Background: an optimization exercise with open tools, aiming at small area and a short achievable clock period. Do not read the settings as production practice. At most, simulation tests tie the RTL to the original design; equivalence was not proved. The series may have gaps, and a smaller design here may also do less where the tests do not look. Function not checked in runs 3 to 5: the RTL went through the layout flow alone.

Figure 1. Routed metal, one color a layer (run 1).
The bar under the picture is 100 um long.
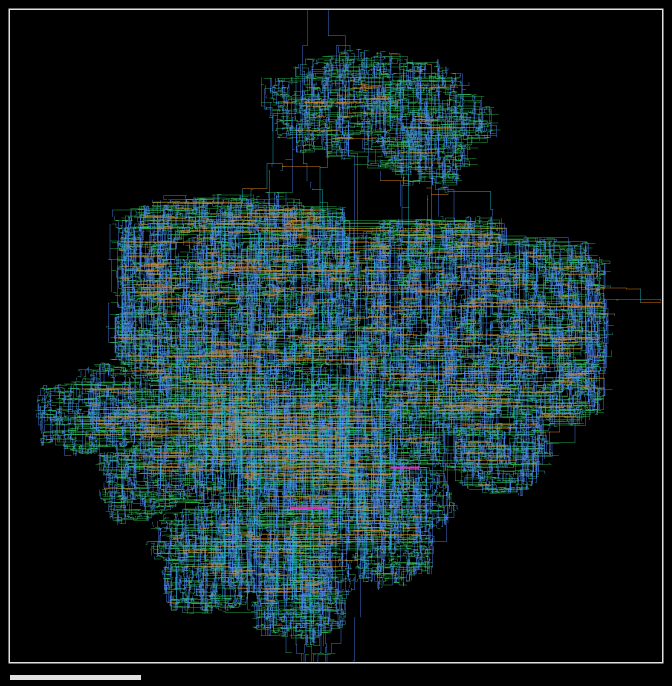
Figure 2. Port wiring (run 1).
The bar under the picture is 100 um long.
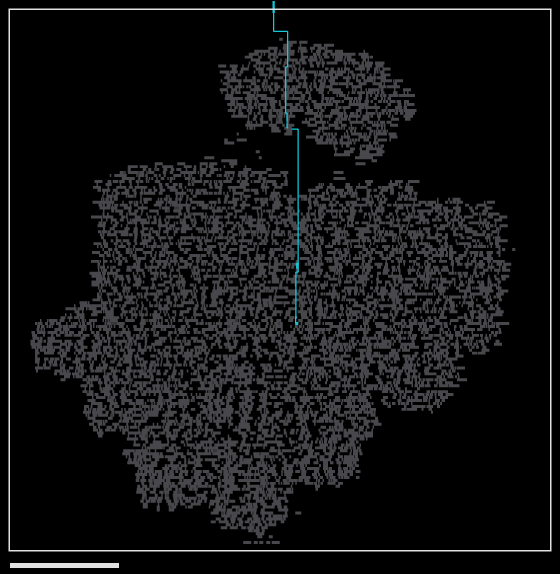
Figure 3. Final layout (run 1).
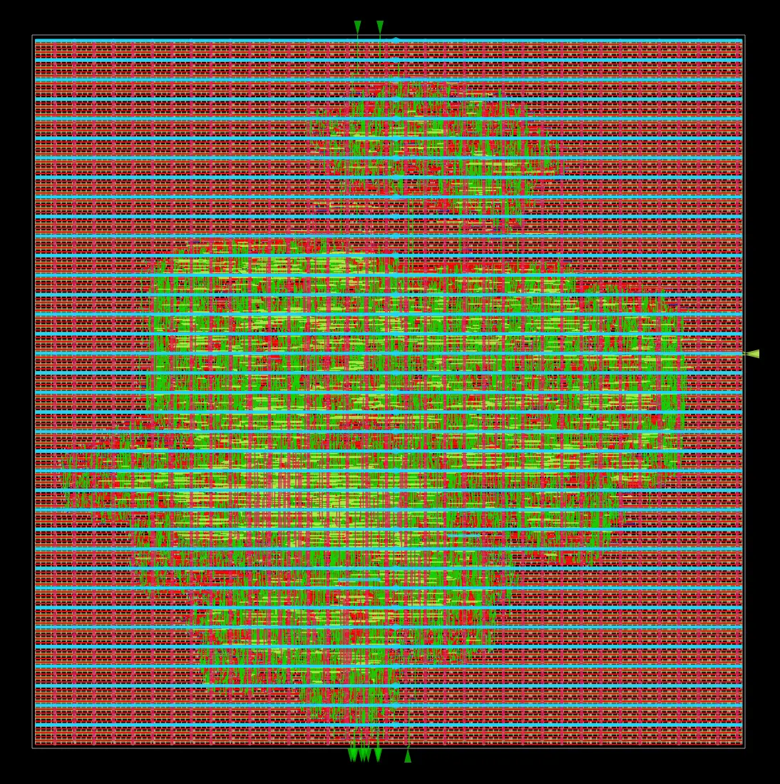
Figure 4. A small window of the routed layout (run 1).
The bar under the picture is 10 um long. Region (233, 134) to (263, 164) um. Cells in gray, sequential cells in the stronger gray; small squares are vias.
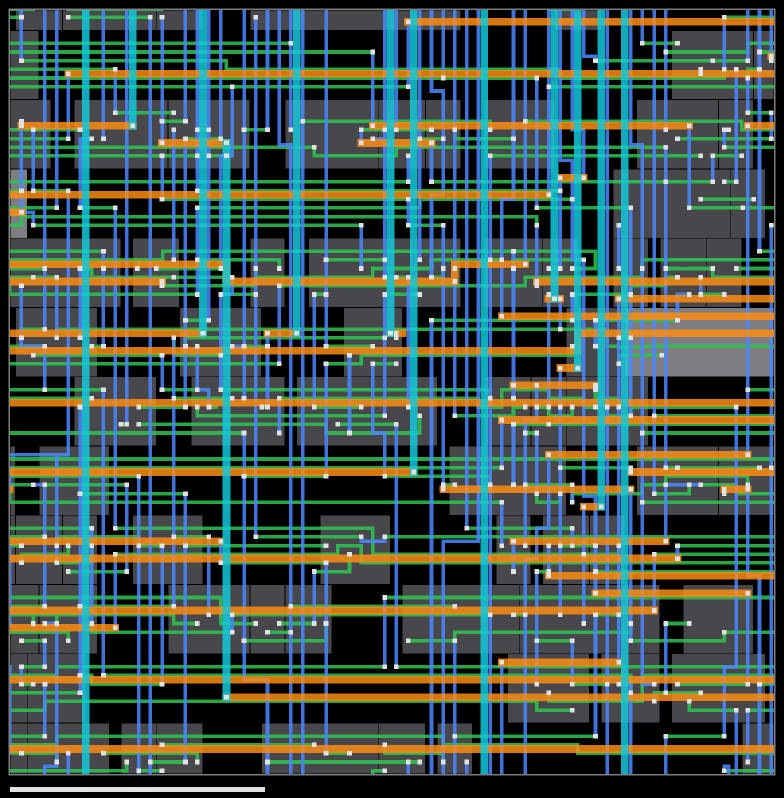
File: design/flow/design.v
 `timescale 1ns / 1ps
module test1 (clk,reset,num_input,cal_input,enter,ans); 
    input clk;
    input reset; 
    input num_input;
    input cal_input;
    input enter;
    output [7:0]ans;
    reg [7:0]ans; 
    reg [127:0]stack_num;
    reg [127:0]stack_cal;
    reg [7:0]tmp_num;
    reg [7:0]tmp_cal;
    reg [7:0]index_cal;
    reg [127:0]tmp;
    reg [7:0]tail;
    reg [7:0]num1;
    reg [7:0]num2;
    reg [7:0]cal1;
    always @(posedge clk) begin
    tmp=tmp+1;
    if(~reset) begin
        tmp=0;
        ans = 0;
        tmp_num=0;
        tmp_cal=0;
        index_cal=0;
        stack_num=0;
        stack_cal=0;
    end
    else begin
        if(tmp>15)begin
            if(num_input==0)
                begin
                tmp=0;
                    if(tmp_cal!=0)begin
                            repeat(3) begin
                                    if(stack_cal[7:0]>=tmp_cal && index_cal) begin
                                        num1= stack_num[7:0];
                                        num2 = stack_num[15:8];
                                        stack_num = stack_num>>8;
                                        cal1 = stack_cal[7:0];
                                        stack_cal = stack_cal>>8;
                                        index_cal = index_cal-1;
                                        if(cal1==2) begin
                                           num1=num1+num2;
                                        end
                                        else if(cal1==3) begin
                                            num1=num2-num1;
                                        end
                                        else if(cal1==4) begin
                                            num1=num1*num2;
                                        end
                                        else if(cal1==5) begin
                                            num1=(num1==0) ? 8'hFF : num2/num1;
                                        end
                                        stack_num[7:0] = num1;
                                    end
                            end
                        stack_cal =(stack_cal<<8);
                        stack_cal = stack_cal + tmp_cal ;
                        index_cal = index_cal+1;
                        tmp_cal= 0;
                    end
                    tmp_num=tmp_num+1;
                    ans=tmp_num;
                end
            else begin
                if(cal_input==0) begin
                    tmp=0;
                    if(tmp_num!=0)begin
                        stack_num =(stack_num<<8);
                        stack_num = stack_num + tmp_num ;
                        tmp_num = 0 ;
                    end
                    tmp_cal=tmp_cal+1;
                    ans=tmp_cal;
                end
                else begin
                    if(enter==0) begin
                        tmp=0;
                        if(tmp_num!=0 || tmp_cal!=0) begin
                            if(tmp_num!=0)begin
                                stack_num =(stack_num<<8);
                                stack_num = stack_num + tmp_num ;
                                tmp_num = 0 ;
                            end 
                            else begin
                            if(tmp_cal!=0)begin
                                stack_cal =(stack_cal<<8);
                                stack_cal = stack_cal + tmp_cal ;
                                index_cal = index_cal+1;
                                tmp_cal= 0;
                            end
                            end
                        end
                        else  begin
                            repeat(4) begin
                                    if(index_cal) begin
                                    num1= stack_num[7:0];
                                    num2 = stack_num[15:8];
                                    stack_num = stack_num>>8;
                                    cal1 = stack_cal[7:0];
                                    stack_cal = stack_cal>>8;
                                    index_cal = index_cal-1;
                                    if(cal1==2) begin
                                       num1=num1+num2;
                                    end
                                    else if(cal1==3) begin
                                        num1=num2-num1;
                                    end
                                    else if(cal1==4) begin
                                        num1=num1*num2;
                                    end
                                    else if(cal1==5) begin
                                        num1=(num1==0) ? 8'hFF : num2/num1;
                                    end
                                    stack_num[7:0] = num1;
                                    end
                            end
                        ans=stack_num[7:0];
                        end
                    end
                end
            end
        end
    end
    end
endmodule
File: design/flow/run.sh
#!/bin/bash
# synth_recipe.tcl (not shown) runs the flow's synth.tcl, then flattens the netlist and writes it again
# the make line also repeats each setting of config.mk as NAME=value (left out here)
make -C /OpenROAD-flow-scripts/flow DESIGN_CONFIG=/design/flow/config.mk WORK_HOME=/design/flow/orfs CLKGATE_MAP_FILE= SYNTH_SCRIPT=/design/flow/synth_recipe.tcl finish
File: design/flow/config.mk
export PLATFORM = sky130hd
export DESIGN_NAME = test1
export DESIGN_NICKNAME = test1
export VERILOG_FILES = /design/flow/design.v
export SDC_FILE = /design/flow/constraint.sdc
export NUM_CORES = 4
export LEC_CHECK = 0
export CAP_MARGIN = 20
export CORE_MARGIN = 2
export CORE_UTILIZATION = 25
export SLEW_MARGIN = 20
File: design/flow/constraint.sdc
create_clock -name core_clock -period 45.0 [get_ports {clk}]
set_input_delay 9.0000 -clock core_clock [delete_from_list [all_inputs] [get_ports {clk}]]
set_output_delay 9.0000 -clock core_clock [all_outputs]
set_load 0.01 [all_outputs]
==> impl_results.md, run 1 <==
* Status: no timing/DRC/antenna violations
* Crit share post-route at 94.1%
* Synth Area in Adders at 12.4%
* Most used cell, CP: o21a_1
* Reg2Reg Capture Point: stack_num[0]
* Largest buffer count on any clock path at 3
* Post-Synth XOR/XNOR Area at 5.89%
* Top cells by count, synth: 1609 x nor2_1, 1075 x nand2_1, 739 x clkbuf_1
* Mapped Cells at 9043
* Hold Path Cell Cnt at 2
* Dpl cells at 11.5k
* Antenna-violating nets left at 0
* Via/cell ratio at 5.66
* Skew final at 0.0384 ns
* Commonest non-fill, non-tap cell in the layout: nor2_1
* Fraction of area in multi-input gates at 73.3%
* Setup Slack @ Placement at -0.549 ns
* Grt met1 use at 24.5%
* Nonclk inv count at 373
* Worst Reg-to-Reg Cells at 248
* Rel. slew slack at 20.2%
* Worst r2r src: stack_num[7]
* Antenna Cells at 2
* Worst Hold End: tmp_cal[7]
* Nature of the critical path endpoint: flop
* Htree depth at 2
* Clock transition at path regs at 0.06 ns
* Reg2reg setup slack at 2.65 ns
* Placeable Area at 241000 sq um
Back to the opening pictures, Figure 1:
metal 4: drawn in cyan, wire length 7050 um. metal 1: drawn in green, wire length 99.4 mm. metal 5: drawn in magenta, wire length 47.8 um. metal 2: drawn in blue, wire length 98.5 mm. metal 3: drawn in orange, wire length 21.2 mm.
gr usage total: 17.4%
via count: 66.2k
wirelength, routed: 226000 um
routed len/inst: 19.3 um

Back to the opening pictures, Figure 2:
`enter`: drawn in cyan, direction input, edge top, end cells 3, buffers 1, wire 312 um.
Port Buffers: 12
# IOs: 13

Back to the opening pictures, Figure 3:
fin util: 27.3%
Non-Filler Instances: 11.7k
die width: 496 um
Core Rows: 180
Die Area: 246000 sq um

Back to the opening pictures, Figure 4:
metal 2: drawn in blue. metal 1: drawn in green. metal 4: drawn in cyan. metal 3: drawn in orange.
Most frequent: nor2_1 (7). 63 logic cells have their middle in the window. Netlist names of flops here include `tmp_num` (1). Sequential cells in the window: 1.

Figure 5. Clock wires, drivers and flops (run 1).
The bar under the picture is 100 um long.
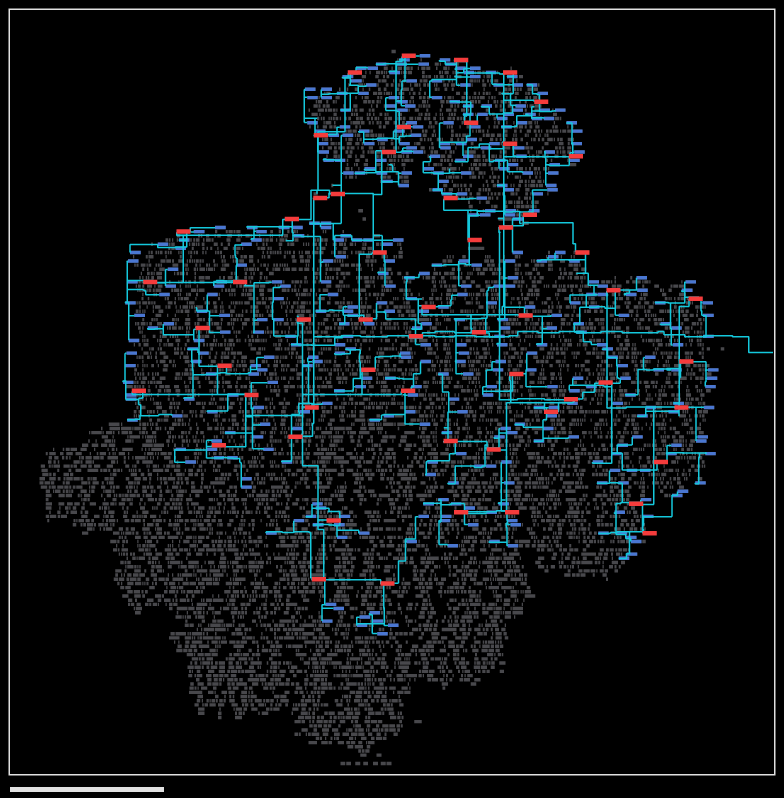

--- run 2 (diff from run 1) ---
==> design/flow/design.v (replaced) <==
`timescale 1ns / 1ps
module test1 (clk, reset, num_input, cal_input, enter, ans);
    input clk;
    input reset;
    input num_input;
    input cal_input;
    input enter;
    output [7:0] ans;
    reg [7:0] ans;           
    reg rst_q, num_q, cal_q, ent_q;
    reg [3:0] cnt;           
    reg [7:0] tmp_num, tmp_cal, index_cal;
    reg [7:0] ns [0:15];     
    reg [7:0] cs [0:15];     
    reg busy, clr, ment;     
    reg [2:0] left;          
    reg [1:0] step;          
    reg x8;                  
    wire ready  = (cnt == 4'd15);
    wire accept = rst_q & ready & ~(num_q & cal_q & ent_q);
    wire k_num  = accept & ~num_q;
    wire k_cal  = accept & num_q & ~cal_q;
    wire k_ent  = accept & num_q & cal_q;
    wire num_nz = |tmp_num;
    wire cal_nz = |tmp_cal;
    wire idx_nz = |index_cal;
    wire [7:0] a  = ns[0];
    wire [7:0] b  = ns[1];
    wire [7:0] op = cs[0];
    wire is_add = (op == 8'd2);
    wire is_sub = (op == 8'd3);
    wire is_mul = (op == 8'd4);
    wire is_div = (op == 8'd5);
    wire run    = busy & ~clr;
    wire cond   = idx_nz & (left != 3'd0) & (ment | (op >= tmp_cal));
    wire red0   = run & (step == 2'd0) & cond;    
    wire redm   = run & (step == 2'd1);
    wire redl   = run & (step == 2'd2);           
    wire finish = run & (step == 2'd0) & ~cond;
    wire inv = is_sub | is_div;
    wire [7:0] ai = inv ? ~a : a;
    wire [2:0] xb = {x8, b[7], b[6]};
    reg  [7:0] r [0:3];
    reg  [2:0] q;
    reg  [8:0] s;
    reg  [8:0] t;
    reg        en;
    integer j;
    always @* begin
        r[0] = ans;
        for (j = 0; j < 3; j = j + 1) begin
            t  = {r[j], xb[2-j] & ~is_mul};
            en = is_div | (is_mul & xb[2-j]) | ((is_add | is_sub) & redl & (j == 2));
            s  = {1'b0, t[7:0]} + {1'b0, en ? ai : 8'd0} + {8'd0, en & inv};
            q[2-j] = t[8] | s[8];
            r[j+1] = (is_div & ~q[2-j]) ? t[7:0] : s[7:0];
        end
    end
    wire [7:0] quo = {b[4:0], q};
    wire [7:0] res = is_div ? quo : (is_add | is_sub | is_mul) ? r[3] : a;
    wire push_n = (k_cal | k_ent) & num_nz;
    wire push_c = (k_ent & ~num_nz & cal_nz) | (finish & ~ment);
    wire pop    = redl | clr | ~rst_q;
    integer i;
    always @(posedge clk) begin
        rst_q <= reset;
        num_q <= num_input;
        cal_q <= cal_input;
        ent_q <= enter;
        if (push_n) begin
            for (i = 15; i > 0; i = i - 1) ns[i] <= ns[i-1];
            ns[0] <= tmp_num;
        end else if (pop) begin
            for (i = 1; i < 15; i = i + 1) ns[i] <= ns[i+1];
            ns[15] <= 8'd0;
            ns[0] <= clr ? 8'd0 : res;
        end else if (red0 | redm) begin
            ns[1] <= {b[4:0], q};
        end
        if (push_c) begin
            for (i = 15; i > 0; i = i - 1) cs[i] <= cs[i-1];
            cs[0] <= tmp_cal;
        end else if (pop) begin
            for (i = 0; i < 15; i = i + 1) cs[i] <= cs[i+1];
            cs[15] <= 8'd0;
        end
        x8 <= (red0 | redm) ? b[5] : 1'b0;
        if (~rst_q) begin
            cnt <= 4'd0;
            tmp_num <= 8'd0;
            tmp_cal <= 8'd0;
            index_cal <= 8'd0;
            ans <= 8'd0;
            busy <= 1'b1;
            clr <= 1'b1;
            ment <= 1'b0;
            left <= 3'd0;
            step <= 2'd0;
        end else begin
            if (accept) cnt <= 4'd0;
            else if (!ready) cnt <= cnt + 4'd1;
            if (clr) begin
                if (cnt == 4'd14) begin
                    clr <= 1'b0;
                    busy <= 1'b0;
                end
            end else if (k_num) begin
                tmp_num <= tmp_num + 8'd1;
                if (cal_nz) begin
                    busy <= 1'b1;
                    ment <= 1'b0;
                    left <= 3'd3;
                    step <= 2'd0;
                    ans <= 8'd0;
                end else begin
                    ans <= tmp_num + 8'd1;
                end
            end else if (k_cal) begin
                if (num_nz) tmp_num <= 8'd0;
                tmp_cal <= tmp_cal + 8'd1;
                ans <= tmp_cal + 8'd1;
            end else if (k_ent) begin
                if (num_nz) begin
                    tmp_num <= 8'd0;
                end else if (cal_nz) begin
                    tmp_cal <= 8'd0;
                    index_cal <= index_cal + 8'd1;
                end else begin
                    busy <= 1'b1;
                    ment <= 1'b1;
                    left <= 3'd4;
                    step <= 2'd0;
                    ans <= 8'd0;
                end
            end else if (finish) begin
                busy <= 1'b0;
                if (ment) begin
                    ans <= a;
                end else begin
                    ans <= tmp_num;
                    tmp_cal <= 8'd0;
                    index_cal <= index_cal + 8'd1;
                end
            end else if (red0 | redm) begin
                ans <= r[3];
                step <= step + 2'd1;
            end else if (redl) begin
                ans <= 8'd0;
                step <= 2'd0;
                left <= left - 3'd1;
                index_cal <= index_cal - 8'd1;
            end
        end
    end
endmodule
Figure 6. Clock wires, drivers and flops (run 2).
The bar under the picture is 100 um long.
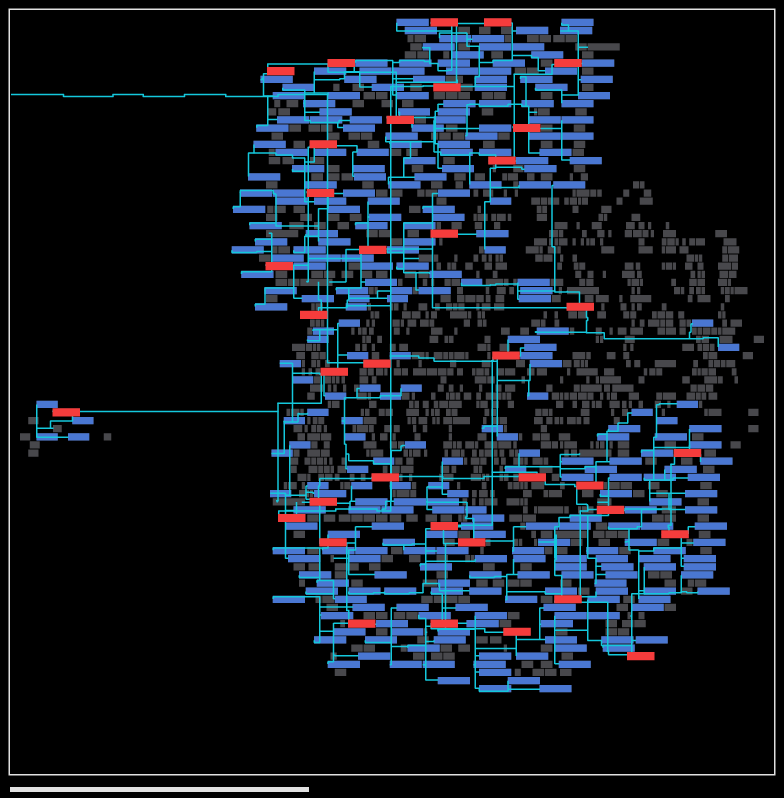
clock wires: drawn in cyan, length 4360 um. flip-flops: drawn in blue, count 305. clock drivers: drawn in red, count 36.
There are 37 routed clock nets.
skew final: 0.0350 ns
clock latency on the worst-skew pair: 0.56 ns

Figure 7. Routed metal, one color a layer (run 2).
The bar under the picture is 100 um long.
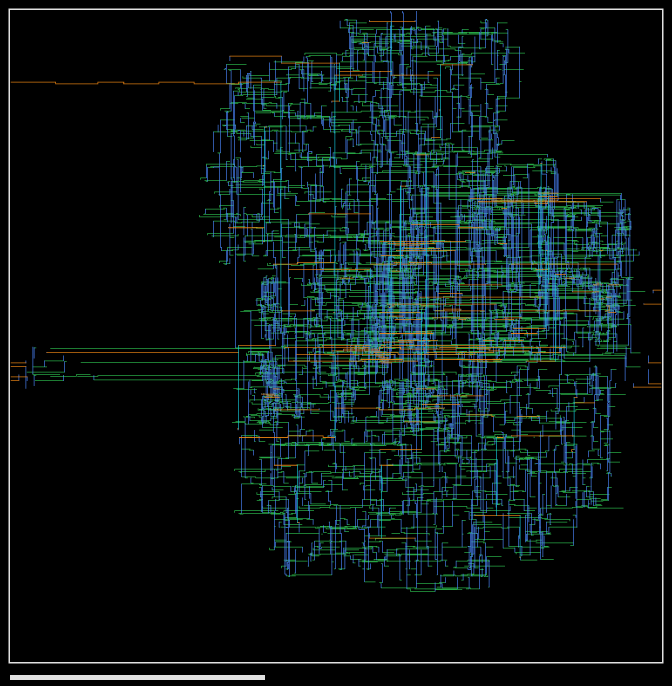
metal 3: drawn in orange, wire length 2010 um. metal 4: drawn in cyan, wire length 952 um. metal 1: drawn in green, wire length 16500 um. metal 2: drawn in blue, wire length 15200 um.
via count: 10.2k
routed len/inst: 16.0 um
gr usage total: 10.4%

==> impl_results.md, run 2 <==
* Post-Synth XOR/XNOR Area at 2.27%
* CTS root buffer: clkbuf_16
* Max-slew violations at 0
* Reg2reg setup slack at 35.50 ns
* Antenna-violating nets left at 0
* Via/cell ratio at 4.70
* Htree depth at 2
* Clock transition at path regs at 0.07 ns
* Antenna Cells at 0
* Reg2Reg Capture Point: ans[2]
* # IOs at 13
* Worst path arrival time at 1.68 ns
* Synth Area in Adders at 4.00%
* Status: no timing/DRC/antenna violations
* Hold Path Cell Cnt at 2
* Dpl cells at 2097
* Port Buffers at 12
* Rel. slew slack at 22.0%
* Grt met1 use at 14.5%
* Fraction of area in multi-input gates at 37.5%
* Worst r2r src: cs[0][5]
* Worst Hold End: left[2]
* Non-Filler Instances at 2160
* Worst Reg-to-Reg Cells at 26
* Commonest non-fill, non-tap cell in the layout: edfxtp_1
* Mapped Cells at 1289
* Largest buffer count on any clock path at 3
* Crit share post-route at 23.7%
Figure 8. Final layout (run 2).
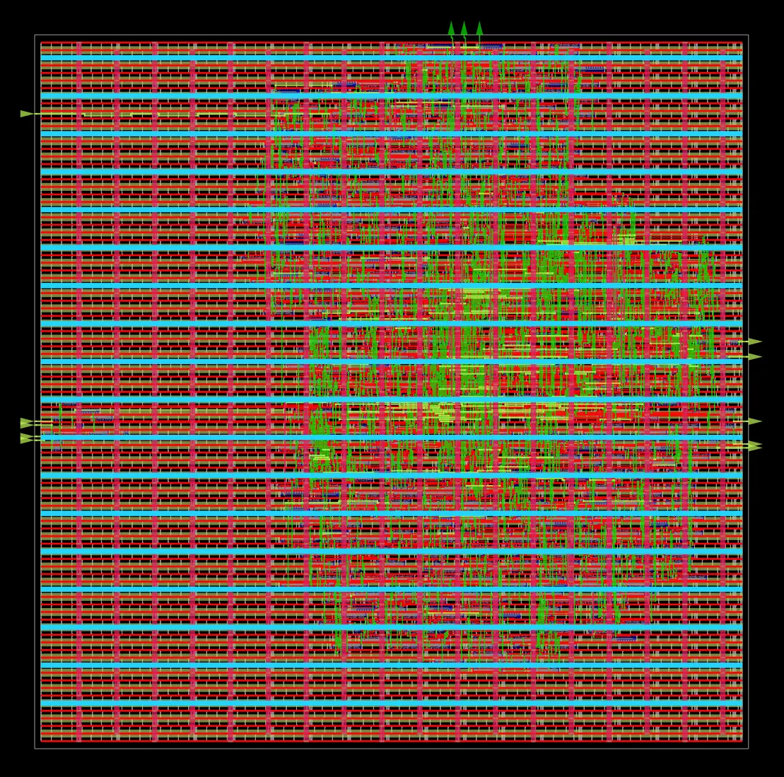
wirelength, routed: 34700 um
fin util: 28.9%
Die Area: 65400 sq um
Core Rows: 92

Figure 9. A small window of the routed layout (run 2).
The bar under the picture is 10 um long. Region (113, 62) to (143, 92) um. Cells in gray, sequential cells in the stronger gray; small squares are vias.
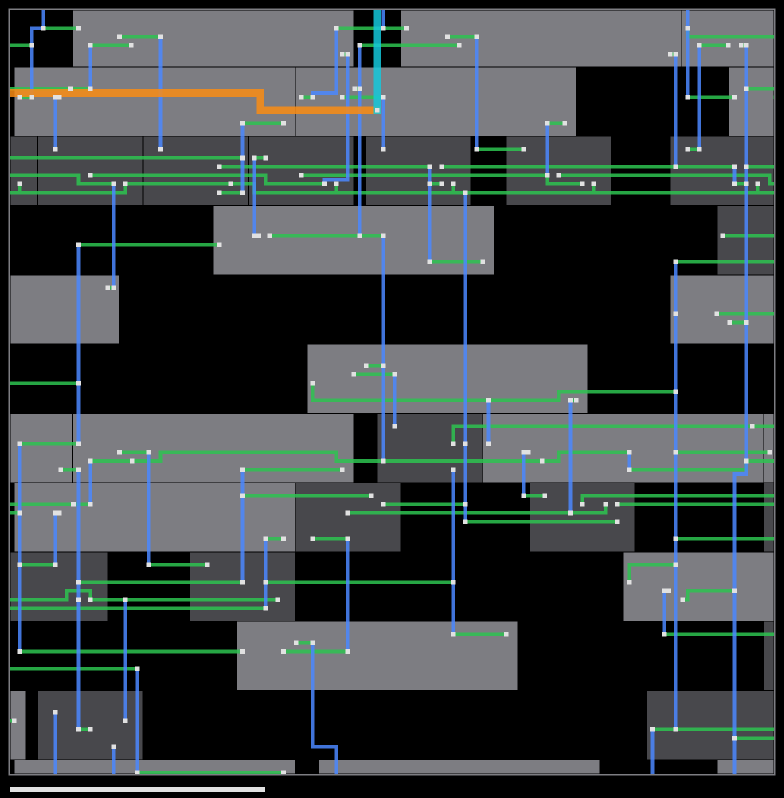

--- run 3 (changed files replaced; the others as in run 2) ---
==> design/flow/design.v <==
`timescale 1ns / 1ps
module test1 (clk, reset, num_input, cal_input, enter, ans);
    input clk;
    input reset;
    input num_input;
    input cal_input;
    input enter;
    output [7:0] ans;
    reg [7:0] ans;           
    reg rst_q, num_q, cal_q, ent_q;
    reg [3:0] cnt;           
    reg [7:0] tmp_num, tmp_cal, index_cal;
    reg busy, clr, ment;     
    reg [2:0] left;          
    reg [1:0] step;          
    reg x8;                  
    reg [7:0] ns0, ns1, cs0;  
    reg nh, nu, nd, ch, cu;   
    wire ready  = (cnt == 4'd15);
    wire accept = rst_q & ready & ~(num_q & cal_q & ent_q);
    wire k_num  = accept & ~num_q;
    wire k_cal  = accept & num_q & ~cal_q;
    wire k_ent  = accept & num_q & cal_q;
    wire num_nz = |tmp_num;
    wire cal_nz = |tmp_cal;
    wire idx_nz = |index_cal;
    wire [7:0] a  = ns0;
    wire [7:0] b  = ns1;
    wire [7:0] op = cs0;
    wire is_add = (op == 8'd2);
    wire is_sub = (op == 8'd3);
    wire is_mul = (op == 8'd4);
    wire is_div = (op == 8'd5);
    wire run    = busy & ~clr;
    wire cond   = idx_nz & (left != 3'd0) & (ment | (op >= tmp_cal));
    wire red0   = run & (step == 2'd0) & cond;    
    wire redm   = run & (step == 2'd1);
    wire redl   = run & (step == 2'd2);           
    wire finish = run & (step == 2'd0) & ~cond;
    wire inv = is_sub | is_div;
    wire [7:0] ai = inv ? ~a : a;
    wire [2:0] xb = {x8, b[7], b[6]};
    reg  [7:0] r [0:3];
    reg  [2:0] q;
    reg  [8:0] s;
    reg  [8:0] t;
    reg        en;
    integer j;
    always @* begin
        r[0] = ans;
        for (j = 0; j < 3; j = j + 1) begin
            t  = {r[j], xb[2-j] & ~is_mul};
            en = is_div | (is_mul & xb[2-j]) | ((is_add | is_sub) & redl & (j == 2));
            s  = {1'b0, t[7:0]} + {1'b0, en ? ai : 8'd0} + {8'd0, en & inv};
            q[2-j] = t[8] | s[8];
            r[j+1] = (is_div & ~q[2-j]) ? t[7:0] : s[7:0];
        end
    end
    wire [7:0] quo = {b[4:0], q};
    wire [7:0] res = is_div ? quo : (is_add | is_sub | is_mul) ? r[3] : a;
    wire p_pop = ~rst_q | clr | redm;
    wire p_pn  = (k_cal | k_ent) & num_nz;
    wire p_pc  = (k_ent & ~num_nz & cal_nz) | (finish & ~ment);
    reg ph;
    reg [7:0] nsp [2:15];
    reg [7:0] csp [1:15];
    wire [7:0] phv = {8{ph}};
    wire [7:0] n1e = ns1 ^ phv;         
    wire [7:0] c0e = cs0 ^ phv;         
    wire [7:0] n2v = nsp[2] ^ phv;      
    wire [7:0] c1v = csp[1] ^ phv;      
    integer i;
    always @(posedge clk) begin
        rst_q <= reset;
        num_q <= num_input;
        cal_q <= cal_input;
        ent_q <= enter;
        nd <= p_pop;
        nu <= p_pn & ~p_pop;
        nh <= ~(p_pn | p_pop);
        cu <= p_pc & ~p_pop;
        ch <= ~(p_pc | p_pop);
        ph <= rst_q & ~ph;
        nsp[2] <= ~(({8{nh}} & nsp[2]) | ({8{nu}} & n1e) | ({8{nd}} & nsp[3]));
        for (i = 3; i < 15; i = i + 1)
            nsp[i] <= ~(({8{nh}} & nsp[i]) | ({8{nu}} & nsp[i-1]) | ({8{nd}} & nsp[i+1]));
        nsp[15] <= ~(({8{nh}} & nsp[15]) | ({8{nu}} & nsp[14]) | ({8{nd}} & phv));
        csp[1] <= ~(({8{ch}} & csp[1]) | ({8{cu}} & c0e) | ({8{nd}} & csp[2]));
        for (i = 2; i < 15; i = i + 1)
            csp[i] <= ~(({8{ch}} & csp[i]) | ({8{cu}} & csp[i-1]) | ({8{nd}} & csp[i+1]));
        csp[15] <= ~(({8{ch}} & csp[15]) | ({8{cu}} & csp[14]) | ({8{nd}} & phv));
        if (nu) begin
            ns1 <= ns0;
            ns0 <= tmp_num;
        end else if (nd) begin
            ns1 <= n2v;
            ns0 <= redl ? res : 8'd0;
        end else if (red0 | redm) begin
            ns1 <= {b[4:0], q};
        end
        if (cu) cs0 <= tmp_cal;
        else if (nd) cs0 <= c1v;
        x8 <= (red0 | redm) ? b[5] : 1'b0;
        if (~rst_q) begin
            cnt <= 4'd0;
            tmp_num <= 8'd0;
            tmp_cal <= 8'd0;
            index_cal <= 8'd0;
            ans <= 8'd0;
            busy <= 1'b1;
            clr <= 1'b1;
            ment <= 1'b0;
            left <= 3'd0;
            step <= 2'd0;
        end else begin
            if (accept) cnt <= 4'd0;
            else if (!ready) cnt <= cnt + 4'd1;
            if (nu) tmp_num <= 8'd0;
            if (cu) begin
                tmp_cal <= 8'd0;
                index_cal <= index_cal + 8'd1;
            end
            if (clr) begin
                if (cnt == 4'd14) begin
                    clr <= 1'b0;
                    busy <= 1'b0;
                end
            end else if (k_num) begin
                tmp_num <= tmp_num + 8'd1;
                if (cal_nz) begin
                    busy <= 1'b1;
                    ment <= 1'b0;
                    left <= 3'd3;
                    step <= 2'd0;
                    ans <= 8'd0;
                end else begin
                    ans <= tmp_num + 8'd1;
                end
            end else if (k_cal) begin
                tmp_cal <= tmp_cal + 8'd1;
                ans <= tmp_cal + 8'd1;
            end else if (k_ent) begin
                if (~num_nz & ~cal_nz) begin
                    busy <= 1'b1;
                    ment <= 1'b1;
                    left <= 3'd4;
                    step <= 2'd0;
                    ans <= 8'd0;
                end
            end else if (finish) begin
                busy <= 1'b0;
                ans <= ment ? a : tmp_num;
            end else if (red0 | redm) begin
                ans <= r[3];
                step <= step + 2'd1;
            end else if (redl) begin
                ans <= 8'd0;
                step <= 2'd0;
                left <= left - 3'd1;
                index_cal <= index_cal - 8'd1;
            end
        end
    end
endmodule
Figure 10. A small window of the routed layout (run 3).
The bar under the picture is 10 um long. Region (104, 57) to (134, 87) um. Cells in gray, sequential cells in the stronger gray; small squares are vias.
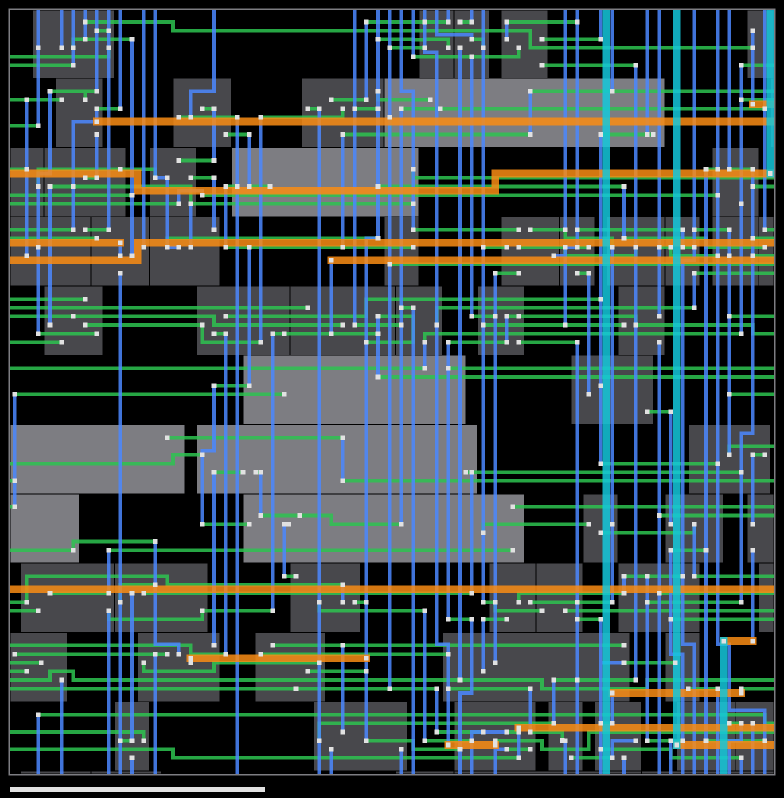
metal 2: drawn in blue. metal 3: drawn in orange. metal 4: drawn in cyan. metal 1: drawn in green.
54 logic cells have their middle in the window. Netlist names of flops here include `ns0` (3). Sequential cells in the window: 6.

Figure 11. Final layout (run 3).
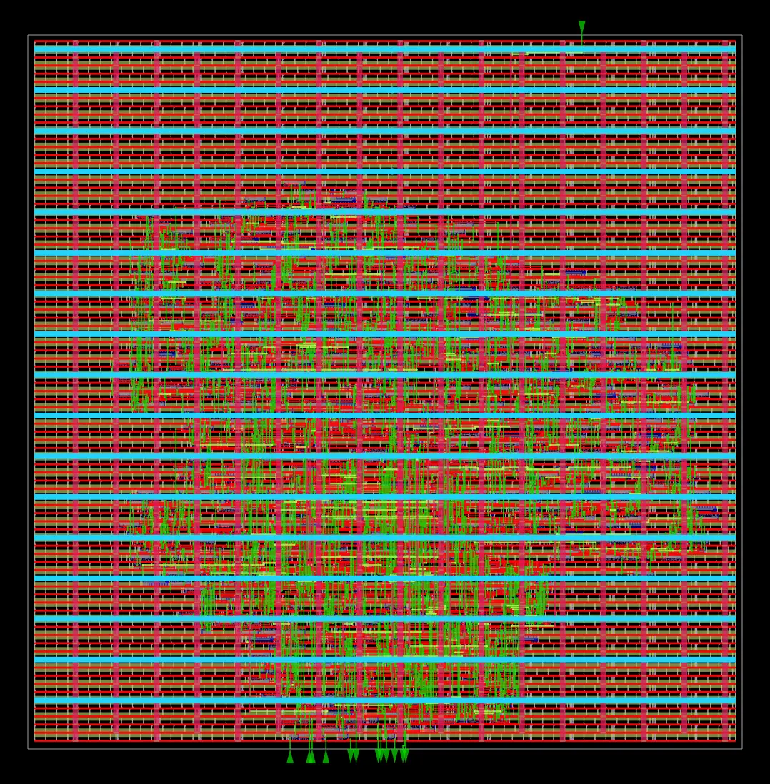
fin util: 28.4%
Non-Filler Instances: 2029

==> impl_results.md, run 3 <==
* Status: no timing/DRC/antenna violations
* Placeable Area at 54800 sq um
* Via/cell ratio at 5.48
* # IOs at 13
* Htree depth at 2
* Worst r2r src: cs0[3]
* Die Area at 57000 sq um
* CTS root buffer: clkbuf_16
* Antenna-violating nets left at 0
* CP peak stage delay at 0.59 ns
* Reg2Reg Capture Point: ans[1]
* Die width at 239 um
* Core Rows at 86
* Hold Path Cell Cnt at 1
* Max-slew violations at 0
* Largest buffer count on any clock path at 3
* Top cells by count, synth: 287 x dfxtp_1, 216 x a222oi_1, 105 x clkbuf_1
* Worst Reg-to-Reg Cells at 33
* Register area at 6490 sq um
* Dpl cells at 1966
* Synth Area in Adders at 4.66%
* Clock transition at path regs at 0.07 ns
* Clock latency on the worst-skew pair at 0.54 ns
* Skew final at 0.0209 ns
* Rel. slew slack at 34.1%
* Fraction of area in multi-input gates at 43.1%
* Min Clock Period, post-route at 10.55 ns
* Nonclk inv count at 42
* Grt met1 use at 14.8%
* Post-Synth XOR/XNOR Area at 4.89%
* Nature of the critical path endpoint: output pin
* Most flops, register: csp
* Antenna Cells at 0
* Crit share post-route at 23.5%
* Worst Hold End: nsp[14][7]
* Commonest non-fill, non-tap cell in the layout: dfxtp_1
* Area-dominant class: multi-input combinational cells
Figure 12. Routed metal, one color a layer (run 3).
The bar under the picture is 50 um long.
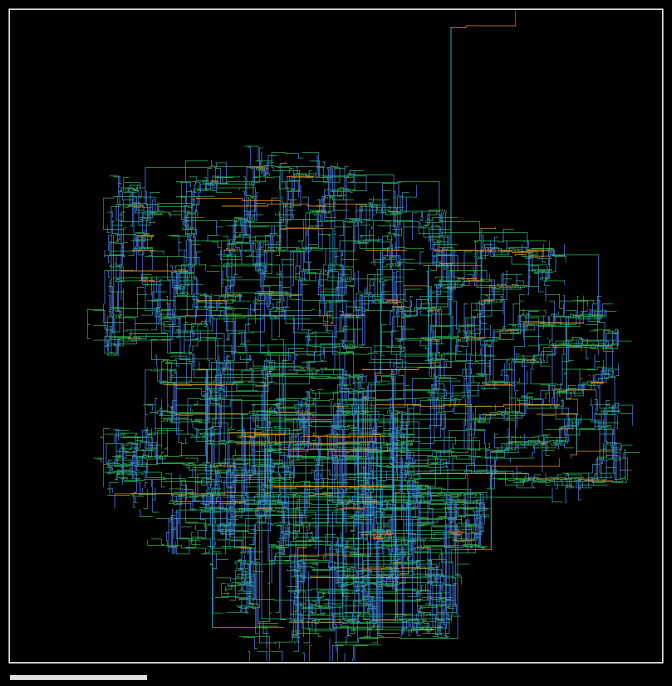
metal 4: drawn in cyan, wire length 1020 um. metal 2: drawn in blue, wire length 14700 um. metal 1: drawn in green, wire length 15300 um. metal 3: drawn in orange, wire length 1530 um.
routed len/inst: 16.0 um
via count: 11.1k
wirelength, routed: 32600 um
gr usage total: 11.1%

Figure 13. Port wiring (run 3).
The bar under the picture is 50 um long.
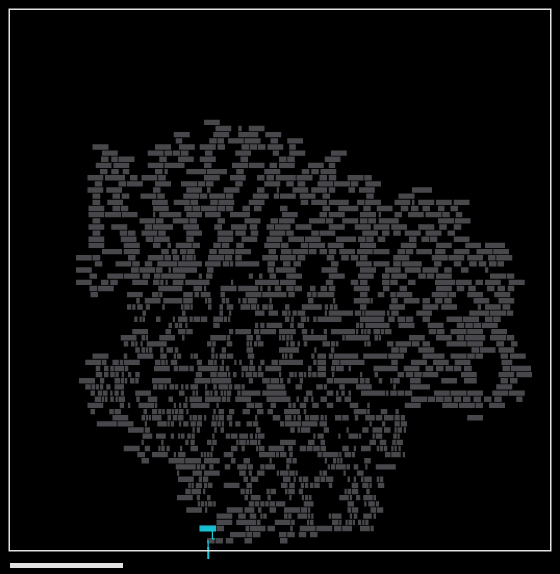

--- run 4 (diff from run 3) ---
--- a/design/flow/config.mk
+++ b/design/flow/config.mk
@@ -8,4 +8,5 @@
 export CAP_MARGIN = 20
 export CORE_MARGIN = 2
 export CORE_UTILIZATION = 25
+export CTS_BUF_LIST = sky130_fd_sc_hd__clkbuf_4
 export SLEW_MARGIN = 20
Figure 14. Port wiring (run 4).
The bar under the picture is 50 um long.
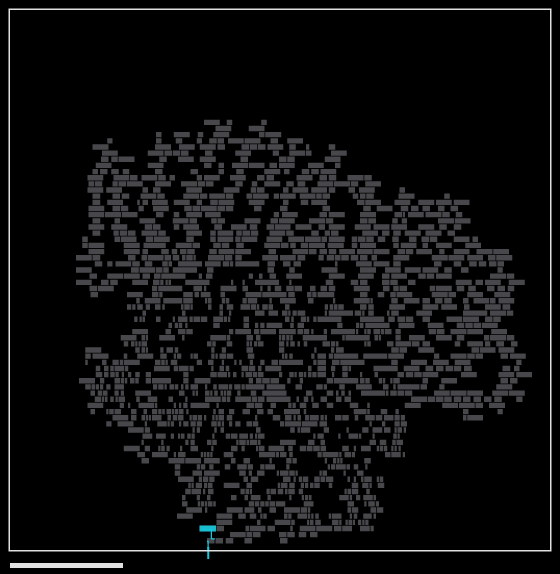
`enter`: drawn in cyan, direction input, edge bottom, end cells 1, buffers 1, wire 13.2 um.

Figure 15. Clock wires, drivers and flops (run 4).
The bar under the picture is 50 um long.
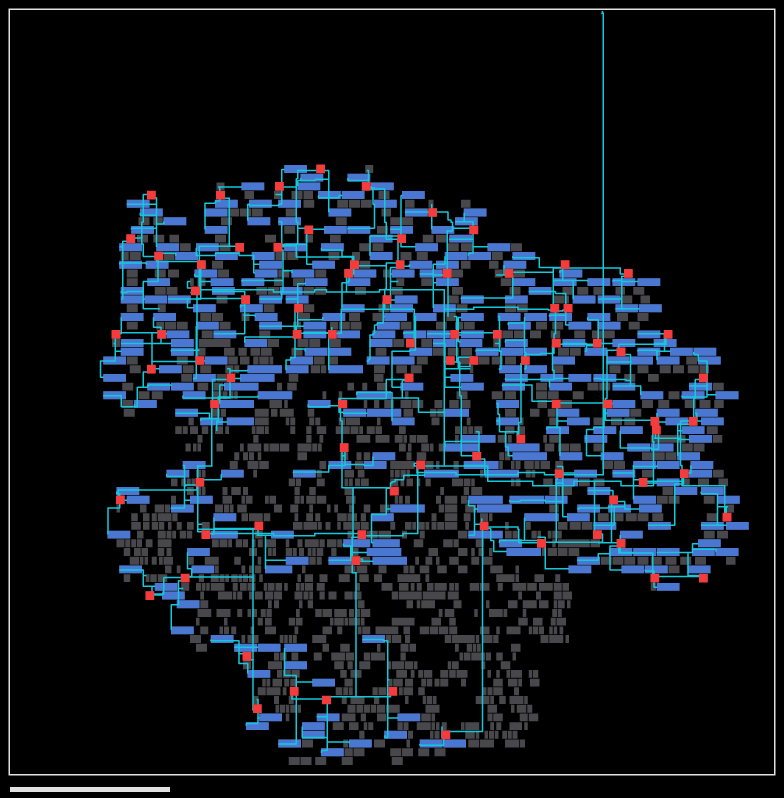
clock wires: drawn in cyan, length 4410 um. clock drivers: drawn in red, count 83. flip-flops: drawn in blue, count 311.
There are 84 routed clock nets.
skew final: 0.0600 ns
clock latency on the worst-skew pair: 0.78 ns

Figure 16. Routed metal, one color a layer (run 4).
The bar under the picture is 50 um long.
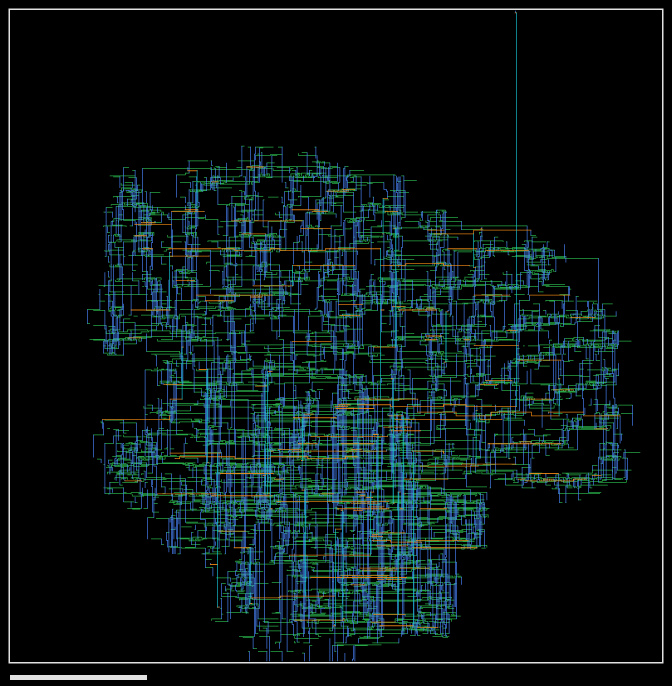
metal 2: drawn in blue, wire length 15000 um. metal 3: drawn in orange, wire length 1770 um. metal 1: drawn in green, wire length 15300 um. metal 4: drawn in cyan, wire length 1010 um.
wirelength, routed: 33100 um
gr usage total: 11.3%

==> impl_results.md, run 4 <==
* Core Rows at 86
* # IOs at 13
* CTS root buffer: clkbuf_4
* Status: no timing/DRC/antenna violations
* Port Buffers at 12
* Synth Area in Adders at 4.66%
* Reg2Reg Capture Point: ans[1]
* Fraction of area in multi-input gates at 43.4%
* Max-slew violations at 0
* Die width at 239 um
* Via/cell ratio at 5.40
* Largest buffer count on any clock path at 3
* Area-dominant class: multi-input combinational cells
* Antenna-violating nets left at 0
* Grt met1 use at 14.6%
* Worst Reg-to-Reg Cells at 33
* Routed len/inst at 15.7 um
* Worst r2r src: cs0[3]
* Reg2reg setup slack at 35.63 ns
* Hold Path Cell Cnt at 1
* Most flops, register: csp
* Fin util at 28.3%
* Placeable Area at 54800 sq um
* Worst path arrival time at 1.76 ns
* Nature of the critical path endpoint: output pin
* Setup Slack @ Placement at 35.01 ns
* Post-Synth XOR/XNOR Area at 4.89%
Figure 17. Final layout (run 4).
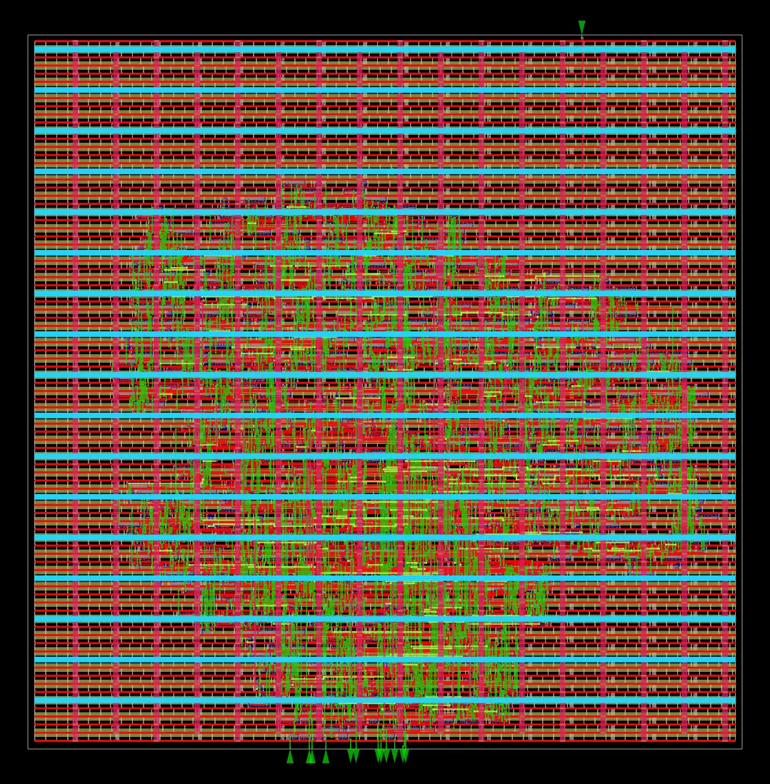

## Run 5: files that changed since run 4, shown whole
removed: design/flow/run.sh
==> design/flow/design.v <==
`timescale 1ns / 1ps
module test1 (clk, reset, num_input, cal_input, enter, ans);
    input clk;
    input reset;
    input num_input;
    input cal_input;
    input enter;
    output [7:0] ans;
    reg [7:0] ans;           
    reg rst_q, num_q, cal_q, ent_q;
    reg [3:0] cnt;           
    reg [7:0] tmp_num, tmp_cal, index_cal;
    reg busy, clr, ment;     
    reg [7:0] ns0, ns1, cs0;  
    reg nh, nu, nd, ch, cu;   
    wire ready  = (cnt == 4'd15);
    wire accept = rst_q & ready & ~(num_q & cal_q & ent_q);
    wire k_num  = accept & ~num_q;
    wire k_cal  = accept & num_q & ~cal_q;
    wire k_ent  = accept & num_q & cal_q;
    wire num_nz = |tmp_num;
    wire cal_nz = |tmp_cal;
    wire idx_nz = |index_cal;
    wire [7:0] a  = ns0;
    wire [7:0] b  = ns1;
    wire [7:0] op = cs0;
    wire is_add = (op == 8'd2);
    wire is_sub = (op == 8'd3);
    wire is_mul = (op == 8'd4);
    wire is_div = (op == 8'd5);
    reg st0, st1, st2;
    always @* begin
        st0 = 1'b0; st1 = 1'b0; st2 = 1'b0;
        case (cnt)
            4'd0, 4'd3, 4'd6, 4'd9, 4'd12: st0 = 1'b1;
            4'd1, 4'd4, 4'd7, 4'd10:       st1 = 1'b1;
            4'd2, 4'd5, 4'd8, 4'd11:       st2 = 1'b1;
            default: ;
        endcase
    end
    wire lim    = ment ? (cnt < 4'd12) : (cnt < 4'd9);
    wire run    = busy & ~clr;
    wire cond   = idx_nz & lim & (ment | (op >= tmp_cal));
    wire red0   = run & st0 & cond;    
    wire redm   = run & st1;
    wire redl   = run & st2;           
    wire finish = run & st0 & ~cond;
    wire inv = is_sub | is_div;
    wire [7:0] ai = inv ? ~a : a;
    wire ah1 = ~|a[7:1];
    wire ah2 = ~|a[7:2];
    wire r7 = is_mul ? (b[7] & a[0]) : (b[7] & ~(is_div & ah1 & a[0]));
    wire q7 = ah1 & (~a[0] | b[7]);
    wire [1:0] t6 = {r7, b[6]};
    wire q6 = ah2 & (t6 >= a[1:0]);
    wire [1:0] r6 = is_mul ? {r7 ^ (b[6] & a[1]), b[6] & a[0]} :
                    (is_div & q6) ? (t6 - a[1:0]) : t6;
    wire [7:0] rin = st0 ? {6'd0, r6} : ans;
    wire [1:0] xb = st0 ? b[5:4] : b[7:6];
    reg  [7:0] r [0:2];
    reg  [1:0] q;
    reg  [8:0] s;
    reg  [8:0] t;
    reg        en;
    integer j;
    always @* begin
        r[0] = rin;
        for (j = 0; j < 2; j = j + 1) begin
            t  = {r[j], xb[1-j] & ~is_mul};
            en = is_div | (is_mul & xb[1-j]) | ((is_add | is_sub) & st2 & (j == 1));
            s  = {1'b0, t[7:0]} + {1'b0, en ? ai : 8'd0} + {8'd0, en & inv};
            q[1-j] = t[8] | s[8];
            r[j+1] = (is_div & ~q[1-j]) ? t[7:0] : s[7:0];
        end
    end
    wire [7:0] quo = {b[5:0], q};
    wire [7:0] res = is_div ? quo : r[2];
    wire p_pop = ~rst_q | clr | redm;
    wire p_pn  = (k_cal | k_ent) & num_nz;
    wire p_pc  = (k_ent & ~num_nz & cal_nz) | (finish & ~ment & cal_nz);
    reg ph;
    reg [7:0] nsp [2:15];
    reg [7:0] csp [1:15];
    wire [7:0] phv = {8{ph}};
    wire [7:0] n1e = ns1 ^ phv;         
    wire [7:0] c0e = cs0 ^ phv;         
    wire [7:0] n2v = nsp[2] ^ phv;      
    wire [7:0] c1v = csp[1] ^ phv;      
    wire other = ~(is_add | is_sub | is_mul | is_div);
    integer i;
    always @(posedge clk) begin
        rst_q <= reset;
        num_q <= num_input;
        cal_q <= cal_input;
        ent_q <= enter;
        nd <= p_pop;
        nu <= p_pn & ~p_pop;
        nh <= ~(p_pn | p_pop);
        cu <= p_pc & ~p_pop;
        ch <= ~(p_pc | p_pop);
        ph <= rst_q & ~ph;
        nsp[2] <= ~(({8{nh}} & nsp[2]) | ({8{nu}} & n1e) | ({8{nd}} & nsp[3]));
        for (i = 3; i < 15; i = i + 1)
            nsp[i] <= ~(({8{nh}} & nsp[i]) | ({8{nu}} & nsp[i-1]) | ({8{nd}} & nsp[i+1]));
        nsp[15] <= ~(({8{nh}} & nsp[15]) | ({8{nu}} & nsp[14]) | ({8{nd}} & phv));
        csp[1] <= ~(({8{ch}} & csp[1]) | ({8{cu}} & c0e) | ({8{nd}} & csp[2]));
        for (i = 2; i < 15; i = i + 1)
            csp[i] <= ~(({8{ch}} & csp[i]) | ({8{cu}} & csp[i-1]) | ({8{nd}} & csp[i+1]));
        csp[15] <= ~(({8{ch}} & csp[15]) | ({8{cu}} & csp[14]) | ({8{nd}} & phv));
        if (nu) begin
            ns1 <= ns0;
            ns0 <= tmp_num;
        end else if (nd) begin
            ns1 <= n2v;
            if (~redl) ns0 <= 8'd0;
            else if (~other) ns0 <= res;
        end else if (red0) begin
            ns1 <= {b[3:0], q7, q6, q};
        end else if (redm) begin
            ns1 <= {b[5:0], q};
        end
        if (cu) cs0 <= tmp_cal;
        else if (nd) cs0 <= c1v;
        if (~rst_q) begin
            cnt <= 4'd0;
            tmp_num <= 8'd0;
            tmp_cal <= 8'd0;
            index_cal <= 8'd0;
            ans <= 8'd0;
            busy <= 1'b1;
            clr <= 1'b1;
            ment <= 1'b0;
        end else begin
            if (accept) cnt <= 4'd0;
            else if (!ready) cnt <= cnt + 4'd1;
            if (nu) tmp_num <= 8'd0;
            if (cu) begin
                tmp_cal <= 8'd0;
                index_cal <= index_cal + 8'd1;
            end
            if (clr) begin
                if (cnt == 4'd14) begin
                    clr <= 1'b0;
                    busy <= 1'b0;
                end
            end else if (k_num) begin
                tmp_num <= tmp_num + 8'd1;
                ans <= tmp_num + 8'd1;
                if (cal_nz) begin
                    busy <= 1'b1;
                    ment <= 1'b0;
                end
            end else if (k_cal) begin
                tmp_cal <= tmp_cal + 8'd1;
                ans <= tmp_cal + 8'd1;
            end else if (k_ent) begin
                if (~num_nz & ~cal_nz) begin
                    busy <= 1'b1;
                    ment <= 1'b1;
                end
            end else if (finish) begin
                busy <= 1'b0;
                ans <= ment ? a : tmp_num;
            end else if (red0 | redm) begin
                ans <= r[2];
            end else if (redl) begin
                index_cal <= index_cal - 8'd1;
            end
        end
    end
endmodule
==> design/flow/flow/run.sh <==
#!/bin/bash
# Standard layout, with the port buffers given an explicit cell.
set -euo pipefail
bash standard.sh BUFFER_PORTS_ARGS="-buffer_cell sky130_fd_sc_hd__buf_4" finish > standard_flow.log 2>&1
==> design/flow/standard.sh <==
#!/bin/bash
# synth_recipe.tcl (not shown) runs the flow's synth.tcl, then flattens the netlist and writes it again
# the make line also repeats each setting of config.mk as NAME=value (left out here)
make -C /OpenROAD-flow-scripts/flow DESIGN_CONFIG=/design/flow/config.mk WORK_HOME=/design/flow/orfs CLKGATE_MAP_FILE= SYNTH_SCRIPT=/design/flow/synth_recipe.tcl "${@:-finish}"
==> design/flow/config.mk <==
export PLATFORM = sky130hd
export DESIGN_NAME = test1
export DESIGN_NICKNAME = test1
export VERILOG_FILES = /design/flow/design.v
export SDC_FILE = /design/flow/constraint.sdc
export NUM_CORES = 4
export LEC_CHECK = 0
export CAP_MARGIN = 20
export CORE_MARGIN = 2
export CORE_UTILIZATION = 25
export SLEW_MARGIN = 20
Figure 18. Final layout (run 5).
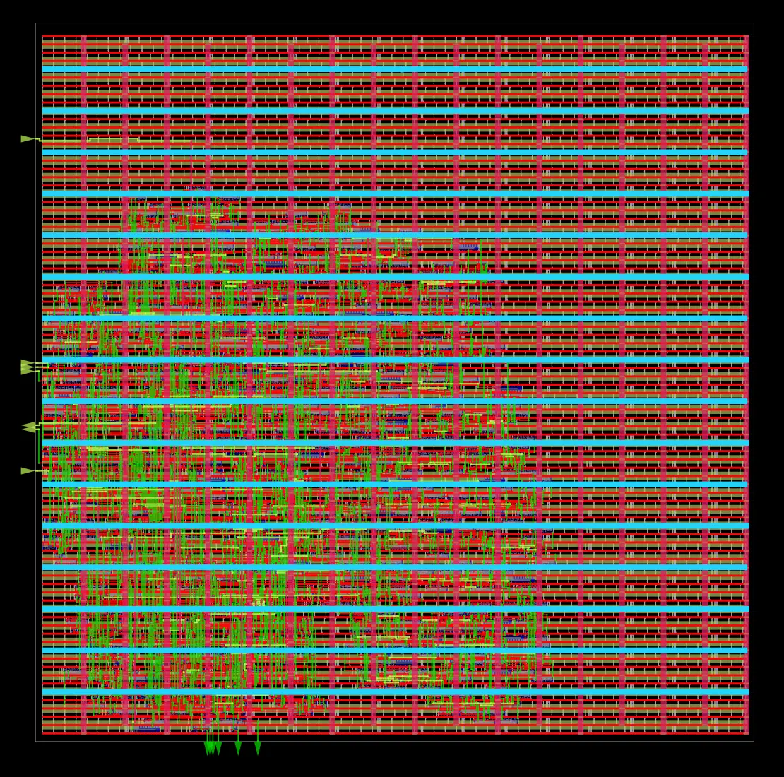
die width: 235 um
Die Area: 55500 sq um
cell area after layout: 15100 sq um
Die H: 235 um

Figure 19. Routed metal, one color a layer (run 5).
The bar under the picture is 50 um long.
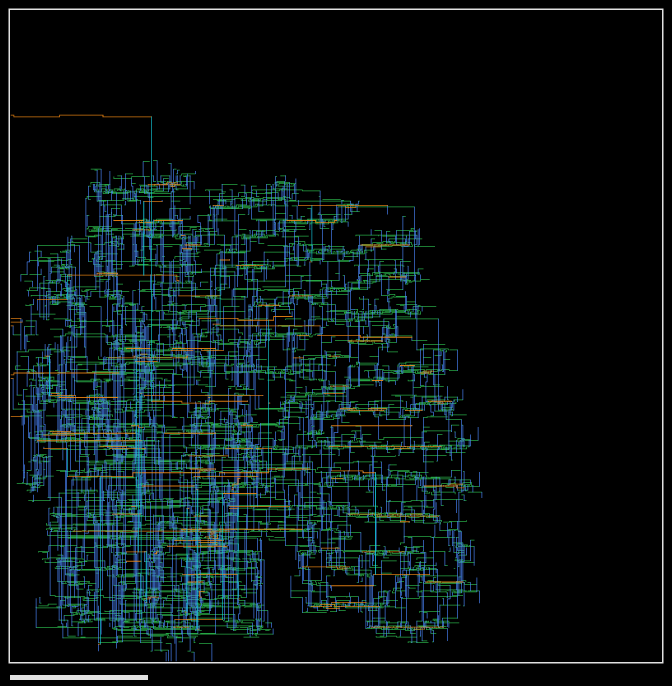
metal 1: drawn in green, wire length 13900 um. metal 3: drawn in orange, wire length 1690 um. metal 2: drawn in blue, wire length 14000 um. metal 4: drawn in cyan, wire length 745 um.
gr usage total: 10.3%
via count: 10.5k
routed len/inst: 15.5 um

Figure 20. Port wiring (run 5).
The bar under the picture is 50 um long.
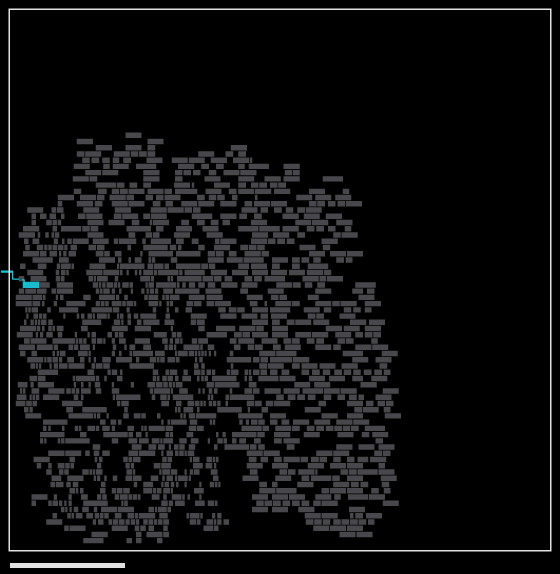
`enter`: drawn in cyan, direction input, edge left, end cells 1, buffers 1, wire 10.5 um.

==> impl_results.md, run 5 <==
* Worst r2r src: cs0[6]
* Skew final at 0.0144 ns
* Setup Slack @ Placement at 35.50 ns
* Mapped Cells at 1296
* Top Layer Used: met4
* Final Wtd Congestion at 0.897
* Antenna Cells at 0
* CP peak stage delay at 0.38 ns
* Fraction of area in multi-input gates at 42.3%
* Top cells by count, synth: 284 x dfxtp_1, 216 x a222oi_1, 110 x clkbuf_1
* Area-dominant class: flip-flops and latches
* Fin util at 28.7%
* Reg2reg setup slack at 37.10 ns
* Non-Filler Instances at 1947
* CTS root buffer: clkbuf_16
* Avg Cell Area, Syn at 10.3 sq um
* Area of the multi-input gates at 6400 sq um
* Grt met1 use at 13.6%
* Crit share post-route at 22.3%
* Status: no timing/DRC/antenna violations
* Port Buffers at 12
* Dpl cells at 1885
* Max-slew violations at 0
* Worst Reg-to-Reg Cells at 26
* Rel. slew slack at 32.3%
* Worst Hold End: csp[14][7]
* Synth Area in Adders at 4.20%
* Post-Synth XOR/XNOR Area at 4.64%
* Commonest non-fill, non-tap cell in the layout: dfxtp_1
* Largest buffer count on any clock path at 3
* Nonclk inv count at 34
* Setup ws final at 34.98 ns
* Antenna-violating nets left at 0
* Htree depth at 2
* Largest family of logic cells by synthesized area: compound AO/OA/AOI/OAI gates
* Fraction of layout cells with a size suffix above 1 at 8.02%
* Nature of the critical path endpoint: output pin
* Clock latency on the worst-skew pair at 0.50 ns
* Min Clock Period, post-route at 10.02 ns
* Hold Path Cell Cnt at 1
* Clock transition at path regs at 0.06 ns
* Placeable Area at 52800 sq um
* Worst path arrival time at 1.02 ns
* Register area at 6430 sq um
Figure 21. Clock wires, drivers and flops (run 5).
The bar under the picture is 50 um long.
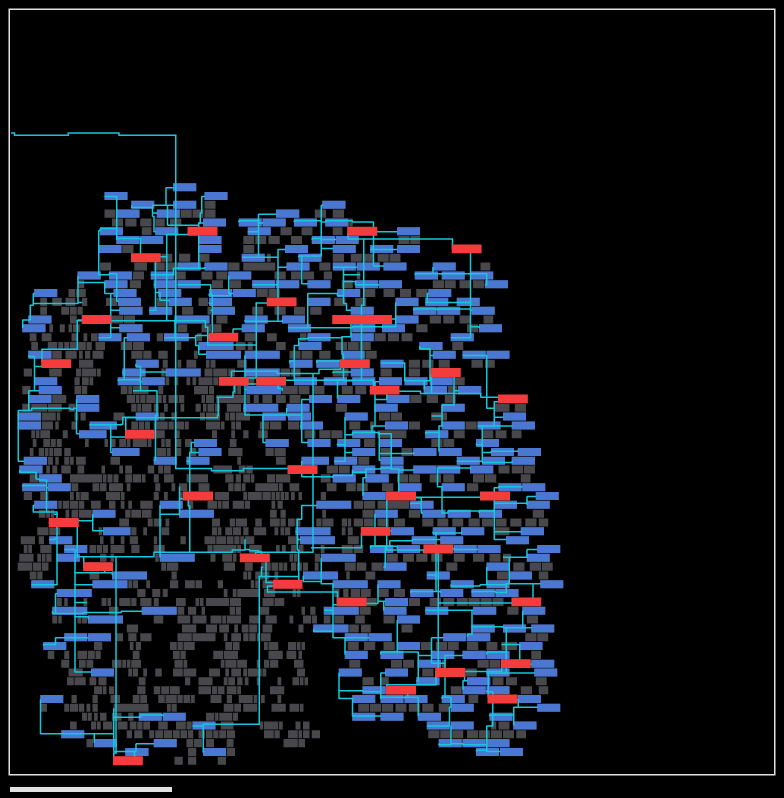

--- run 6 (diff from run 5) ---
--- a/design/flow/design.v
+++ b/design/flow/design.v
@@ -9,7 +9,8 @@
     reg [7:0] ans;           
     reg rst_q, num_q, cal_q, ent_q;
     reg [3:0] cnt;           
-    reg [7:0] tmp_num, tmp_cal, index_cal;
+    reg [7:0] tmp, index_cal;  
+    reg is_cal;              
     reg busy, clr, ment;     
     reg [7:0] ns0, ns1, cs0;  
     reg nh, nu, nd, ch, cu;   
@@ -18,8 +19,11 @@
     wire k_num  = accept & ~num_q;
     wire k_cal  = accept & num_q & ~cal_q;
     wire k_ent  = accept & num_q & cal_q;
-    wire num_nz = |tmp_num;
-    wire cal_nz = |tmp_cal;
+    wire tmp_nz = |tmp;
+    wire num_nz = tmp_nz & ~is_cal;
+    wire cal_nz = tmp_nz & is_cal;
+    wire [7:0] tmp_cal = tmp;
+    wire [7:0] tmp_inc = tmp + 8'd1;
     wire idx_nz = |index_cal;
     wire [7:0] a  = ns0;
     wire [7:0] b  = ns1;
@@ -62,13 +66,24 @@
     reg  [8:0] s;
     reg  [8:0] t;
     reg        en;
-    integer j;
+    reg        c, o, p;
+    integer j, k;
     always @* begin
         r[0] = rin;
         for (j = 0; j < 2; j = j + 1) begin
             t  = {r[j], xb[1-j] & ~is_mul};
             en = is_div | (is_mul & xb[1-j]) | ((is_add | is_sub) & st2 & (j == 1));
-            s  = {1'b0, t[7:0]} + {1'b0, en ? ai : 8'd0} + {8'd0, en & inv};
+            if (j == 0) begin
+                c = en & inv;
+                for (k = 0; k < 8; k = k + 1) begin
+                    o = en & ai[k];
+                    p = t[k] ^ o;
+                    s[k] = p ^ c;
+                    c = (t[k] & o) | (p & c);
+                end
+                s[8] = c;
+            end else
+                s  = {1'b0, t[7:0]} + {1'b0, en ? ai : 8'd0} + {8'd0, en & inv};
             q[1-j] = t[8] | s[8];
             r[j+1] = (is_div & ~q[1-j]) ? t[7:0] : s[7:0];
         end
@@ -109,7 +124,7 @@
         csp[15] <= ~(({8{ch}} & csp[15]) | ({8{cu}} & csp[14]) | ({8{nd}} & phv));
         if (nu) begin
             ns1 <= ns0;
-            ns0 <= tmp_num;
+            ns0 <= tmp;
         end else if (nd) begin
             ns1 <= n2v;
             if (~redl) ns0 <= 8'd0;
@@ -119,12 +134,12 @@
         end else if (redm) begin
             ns1 <= {b[5:0], q};
         end
-        if (cu) cs0 <= tmp_cal;
+        if (cu) cs0 <= tmp;
         else if (nd) cs0 <= c1v;
         if (~rst_q) begin
             cnt <= 4'd0;
-            tmp_num <= 8'd0;
-            tmp_cal <= 8'd0;
+            tmp <= 8'd0;
+            is_cal <= 1'b0;
             index_cal <= 8'd0;
             ans <= 8'd0;
             busy <= 1'b1;
@@ -133,9 +148,10 @@
         end else begin
             if (accept) cnt <= 4'd0;
             else if (!ready) cnt <= cnt + 4'd1;
-            if (nu) tmp_num <= 8'd0;
+            if (nu) tmp <= {7'd0, ~ment};
             if (cu) begin
-                tmp_cal <= 8'd0;
+                tmp <= {7'd0, ~ment};
+                if (~ment) is_cal <= 1'b0;
                 index_cal <= index_cal + 8'd1;
             end
             if (clr) begin
@@ -144,23 +160,25 @@
                     busy <= 1'b0;
                 end
             end else if (k_num) begin
-                tmp_num <= tmp_num + 8'd1;
-                ans <= tmp_num + 8'd1;
+                ment <= 1'b0;
                 if (cal_nz) begin
                     busy <= 1'b1;
-                    ment <= 1'b0;
+                end else begin
+                    tmp <= tmp_inc;
+                    ans <= tmp_inc;
+                    is_cal <= 1'b0;
                 end
             end else if (k_cal) begin
-                tmp_cal <= tmp_cal + 8'd1;
-                ans <= tmp_cal + 8'd1;
+                ment <= 1'b0;
+                if (~num_nz) tmp <= tmp_inc;
+                ans <= num_nz ? 8'd1 : tmp_inc;
+                is_cal <= 1'b1;
             end else if (k_ent) begin
-                if (~num_nz & ~cal_nz) begin
-                    busy <= 1'b1;
-                    ment <= 1'b1;
-                end
+                ment <= 1'b1;
+                if (~tmp_nz) busy <= 1'b1;
             end else if (finish) begin
                 busy <= 1'b0;
-                ans <= ment ? a : tmp_num;
+                ans <= ment ? a : 8'd1;
             end else if (red0 | redm) begin
                 ans <= r[2];
             end else if (redl) begin
==> design/flow/flow/run.sh (replaced) <==
#!/bin/bash
# Standard layout (standard.sh), with buf_2 as the port buffer cell.
set -euo pipefail
bash standard.sh "BUFFER_PORTS_ARGS=-buffer_cell sky130_fd_sc_hd__buf_2" finish > standard_flow.log 2>&1
--- a/design/flow/config.mk
+++ b/design/flow/config.mk
@@ -8,4 +8,7 @@
 export CAP_MARGIN = 20
 export CORE_MARGIN = 2
 export CORE_UTILIZATION = 25
+export CTS_BUF_LIST = sky130_fd_sc_hd__clkbuf_8
+export CTS_CLUSTER_DIAMETER = 60
+export CTS_CLUSTER_SIZE = 16
 export SLEW_MARGIN = 20
Figure 22. Clock wires, drivers and flops (run 6).
The bar under the picture is 50 um long.
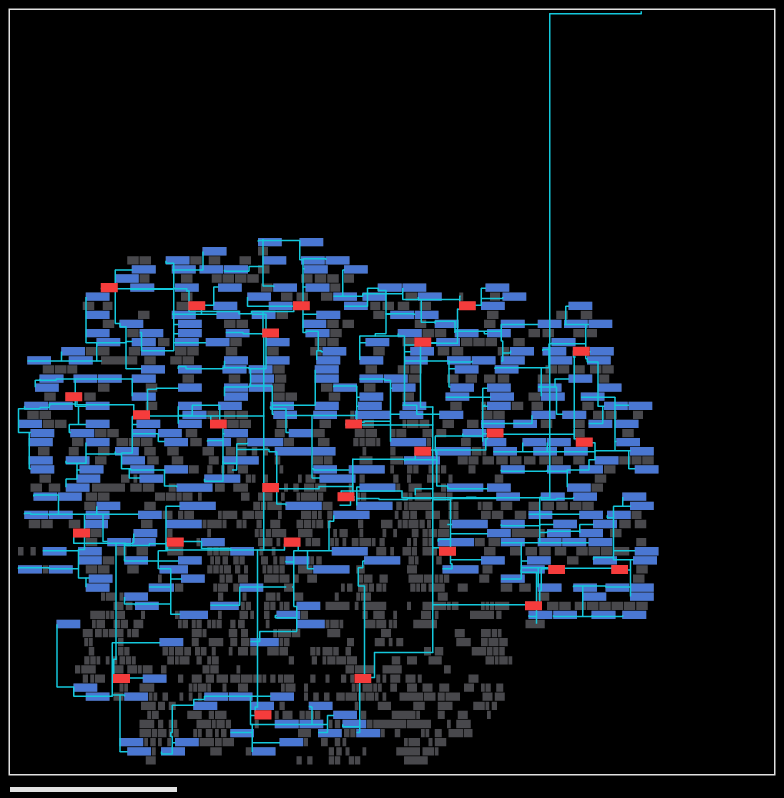
clock drivers: drawn in red, count 26. clock wires: drawn in cyan, length 3580 um. flip-flops: drawn in blue, count 301.
There are 27 routed clock nets.
clock latency on the worst-skew pair: 0.57 ns
skew final: 0.0250 ns

Figure 23. A small window of the routed layout (run 6).
The bar under the picture is 10 um long. Region (99, 54) to (129, 84) um. Cells in gray, sequential cells in the stronger gray; small squares are vias.
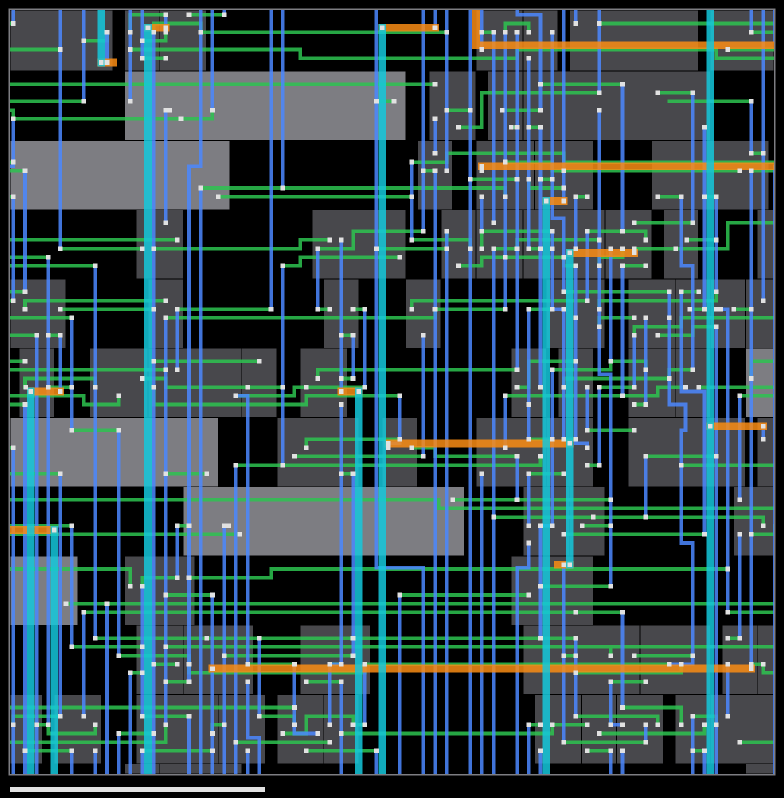
metal 1: drawn in green. metal 4: drawn in cyan. metal 3: drawn in orange. metal 2: drawn in blue.
Netlist names of flops here include `ns0` (4). Sequential cells in the window: 4. Most frequent: nor2_1 (8), nand2_1 (8). 69 logic cells have their middle in the window.

==> impl_results.md, run 6 <==
* Status: no timing/DRC/antenna violations
* Antenna Cells at 1
* Synth Area in Adders at 4.53%
* Fraction of layout cells with a size suffix above 1 at 7.11%
* Gr usage total at 10.3%
* Clock transition at path regs at 0.10 ns
* Wirelength, routed at 28300 um
* Routed len/inst at 15.5 um
* Area-dominant class: flip-flops and latches
* Hold Path Cell Cnt at 1
* Nonclk inv count at 33
* Non-Filler Instances at 1827
* Area of the multi-input gates at 5800 sq um
* Nature of the critical path endpoint: output pin
* Antenna-violating nets left at 0
* Die width at 229 um
* Most flops, register: csp
* Avg Cell Area, Syn at 10.5 sq um
* Mapped Cells at 1201
* Largest family of logic cells by synthesized area: compound AO/OA/AOI/OAI gates
* Grt met1 use at 14.2%
* Rel. slew slack at 34.0%
* Commonest non-fill, non-tap cell in the layout: dfxtp_1
* Top cells by count, synth: 277 x dfxtp_1, 216 x a222oi_1, 101 x clkbuf_1
* Setup Slack @ Placement at 35.44 ns
* Worst r2r src: cs0[7]
* # IOs at 13
* Via/cell ratio at 5.39
* Fin util at 27.5%
* Largest buffer count on any clock path at 3
* Fraction of area in multi-input gates at 42.2%
* Die H at 229 um
* Register area at 6290 sq um
* Worst Hold End: nsp[14][7]
* CP peak stage delay at 0.42 ns
* Htree depth at 1
* Cell area after layout at 13700 sq um
* Max-slew violations at 0
* CTS root buffer: clkbuf_8
* Top Layer Used: met4
* Placeable Area at 50000 sq um
* FILL cells at 5235
* Reg2Reg Capture Point: ans[4]
* Via count at 9850
* Distinct cells, synth at 66
* Final Wtd Congestion at 0.889
* Cts hold-fix bufs at 0
* Die Area at 52200 sq um
* Worst path arrival time at 1.15 ns
* Reg2reg setup slack at 35.66 ns
* Setup ws final at 34.85 ns
* Min Clock Period, post-route at 10.15 ns
Figure 24. Port wiring (run 6).
The bar under the picture is 50 um long.
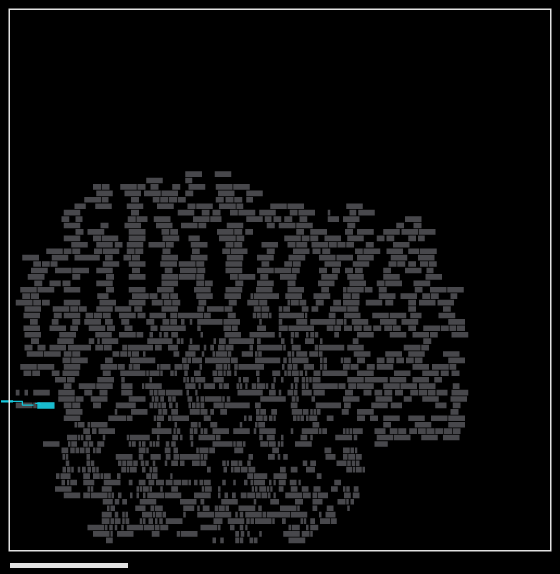
`enter`: drawn in cyan, direction input, edge left, end cells 1, buffers 1, wire 13.5 um.

Figure 25. Final layout (run 6).
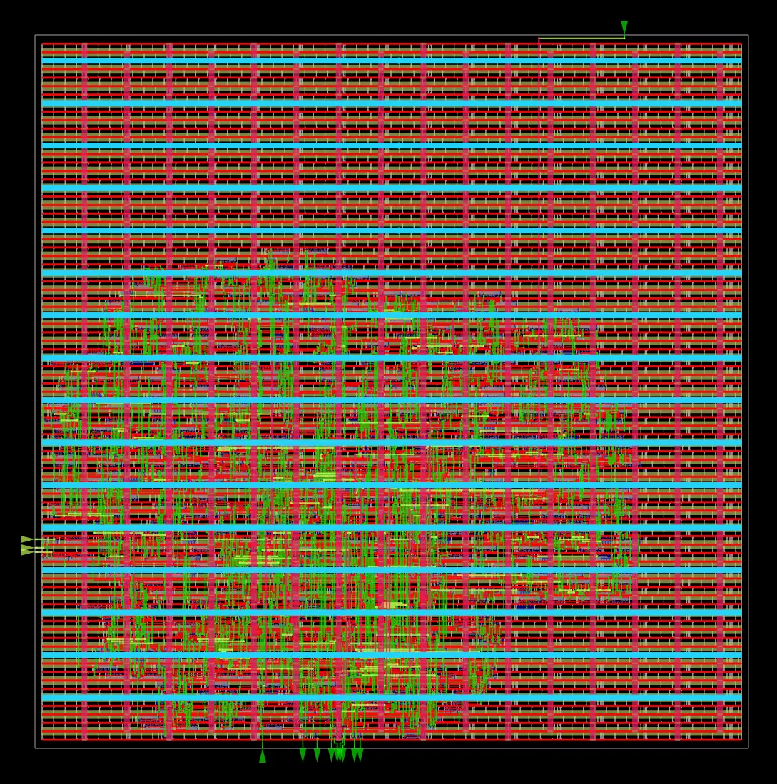

--- run 7 (diff from run 6) ---
--- a/design/flow/config.mk
+++ b/design/flow/config.mk
@@ -8,7 +8,7 @@
 export CAP_MARGIN = 20
 export CORE_MARGIN = 2
 export CORE_UTILIZATION = 25
-export CTS_BUF_LIST = sky130_fd_sc_hd__clkbuf_8
-export CTS_CLUSTER_DIAMETER = 60
-export CTS_CLUSTER_SIZE = 16
+export CTS_BUF_LIST = sky130_fd_sc_hd__clkbuf_16
+export CTS_CLUSTER_DIAMETER = 80
+export CTS_CLUSTER_SIZE = 24
 export SLEW_MARGIN = 20
Figure 26. Final layout (run 7).
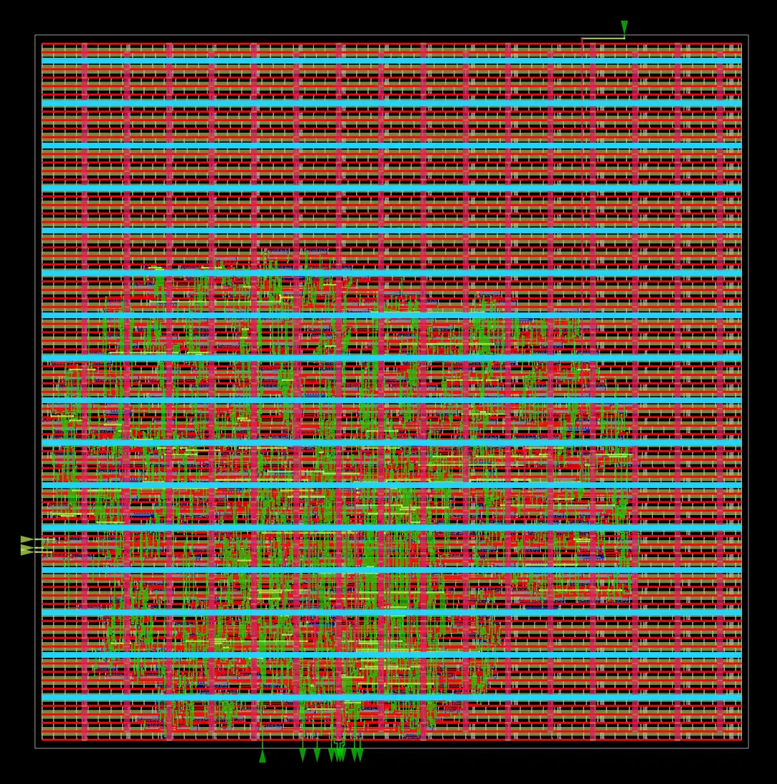
wirelength, routed: 28200 um
cell area after layout: 13700 sq um
Core Rows: 82

Figure 27. Port wiring (run 7).
The bar under the picture is 50 um long.
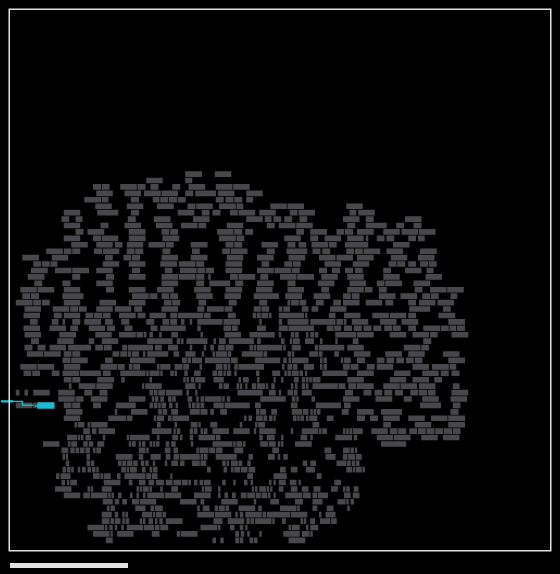
`enter`: drawn in cyan, direction input, edge left, end cells 1, buffers 1, wire 13.8 um.

==> impl_results.md, run 7 <==
* Antenna Cells at 0
* Die Area at 52200 sq um
* Area of the multi-input gates at 5800 sq um
* Register area at 6290 sq um
* Fraction of area in multi-input gates at 42.3%
* Port Buffers at 12
* Post-Synth XOR/XNOR Area at 4.31%
* Most flops, register: csp
* Fraction of layout cells with a size suffix above 1 at 5.79%
* Via count at 9752
* Reg2Reg Capture Point: ans[4]
* Crit share post-route at 22.5%
* Hold Path Cell Cnt at 1
* Setup Slack @ Placement at 35.44 ns
* Cts hold-fix bufs at 0
* Die H at 229 um
* CP peak stage delay at 0.43 ns
* Synth Area in Adders at 4.53%
* Rel. slew slack at 33.7%
* CTS root buffer: clkbuf_16
* Routed len/inst at 15.6 um
* Largest family of logic cells by synthesized area: compound AO/OA/AOI/OAI gates
* Setup ws final at 34.88 ns
* Top cells by count, synth: 277 x dfxtp_1, 216 x a222oi_1, 101 x clkbuf_1
* Dpl cells at 1783
* Grt met1 use at 14.0%
* Min Clock Period, post-route at 10.12 ns
* Nature of the critical path endpoint: output pin
* Fin util at 27.5%
* Largest buffer count on any clock path at 3
* Worst r2r src: cs0[7]
* Reg2reg setup slack at 35.72 ns
* Antenna-violating nets left at 0
* Commonest non-fill, non-tap cell in the layout: dfxtp_1
* Area-dominant class: flip-flops and latches
* Worst Reg-to-Reg Cells at 30
* Avg Cell Area, Syn at 10.5 sq um
* Worst path arrival time at 1.12 ns
* Skew final at 0.0471 ns
* Worst Hold End: nsp[14][7]
* Clock transition at path regs at 0.09 ns
* Top Layer Used: met4
* Htree depth at 1
* Status: no timing/DRC/antenna violations
* Die width at 229 um
* Final Wtd Congestion at 0.889
* Non-Filler Instances at 1812
* FILL cells at 5223
Figure 28. A small window of the routed layout (run 7).
The bar under the picture is 10 um long. Region (99, 54) to (129, 84) um. Cells in gray, sequential cells in the stronger gray; small squares are vias.
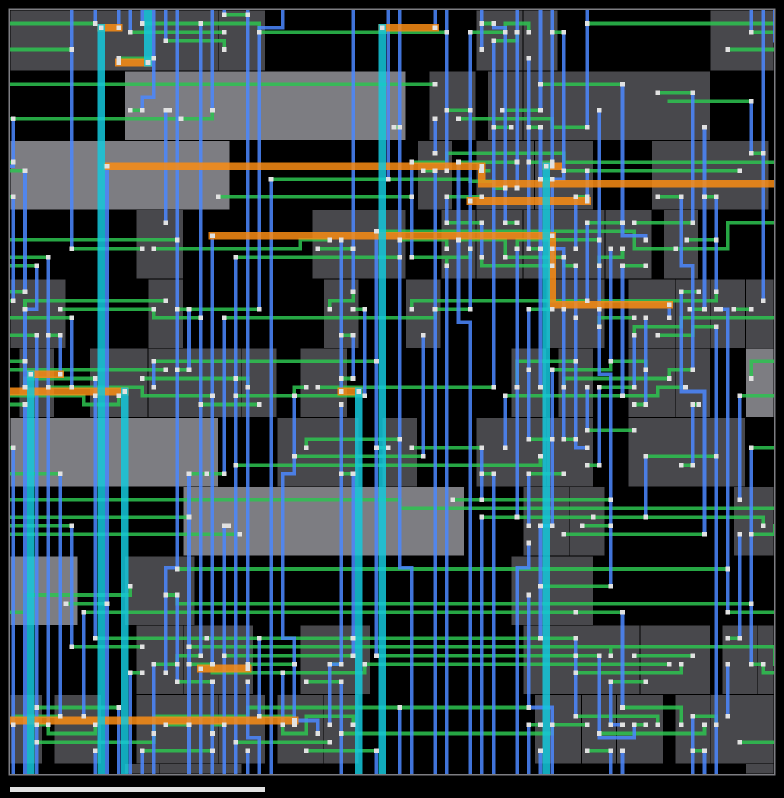
metal 4: drawn in cyan. metal 1: drawn in green. metal 2: drawn in blue. metal 3: drawn in orange.
Netlist names of flops here include `ns0` (4). 67 logic cells have their middle in the window. Sequential cells in the window: 4. Most frequent: nand2_1 (8), nor2_1 (7).

Figure 29. Clock wires, drivers and flops (run 7).
The bar under the picture is 50 um long.
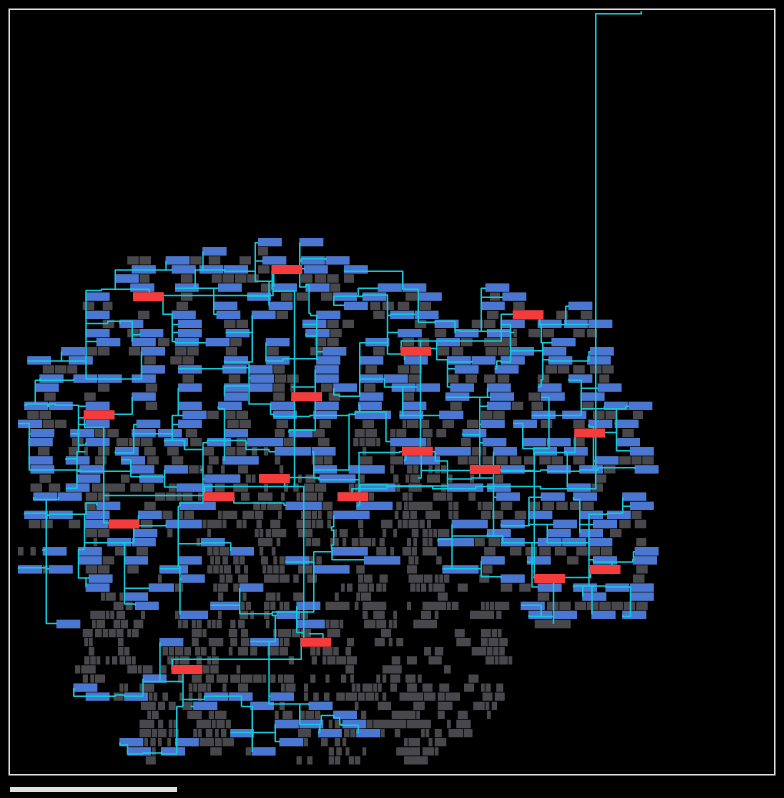

--- run 8 (diff from run 7) ---
==> design/flow/flow/run.sh (replaced) <==
#!/bin/bash
# The standard layout, with two changes: the output registers are sized
# up after synthesis, and the port buffers are buf_4.
set -euo pipefail
bash standard.sh synth > standard_synth.log 2>&1
openroad -no_init -exit flow/upsize.tcl > upsize.log 2>&1
bash standard.sh "BUFFER_PORTS_ARGS=-buffer_cell sky130_fd_sc_hd__buf_4" finish > standard_flow.log 2>&1
==> design/flow/flow/upsize.tcl (new file) <==
# Give the registers that drive the output ports a stronger drive: same cell
# type (dfxtp), larger size. Everything else is the standard layout.
read_db orfs/results/sky130hd/test1/base/1_synth.odb
set m [[ord::get_db] findMaster sky130_fd_sc_hd__dfxtp_4]
set n 0
foreach inst [[ord::get_db_block] getInsts] {
  if {[string range [$inst getName] 0 3] eq "ans\\" && [[$inst getMaster] getName] eq "sky130_fd_sc_hd__dfxtp_1"} {
    $inst swapMaster $m
    incr n
  }
}
puts "upsized $n"
write_db orfs/results/sky130hd/test1/base/1_synth.odb
--- a/design/flow/config.mk
+++ b/design/flow/config.mk
@@ -9,6 +9,6 @@
 export CORE_MARGIN = 2
 export CORE_UTILIZATION = 25
 export CTS_BUF_LIST = sky130_fd_sc_hd__clkbuf_16
-export CTS_CLUSTER_DIAMETER = 80
-export CTS_CLUSTER_SIZE = 24
+export CTS_CLUSTER_DIAMETER = 100
+export CTS_CLUSTER_SIZE = 30
 export SLEW_MARGIN = 20
Figure 30. Clock wires, drivers and flops (run 8).
The bar under the picture is 50 um long.
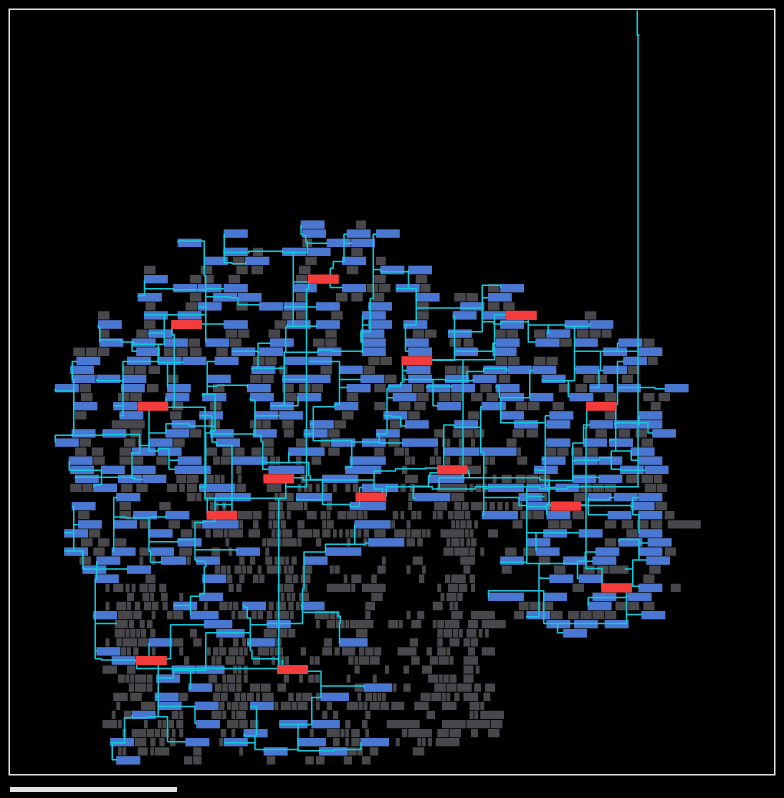
clock drivers: drawn in red, count 14. clock wires: drawn in cyan, length 3360 um. flip-flops: drawn in blue, count 301.
There are 15 routed clock nets.
clock latency on the worst-skew pair: 0.51 ns

Figure 31. Final layout (run 8).
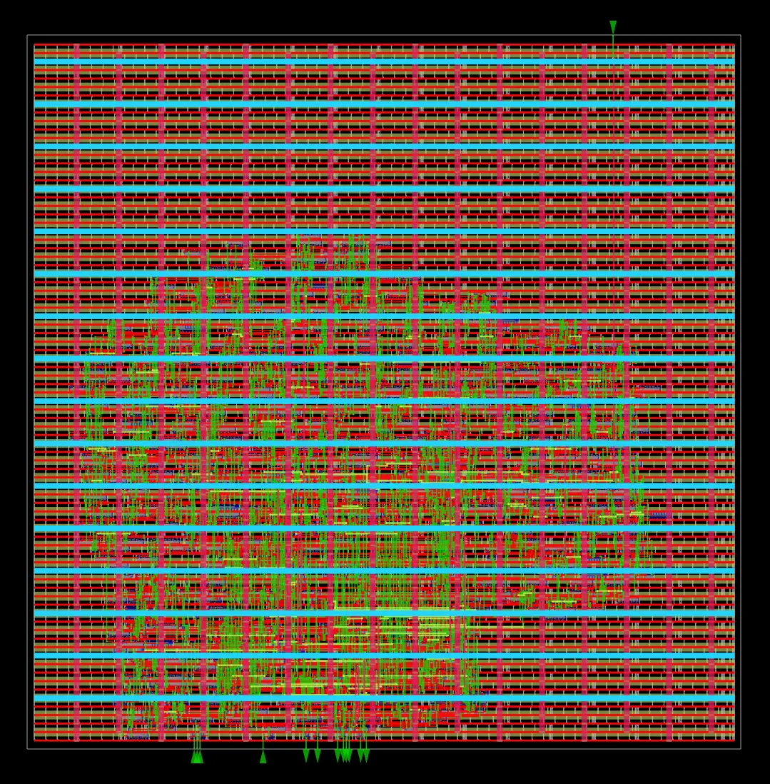
cell area after layout: 13700 sq um
Die H: 229 um

==> impl_results.md, run 8 <==
* Final Wtd Congestion at 0.861
* Fraction of layout cells with a size suffix above 1 at 6.26%
* CP peak stage delay at 0.38 ns
* Area-dominant class: flip-flops and latches
* Wirelength, routed at 29000 um
* Hold Path Cell Cnt at 1
* Worst Hold End: nsp[14][7]
* Dpl cells at 1783
* Die width at 229 um
* Area of the multi-input gates at 5800 sq um
* CTS root buffer: clkbuf_16
* Cts hold-fix bufs at 0
* Mapped Cells at 1201
* Die Area at 52400 sq um
* Rel. slew slack at 30.7%
* Clock transition at path regs at 0.12 ns
* # IOs at 13
* Fin util at 27.4%
* Most flops, register: csp
* Antenna-violating nets left at 0
* Placeable Area at 50100 sq um
* Routed len/inst at 16.1 um
* Gr usage total at 10.4%
* Worst Reg-to-Reg Cells at 30
* Via count at 9857
* Status: no timing/DRC/antenna violations
* Post-Synth XOR/XNOR Area at 4.31%
Figure 32. A small window of the routed layout (run 8).
The bar under the picture is 10 um long. Region (99, 54) to (129, 84) um. Cells in gray, sequential cells in the stronger gray; small squares are vias.
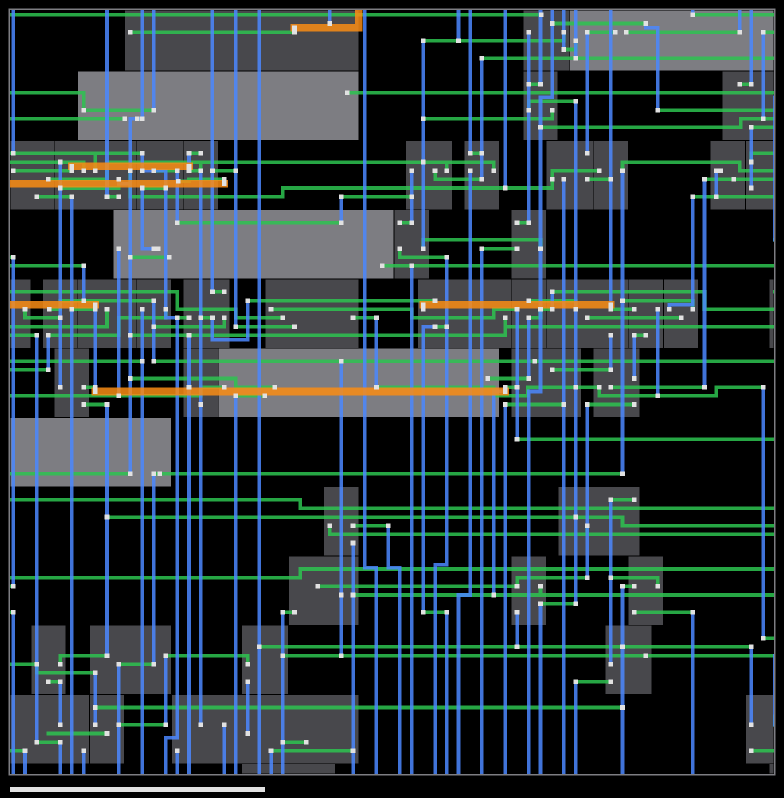
metal 2: drawn in blue. metal 3: drawn in orange. metal 1: drawn in green.
Netlist names of flops here include `ns0` (4), `ns1` (1). Most frequent: nor2_1 (11), nand2_1 (8), edfxtp_1 (5). 47 logic cells have their middle in the window. Sequential cells in the window: 5.

Figure 33. Routed metal, one color a layer (run 8).
The bar under the picture is 50 um long.
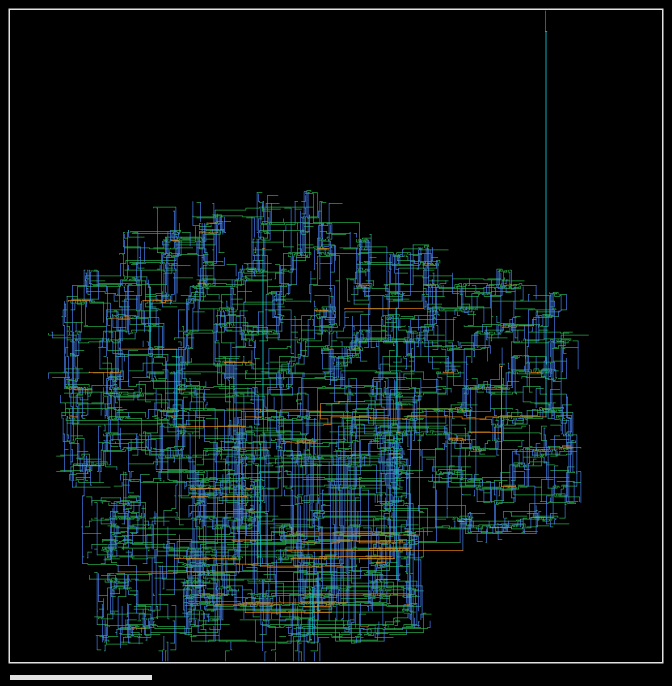

--- run 9 (diff from run 8) ---
--- a/design/flow/design.v
+++ b/design/flow/design.v
@@ -32,16 +32,9 @@
     wire is_sub = (op == 8'd3);
     wire is_mul = (op == 8'd4);
     wire is_div = (op == 8'd5);
-    reg st0, st1, st2;
-    always @* begin
-        st0 = 1'b0; st1 = 1'b0; st2 = 1'b0;
-        case (cnt)
-            4'd0, 4'd3, 4'd6, 4'd9, 4'd12: st0 = 1'b1;
-            4'd1, 4'd4, 4'd7, 4'd10:       st1 = 1'b1;
-            4'd2, 4'd5, 4'd8, 4'd11:       st2 = 1'b1;
-            default: ;
-        endcase
-    end
+    wire st0 = (cnt == 4'd0) | (cnt == 4'd3) | (cnt == 4'd6) | (cnt == 4'd9) | (cnt == 4'd12);
+    wire st1 = (cnt == 4'd1) | (cnt == 4'd4) | (cnt == 4'd7) | (cnt == 4'd10);
+    wire st2 = (cnt == 4'd2) | (cnt == 4'd5) | (cnt == 4'd8) | (cnt == 4'd11);
     wire lim    = ment ? (cnt < 4'd12) : (cnt < 4'd9);
     wire run    = busy & ~clr;
     wire cond   = idx_nz & lim & (ment | (op >= tmp_cal));
--- a/design/flow/config.mk
+++ b/design/flow/config.mk
@@ -7,7 +7,7 @@
 export LEC_CHECK = 0
 export CAP_MARGIN = 20
 export CORE_MARGIN = 2
-export CORE_UTILIZATION = 25
+export CORE_UTILIZATION = 55
 export CTS_BUF_LIST = sky130_fd_sc_hd__clkbuf_16
 export CTS_CLUSTER_DIAMETER = 100
 export CTS_CLUSTER_SIZE = 30
Figure 34. Routed metal, one color a layer (run 9).
The bar under the picture is 50 um long.
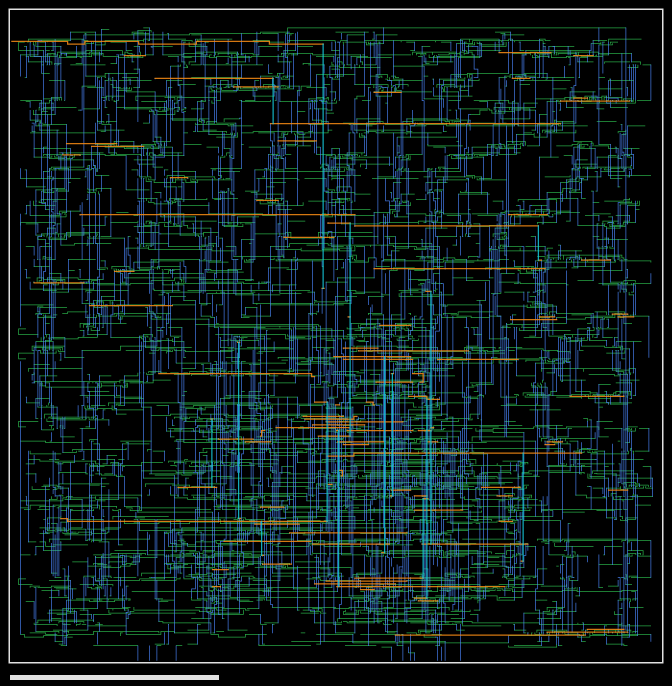
metal 1: drawn in green, wire length 13100 um. metal 2: drawn in blue, wire length 12500 um. metal 4: drawn in cyan, wire length 490 um. metal 3: drawn in orange, wire length 1330 um.
routed len/inst: 19.6 um
wirelength, routed: 27400 um

Figure 35. Clock wires, drivers and flops (run 9).
The bar under the picture is 50 um long.
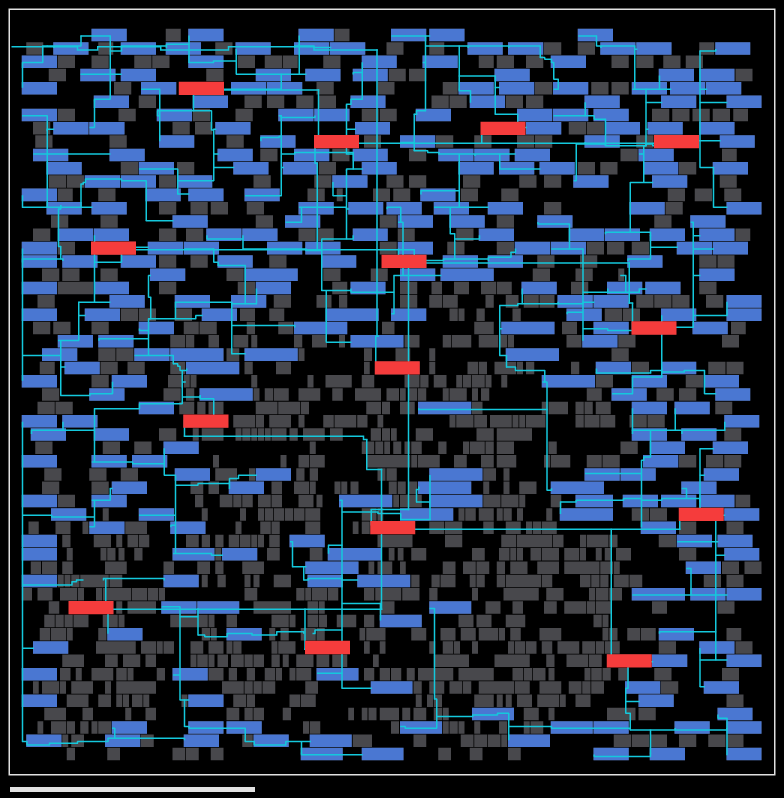
clock wires: drawn in cyan, length 3130 um. flip-flops: drawn in blue, count 298. clock drivers: drawn in red, count 14.
There are 15 routed clock nets. Position of the flops: spread over the die.
skew final: 0.0235 ns

==> impl_results.md, run 9 <==
* Fraction of layout cells with a size suffix above 1 at 7.70%
* Hold Path Cell Cnt at 1
* Worst path arrival time at 1.02 ns
* Die Area at 24400 sq um
* Status: no timing/DRC/antenna violations
* Max-slew violations at 0
* Most flops, register: csp
* Rel. slew slack at 36.3%
* Htree depth at 1
* Area-dominant class: flip-flops and latches
* Top Layer Used: met4
* Cts hold-fix bufs at 0
* Fraction of area in multi-input gates at 44.6%
* Grt met1 use at 31.7%
* Reg2Reg Capture Point: ans[4]
* # IOs at 13
* Register area at 6260 sq um
* Clock transition at path regs at 0.11 ns
* Nonclk inv count at 34
* CP peak stage delay at 0.38 ns
* Clock latency on the worst-skew pair at 0.51 ns
* CTS root buffer: clkbuf_16
* Commonest non-fill, non-tap cell in the layout: dfxtp_1
* Worst r2r src: ns0[4]
* Fin util at 58.6%
* Min Clock Period, post-route at 10.02 ns
* Mapped Cells at 1185
* Post-Synth XOR/XNOR Area at 4.00%
* Cell area after layout at 13300 sq um
* Antenna-violating nets left at 0
* Final Wtd Congestion at 0.898
* Gr usage total at 21.9%
* Largest buffer count on any clock path at 3
* Largest family of logic cells by synthesized area: compound AO/OA/AOI/OAI gates
* Via/cell ratio at 6.88
* Antenna Cells at 0
* Crit share post-route at 22.3%
* Area of the multi-input gates at 5920 sq um
* Via count at 9648
* Worst Hold End: nsp[14][7]
Figure 36. Final layout (run 9).
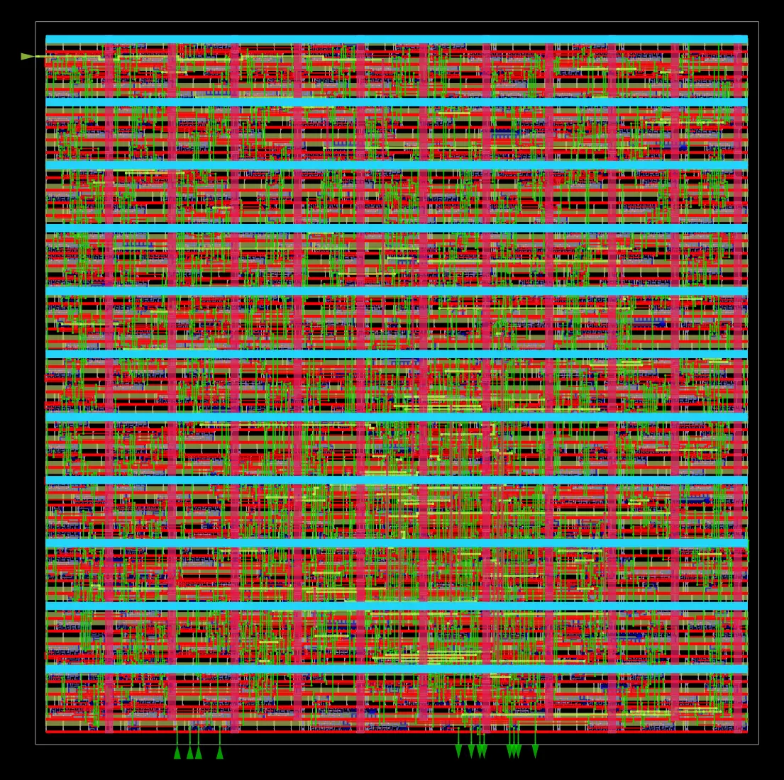
Non-Filler Instances: 1402
Core Rows: 55
die width: 156 um
Die H: 156 um

Figure 37. Port wiring (run 9).
The bar under the picture is 50 um long.
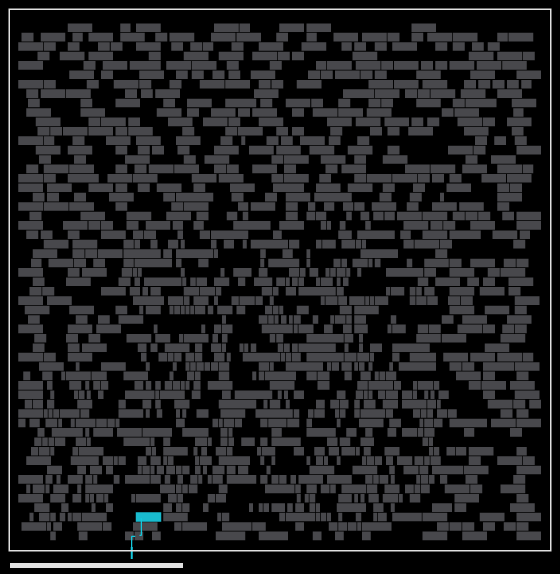

--- run 10 (diff from run 9) ---
--- a/design/flow/config.mk
+++ b/design/flow/config.mk
@@ -7,7 +7,7 @@
 export LEC_CHECK = 0
 export CAP_MARGIN = 20
 export CORE_MARGIN = 2
-export CORE_UTILIZATION = 55
+export CORE_UTILIZATION = 25
 export CTS_BUF_LIST = sky130_fd_sc_hd__clkbuf_16
 export CTS_CLUSTER_DIAMETER = 100
 export CTS_CLUSTER_SIZE = 30
Figure 38. Port wiring (run 10).
The bar under the picture is 50 um long.
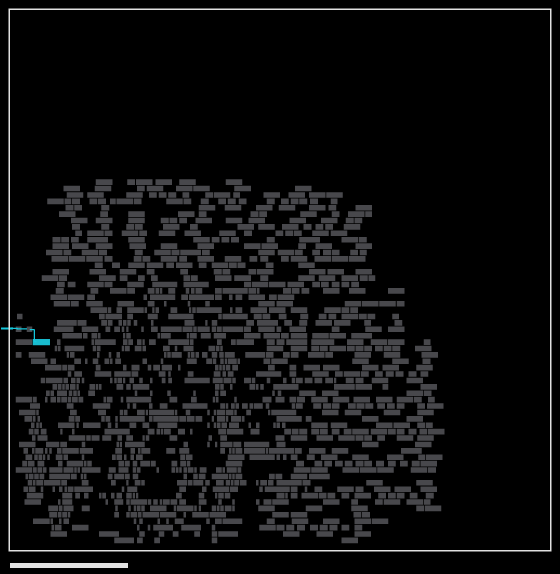
`enter`: drawn in cyan, direction input, edge left, end cells 1, buffers 1, wire 14.6 um.

Figure 39. Clock wires, drivers and flops (run 10).
The bar under the picture is 50 um long.
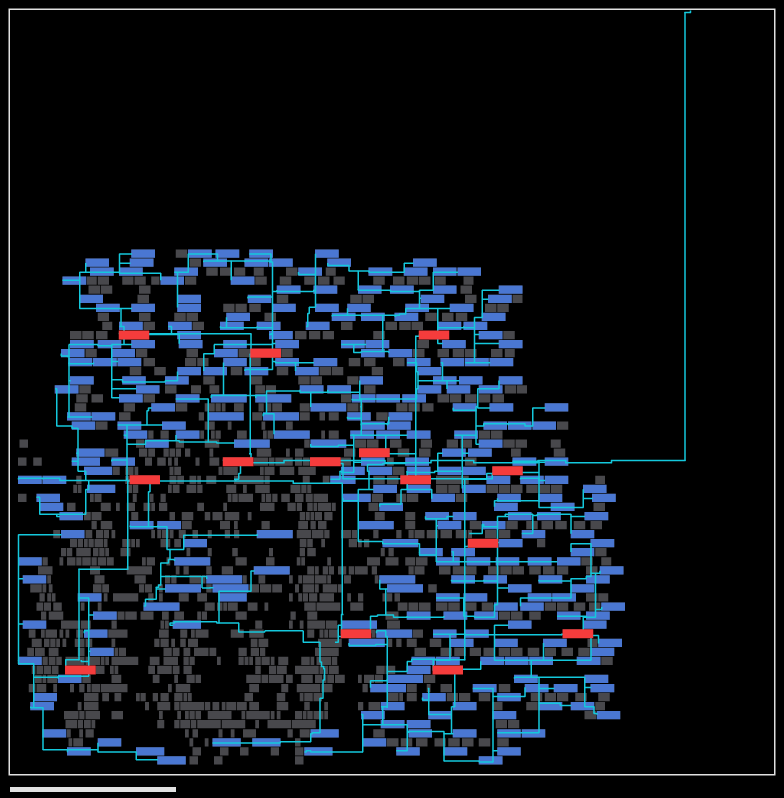
flip-flops: drawn in blue, count 298. clock drivers: drawn in red, count 14. clock wires: drawn in cyan, length 3390 um.
There are 15 routed clock nets.
clock latency on the worst-skew pair: 0.52 ns
skew final: 0.0345 ns

Figure 40. Final layout (run 10).
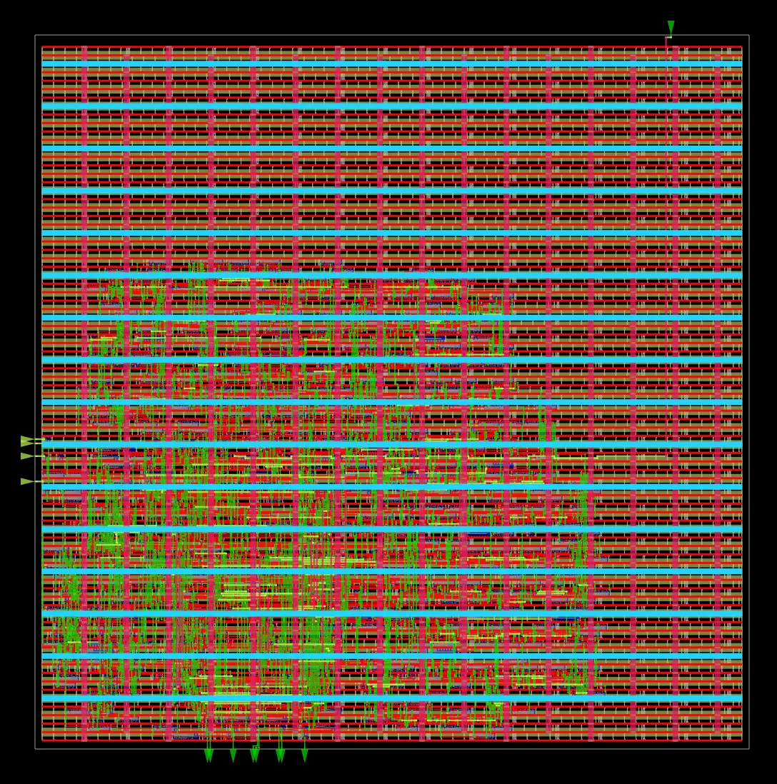
Core Rows: 82
cell area after layout: 13700 sq um

==> impl_results.md, run 10 <==
* Max-slew violations at 0
* Register area at 6260 sq um
* Setup ws final at 34.97 ns
* Area-dominant class: flip-flops and latches
* Reg2Reg Capture Point: ans[5]
* Die Area at 52700 sq um
* Worst path arrival time at 1.03 ns
* Routed len/inst at 15.9 um
* Largest family of logic cells by synthesized area: compound AO/OA/AOI/OAI gates
* Post-Synth XOR/XNOR Area at 4.00%
* Placeable Area at 50200 sq um
* Worst r2r src: ns0[5]
* Mapped Cells at 1185
* Most flops, register: csp
* Fraction of layout cells with a size suffix above 1 at 7.44%
* Synth Area in Adders at 4.30%
* Status: no timing/DRC/antenna violations
* Commonest non-fill, non-tap cell in the layout: dfxtp_1
* Worst Hold End: csp[14][7]
* CTS root buffer: clkbuf_16
* FILL cells at 5212
* Final Wtd Congestion at 0.931
* Grt met1 use at 14.6%
* Worst Reg-to-Reg Cells at 31
* Top cells by count, synth: 274 x dfxtp_1, 216 x a222oi_1, 96 x clkbuf_1
* Nature of the critical path endpoint: output pin
* # IOs at 13
* Top Layer Used: met4
* Gr usage total at 10.3%
* Die H at 230 um
* Hold Path Cell Cnt at 1
Figure 41. Routed metal, one color a layer (run 10).
The bar under the picture is 50 um long.
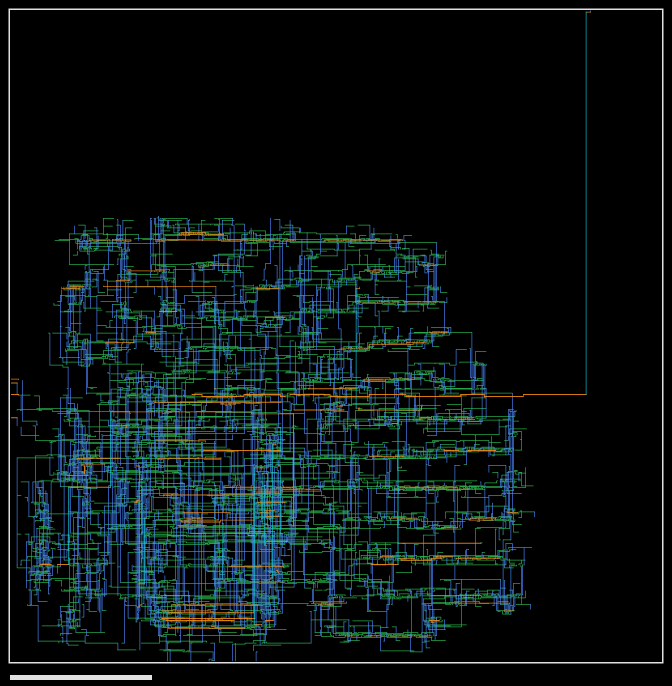

--- run 11 (diff from run 10) ---
--- a/design/flow/config.mk
+++ b/design/flow/config.mk
@@ -7,7 +7,7 @@
 export LEC_CHECK = 0
 export CAP_MARGIN = 20
 export CORE_MARGIN = 2
-export CORE_UTILIZATION = 25
+export CORE_UTILIZATION = 40
 export CTS_BUF_LIST = sky130_fd_sc_hd__clkbuf_16
 export CTS_CLUSTER_DIAMETER = 100
 export CTS_CLUSTER_SIZE = 30
Figure 42. Routed metal, one color a layer (run 11).
The bar under the picture is 50 um long.
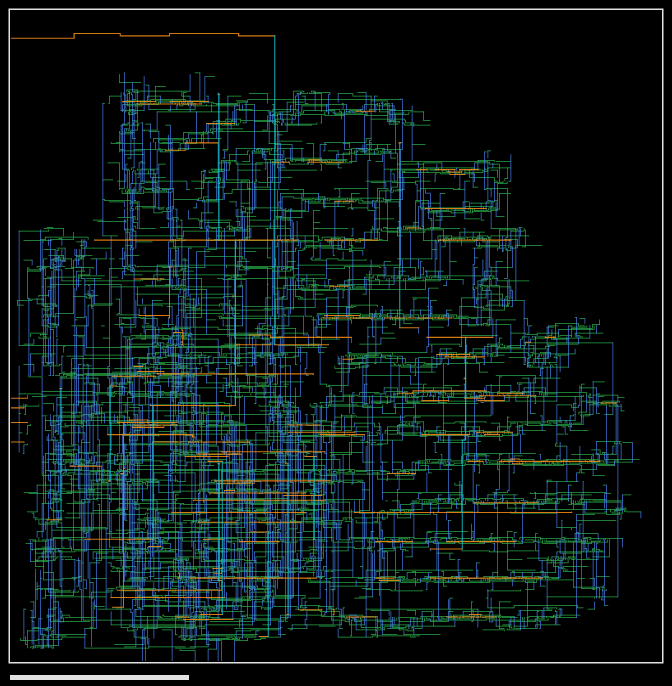
metal 1: drawn in green, wire length 13200 um. metal 3: drawn in orange, wire length 1480 um. metal 2: drawn in blue, wire length 12300 um. metal 4: drawn in cyan, wire length 621 um.
via count: 9646
routed len/inst: 18.2 um
gr usage total: 16.0%
wirelength, routed: 27600 um

Figure 43. Final layout (run 11).
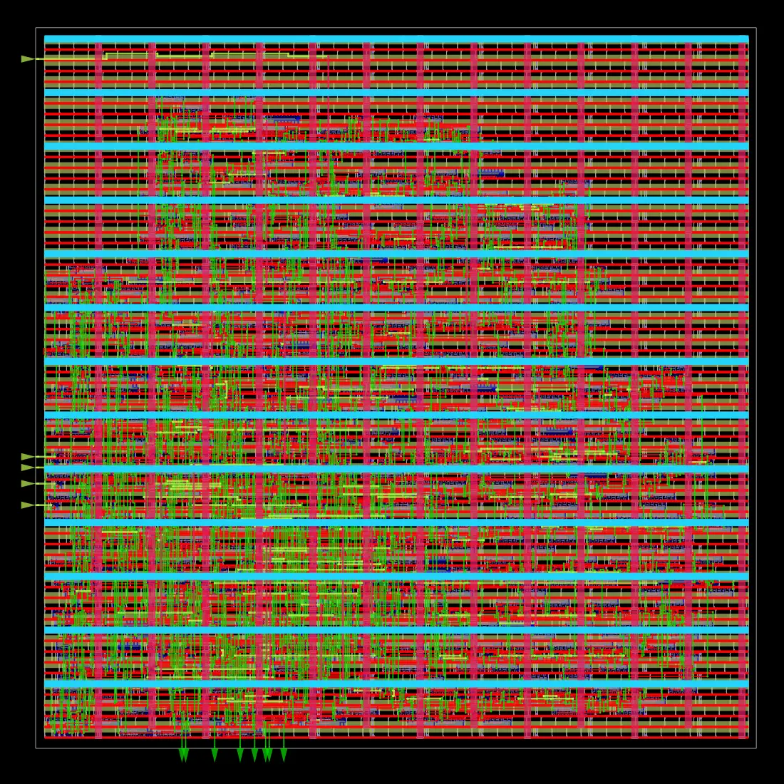
die width: 182 um
cell area after layout: 13400 sq um
Non-Filler Instances: 1515

==> impl_results.md, run 11 <==
* Largest family of logic cells by synthesized area: compound AO/OA/AOI/OAI gates
* Via/cell ratio at 6.37
* Die Area at 33200 sq um
* Area of the multi-input gates at 5920 sq um
* Crit share post-route at 22.2%
* Htree depth at 1
* Setup TNS Final at 0 ns
* Setup ws final at 35.00 ns
* Top cells by count, synth: 274 x dfxtp_1, 216 x a222oi_1, 96 x clkbuf_1
* Skew final at 0.0182 ns
* Core Rows at 65
* Synth-to-layout area growth at 5.34%
* Dpl cells at 1495
* Worst r2r src: ns0[5]
* Port Buffers at 12
* Fin util at 42.6%
* Post-Synth XOR/XNOR Area at 4.00%
* Top Layer Used: met4
* Reg2Reg Capture Point: ans[5]
* Worst path arrival time at 1.00 ns
* Yosys top cell area share at 43.2%
* Distinct cells, synth at 81
* Min Clock Period, post-route at 10.00 ns
* Cts hold-fix bufs at 0
* CTS root buffer: clkbuf_16
* CP peak stage delay at 0.38 ns
* Setup Slack @ Placement at 35.37 ns
* Status: no timing/DRC/antenna violations
* Max-slew violations at 0
* Commonest non-fill, non-tap cell in the layout: dfxtp_1
* # IOs at 13
* Clock latency on the worst-skew pair at 0.50 ns
* Antenna-violating nets left at 0
* Fraction of layout cells with a size suffix above 1 at 7.55%
* CTS tree: yes
* Nature of the critical path endpoint: output pin
* Grt met1 use at 23.4%
* Most flops, register: csp
* Avg Cell Area, Syn at 10.7 sq um
* Reg2reg setup slack at 35.29 ns
* Largest buffer count on any clock path at 3
* CLK BUF at 15
* FILL cells at 3003
* Placeable Area at 31500 sq um
* Rel. slew slack at 26.8%
* Antenna Cells at 0
* Nonclk inv count at 34
* Fraction of area in multi-input gates at 44.2%
* Worst Hold End: nsp[14][7]
* Register area at 6260 sq um
* Clock transition at path regs at 0.11 ns
* Hold Path Cell Cnt at 1
Figure 44. Port wiring (run 11).
The bar under the picture is 50 um long.
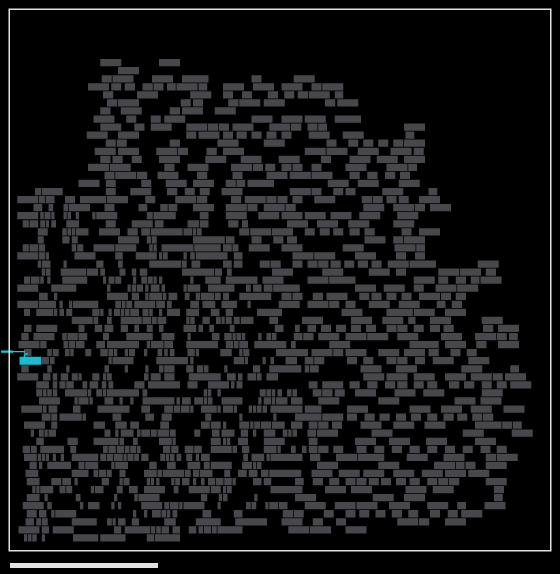
`enter`: drawn in cyan, direction input, edge left, end cells 1, buffers 1, wire 8.20 um.

-- afterwards: timing with drivers on the ports --
How much do the figures lean on ideal ports? The routed layouts below were timed once more, with nothing changed but the port constraints. Step 1: set_driving_cell puts a clkbuf_16 on clk and a buf_2 on each other input, an assumption about the parent block. Step 2, shift: input delay + t, output delay - t, t = (earliest + latest rising clock arrival at the registers) / 2. This alone moves slack from input paths to output paths. Three values: ideal ports, drivers, drivers and shift; two values: the first two.
| run | shift t [ns] | slack for setup (ns) | worst setup path after step 2 | worst register clock-pin slew, ns | worst slew at a driven data input, ns |
|---|---|---|---|---|---|
| run 1 | 0.729 | 2.652 / 2.652 / 2.652 | register to register | 0.07 / 0.07 | 0.10 |
| run 2 | 0.599 | 34.317 / 34.265 / 34.864 | register to output | 0.07 / 0.07 | 0.03 |
| run 3 | 0.585 | 34.445 / 34.395 / 34.980 | register to output | 0.07 / 0.07 | 0.03 |
| run 4 | 0.799 | 34.241 / 34.191 / 34.990 | register to output | 0.07 / 0.07 | 0.03 |
| run 5 | 0.546 | 34.981 / 34.929 / 35.475 | register to output | 0.06 / 0.06 | 0.03 |
| run 6 | 0.615 | 34.851 / 34.795 / 35.410 | register to output | 0.10 / 0.10 | 0.03 |
| run 7 | 0.554 | 34.877 / 34.819 / 35.374 | register to output | 0.10 / 0.10 | 0.03 |
| run 8 | 0.549 | 34.969 / 34.911 / 35.460 | register to output | 0.12 / 0.12 | 0.03 |
| run 9 | 0.546 | 34.976 / 34.928 / 35.396 | register to register | 0.12 / 0.12 | 0.03 |
| run 10 | 0.556 | 34.973 / 34.915 / 35.372 | register to register | 0.12 / 0.12 | 0.03 |
| run 11 | 0.537 | 34.996 / 34.945 / 35.285 | register to register | 0.11 / 0.11 | 0.03 |
After both steps setup and hold are still met in every run listed.
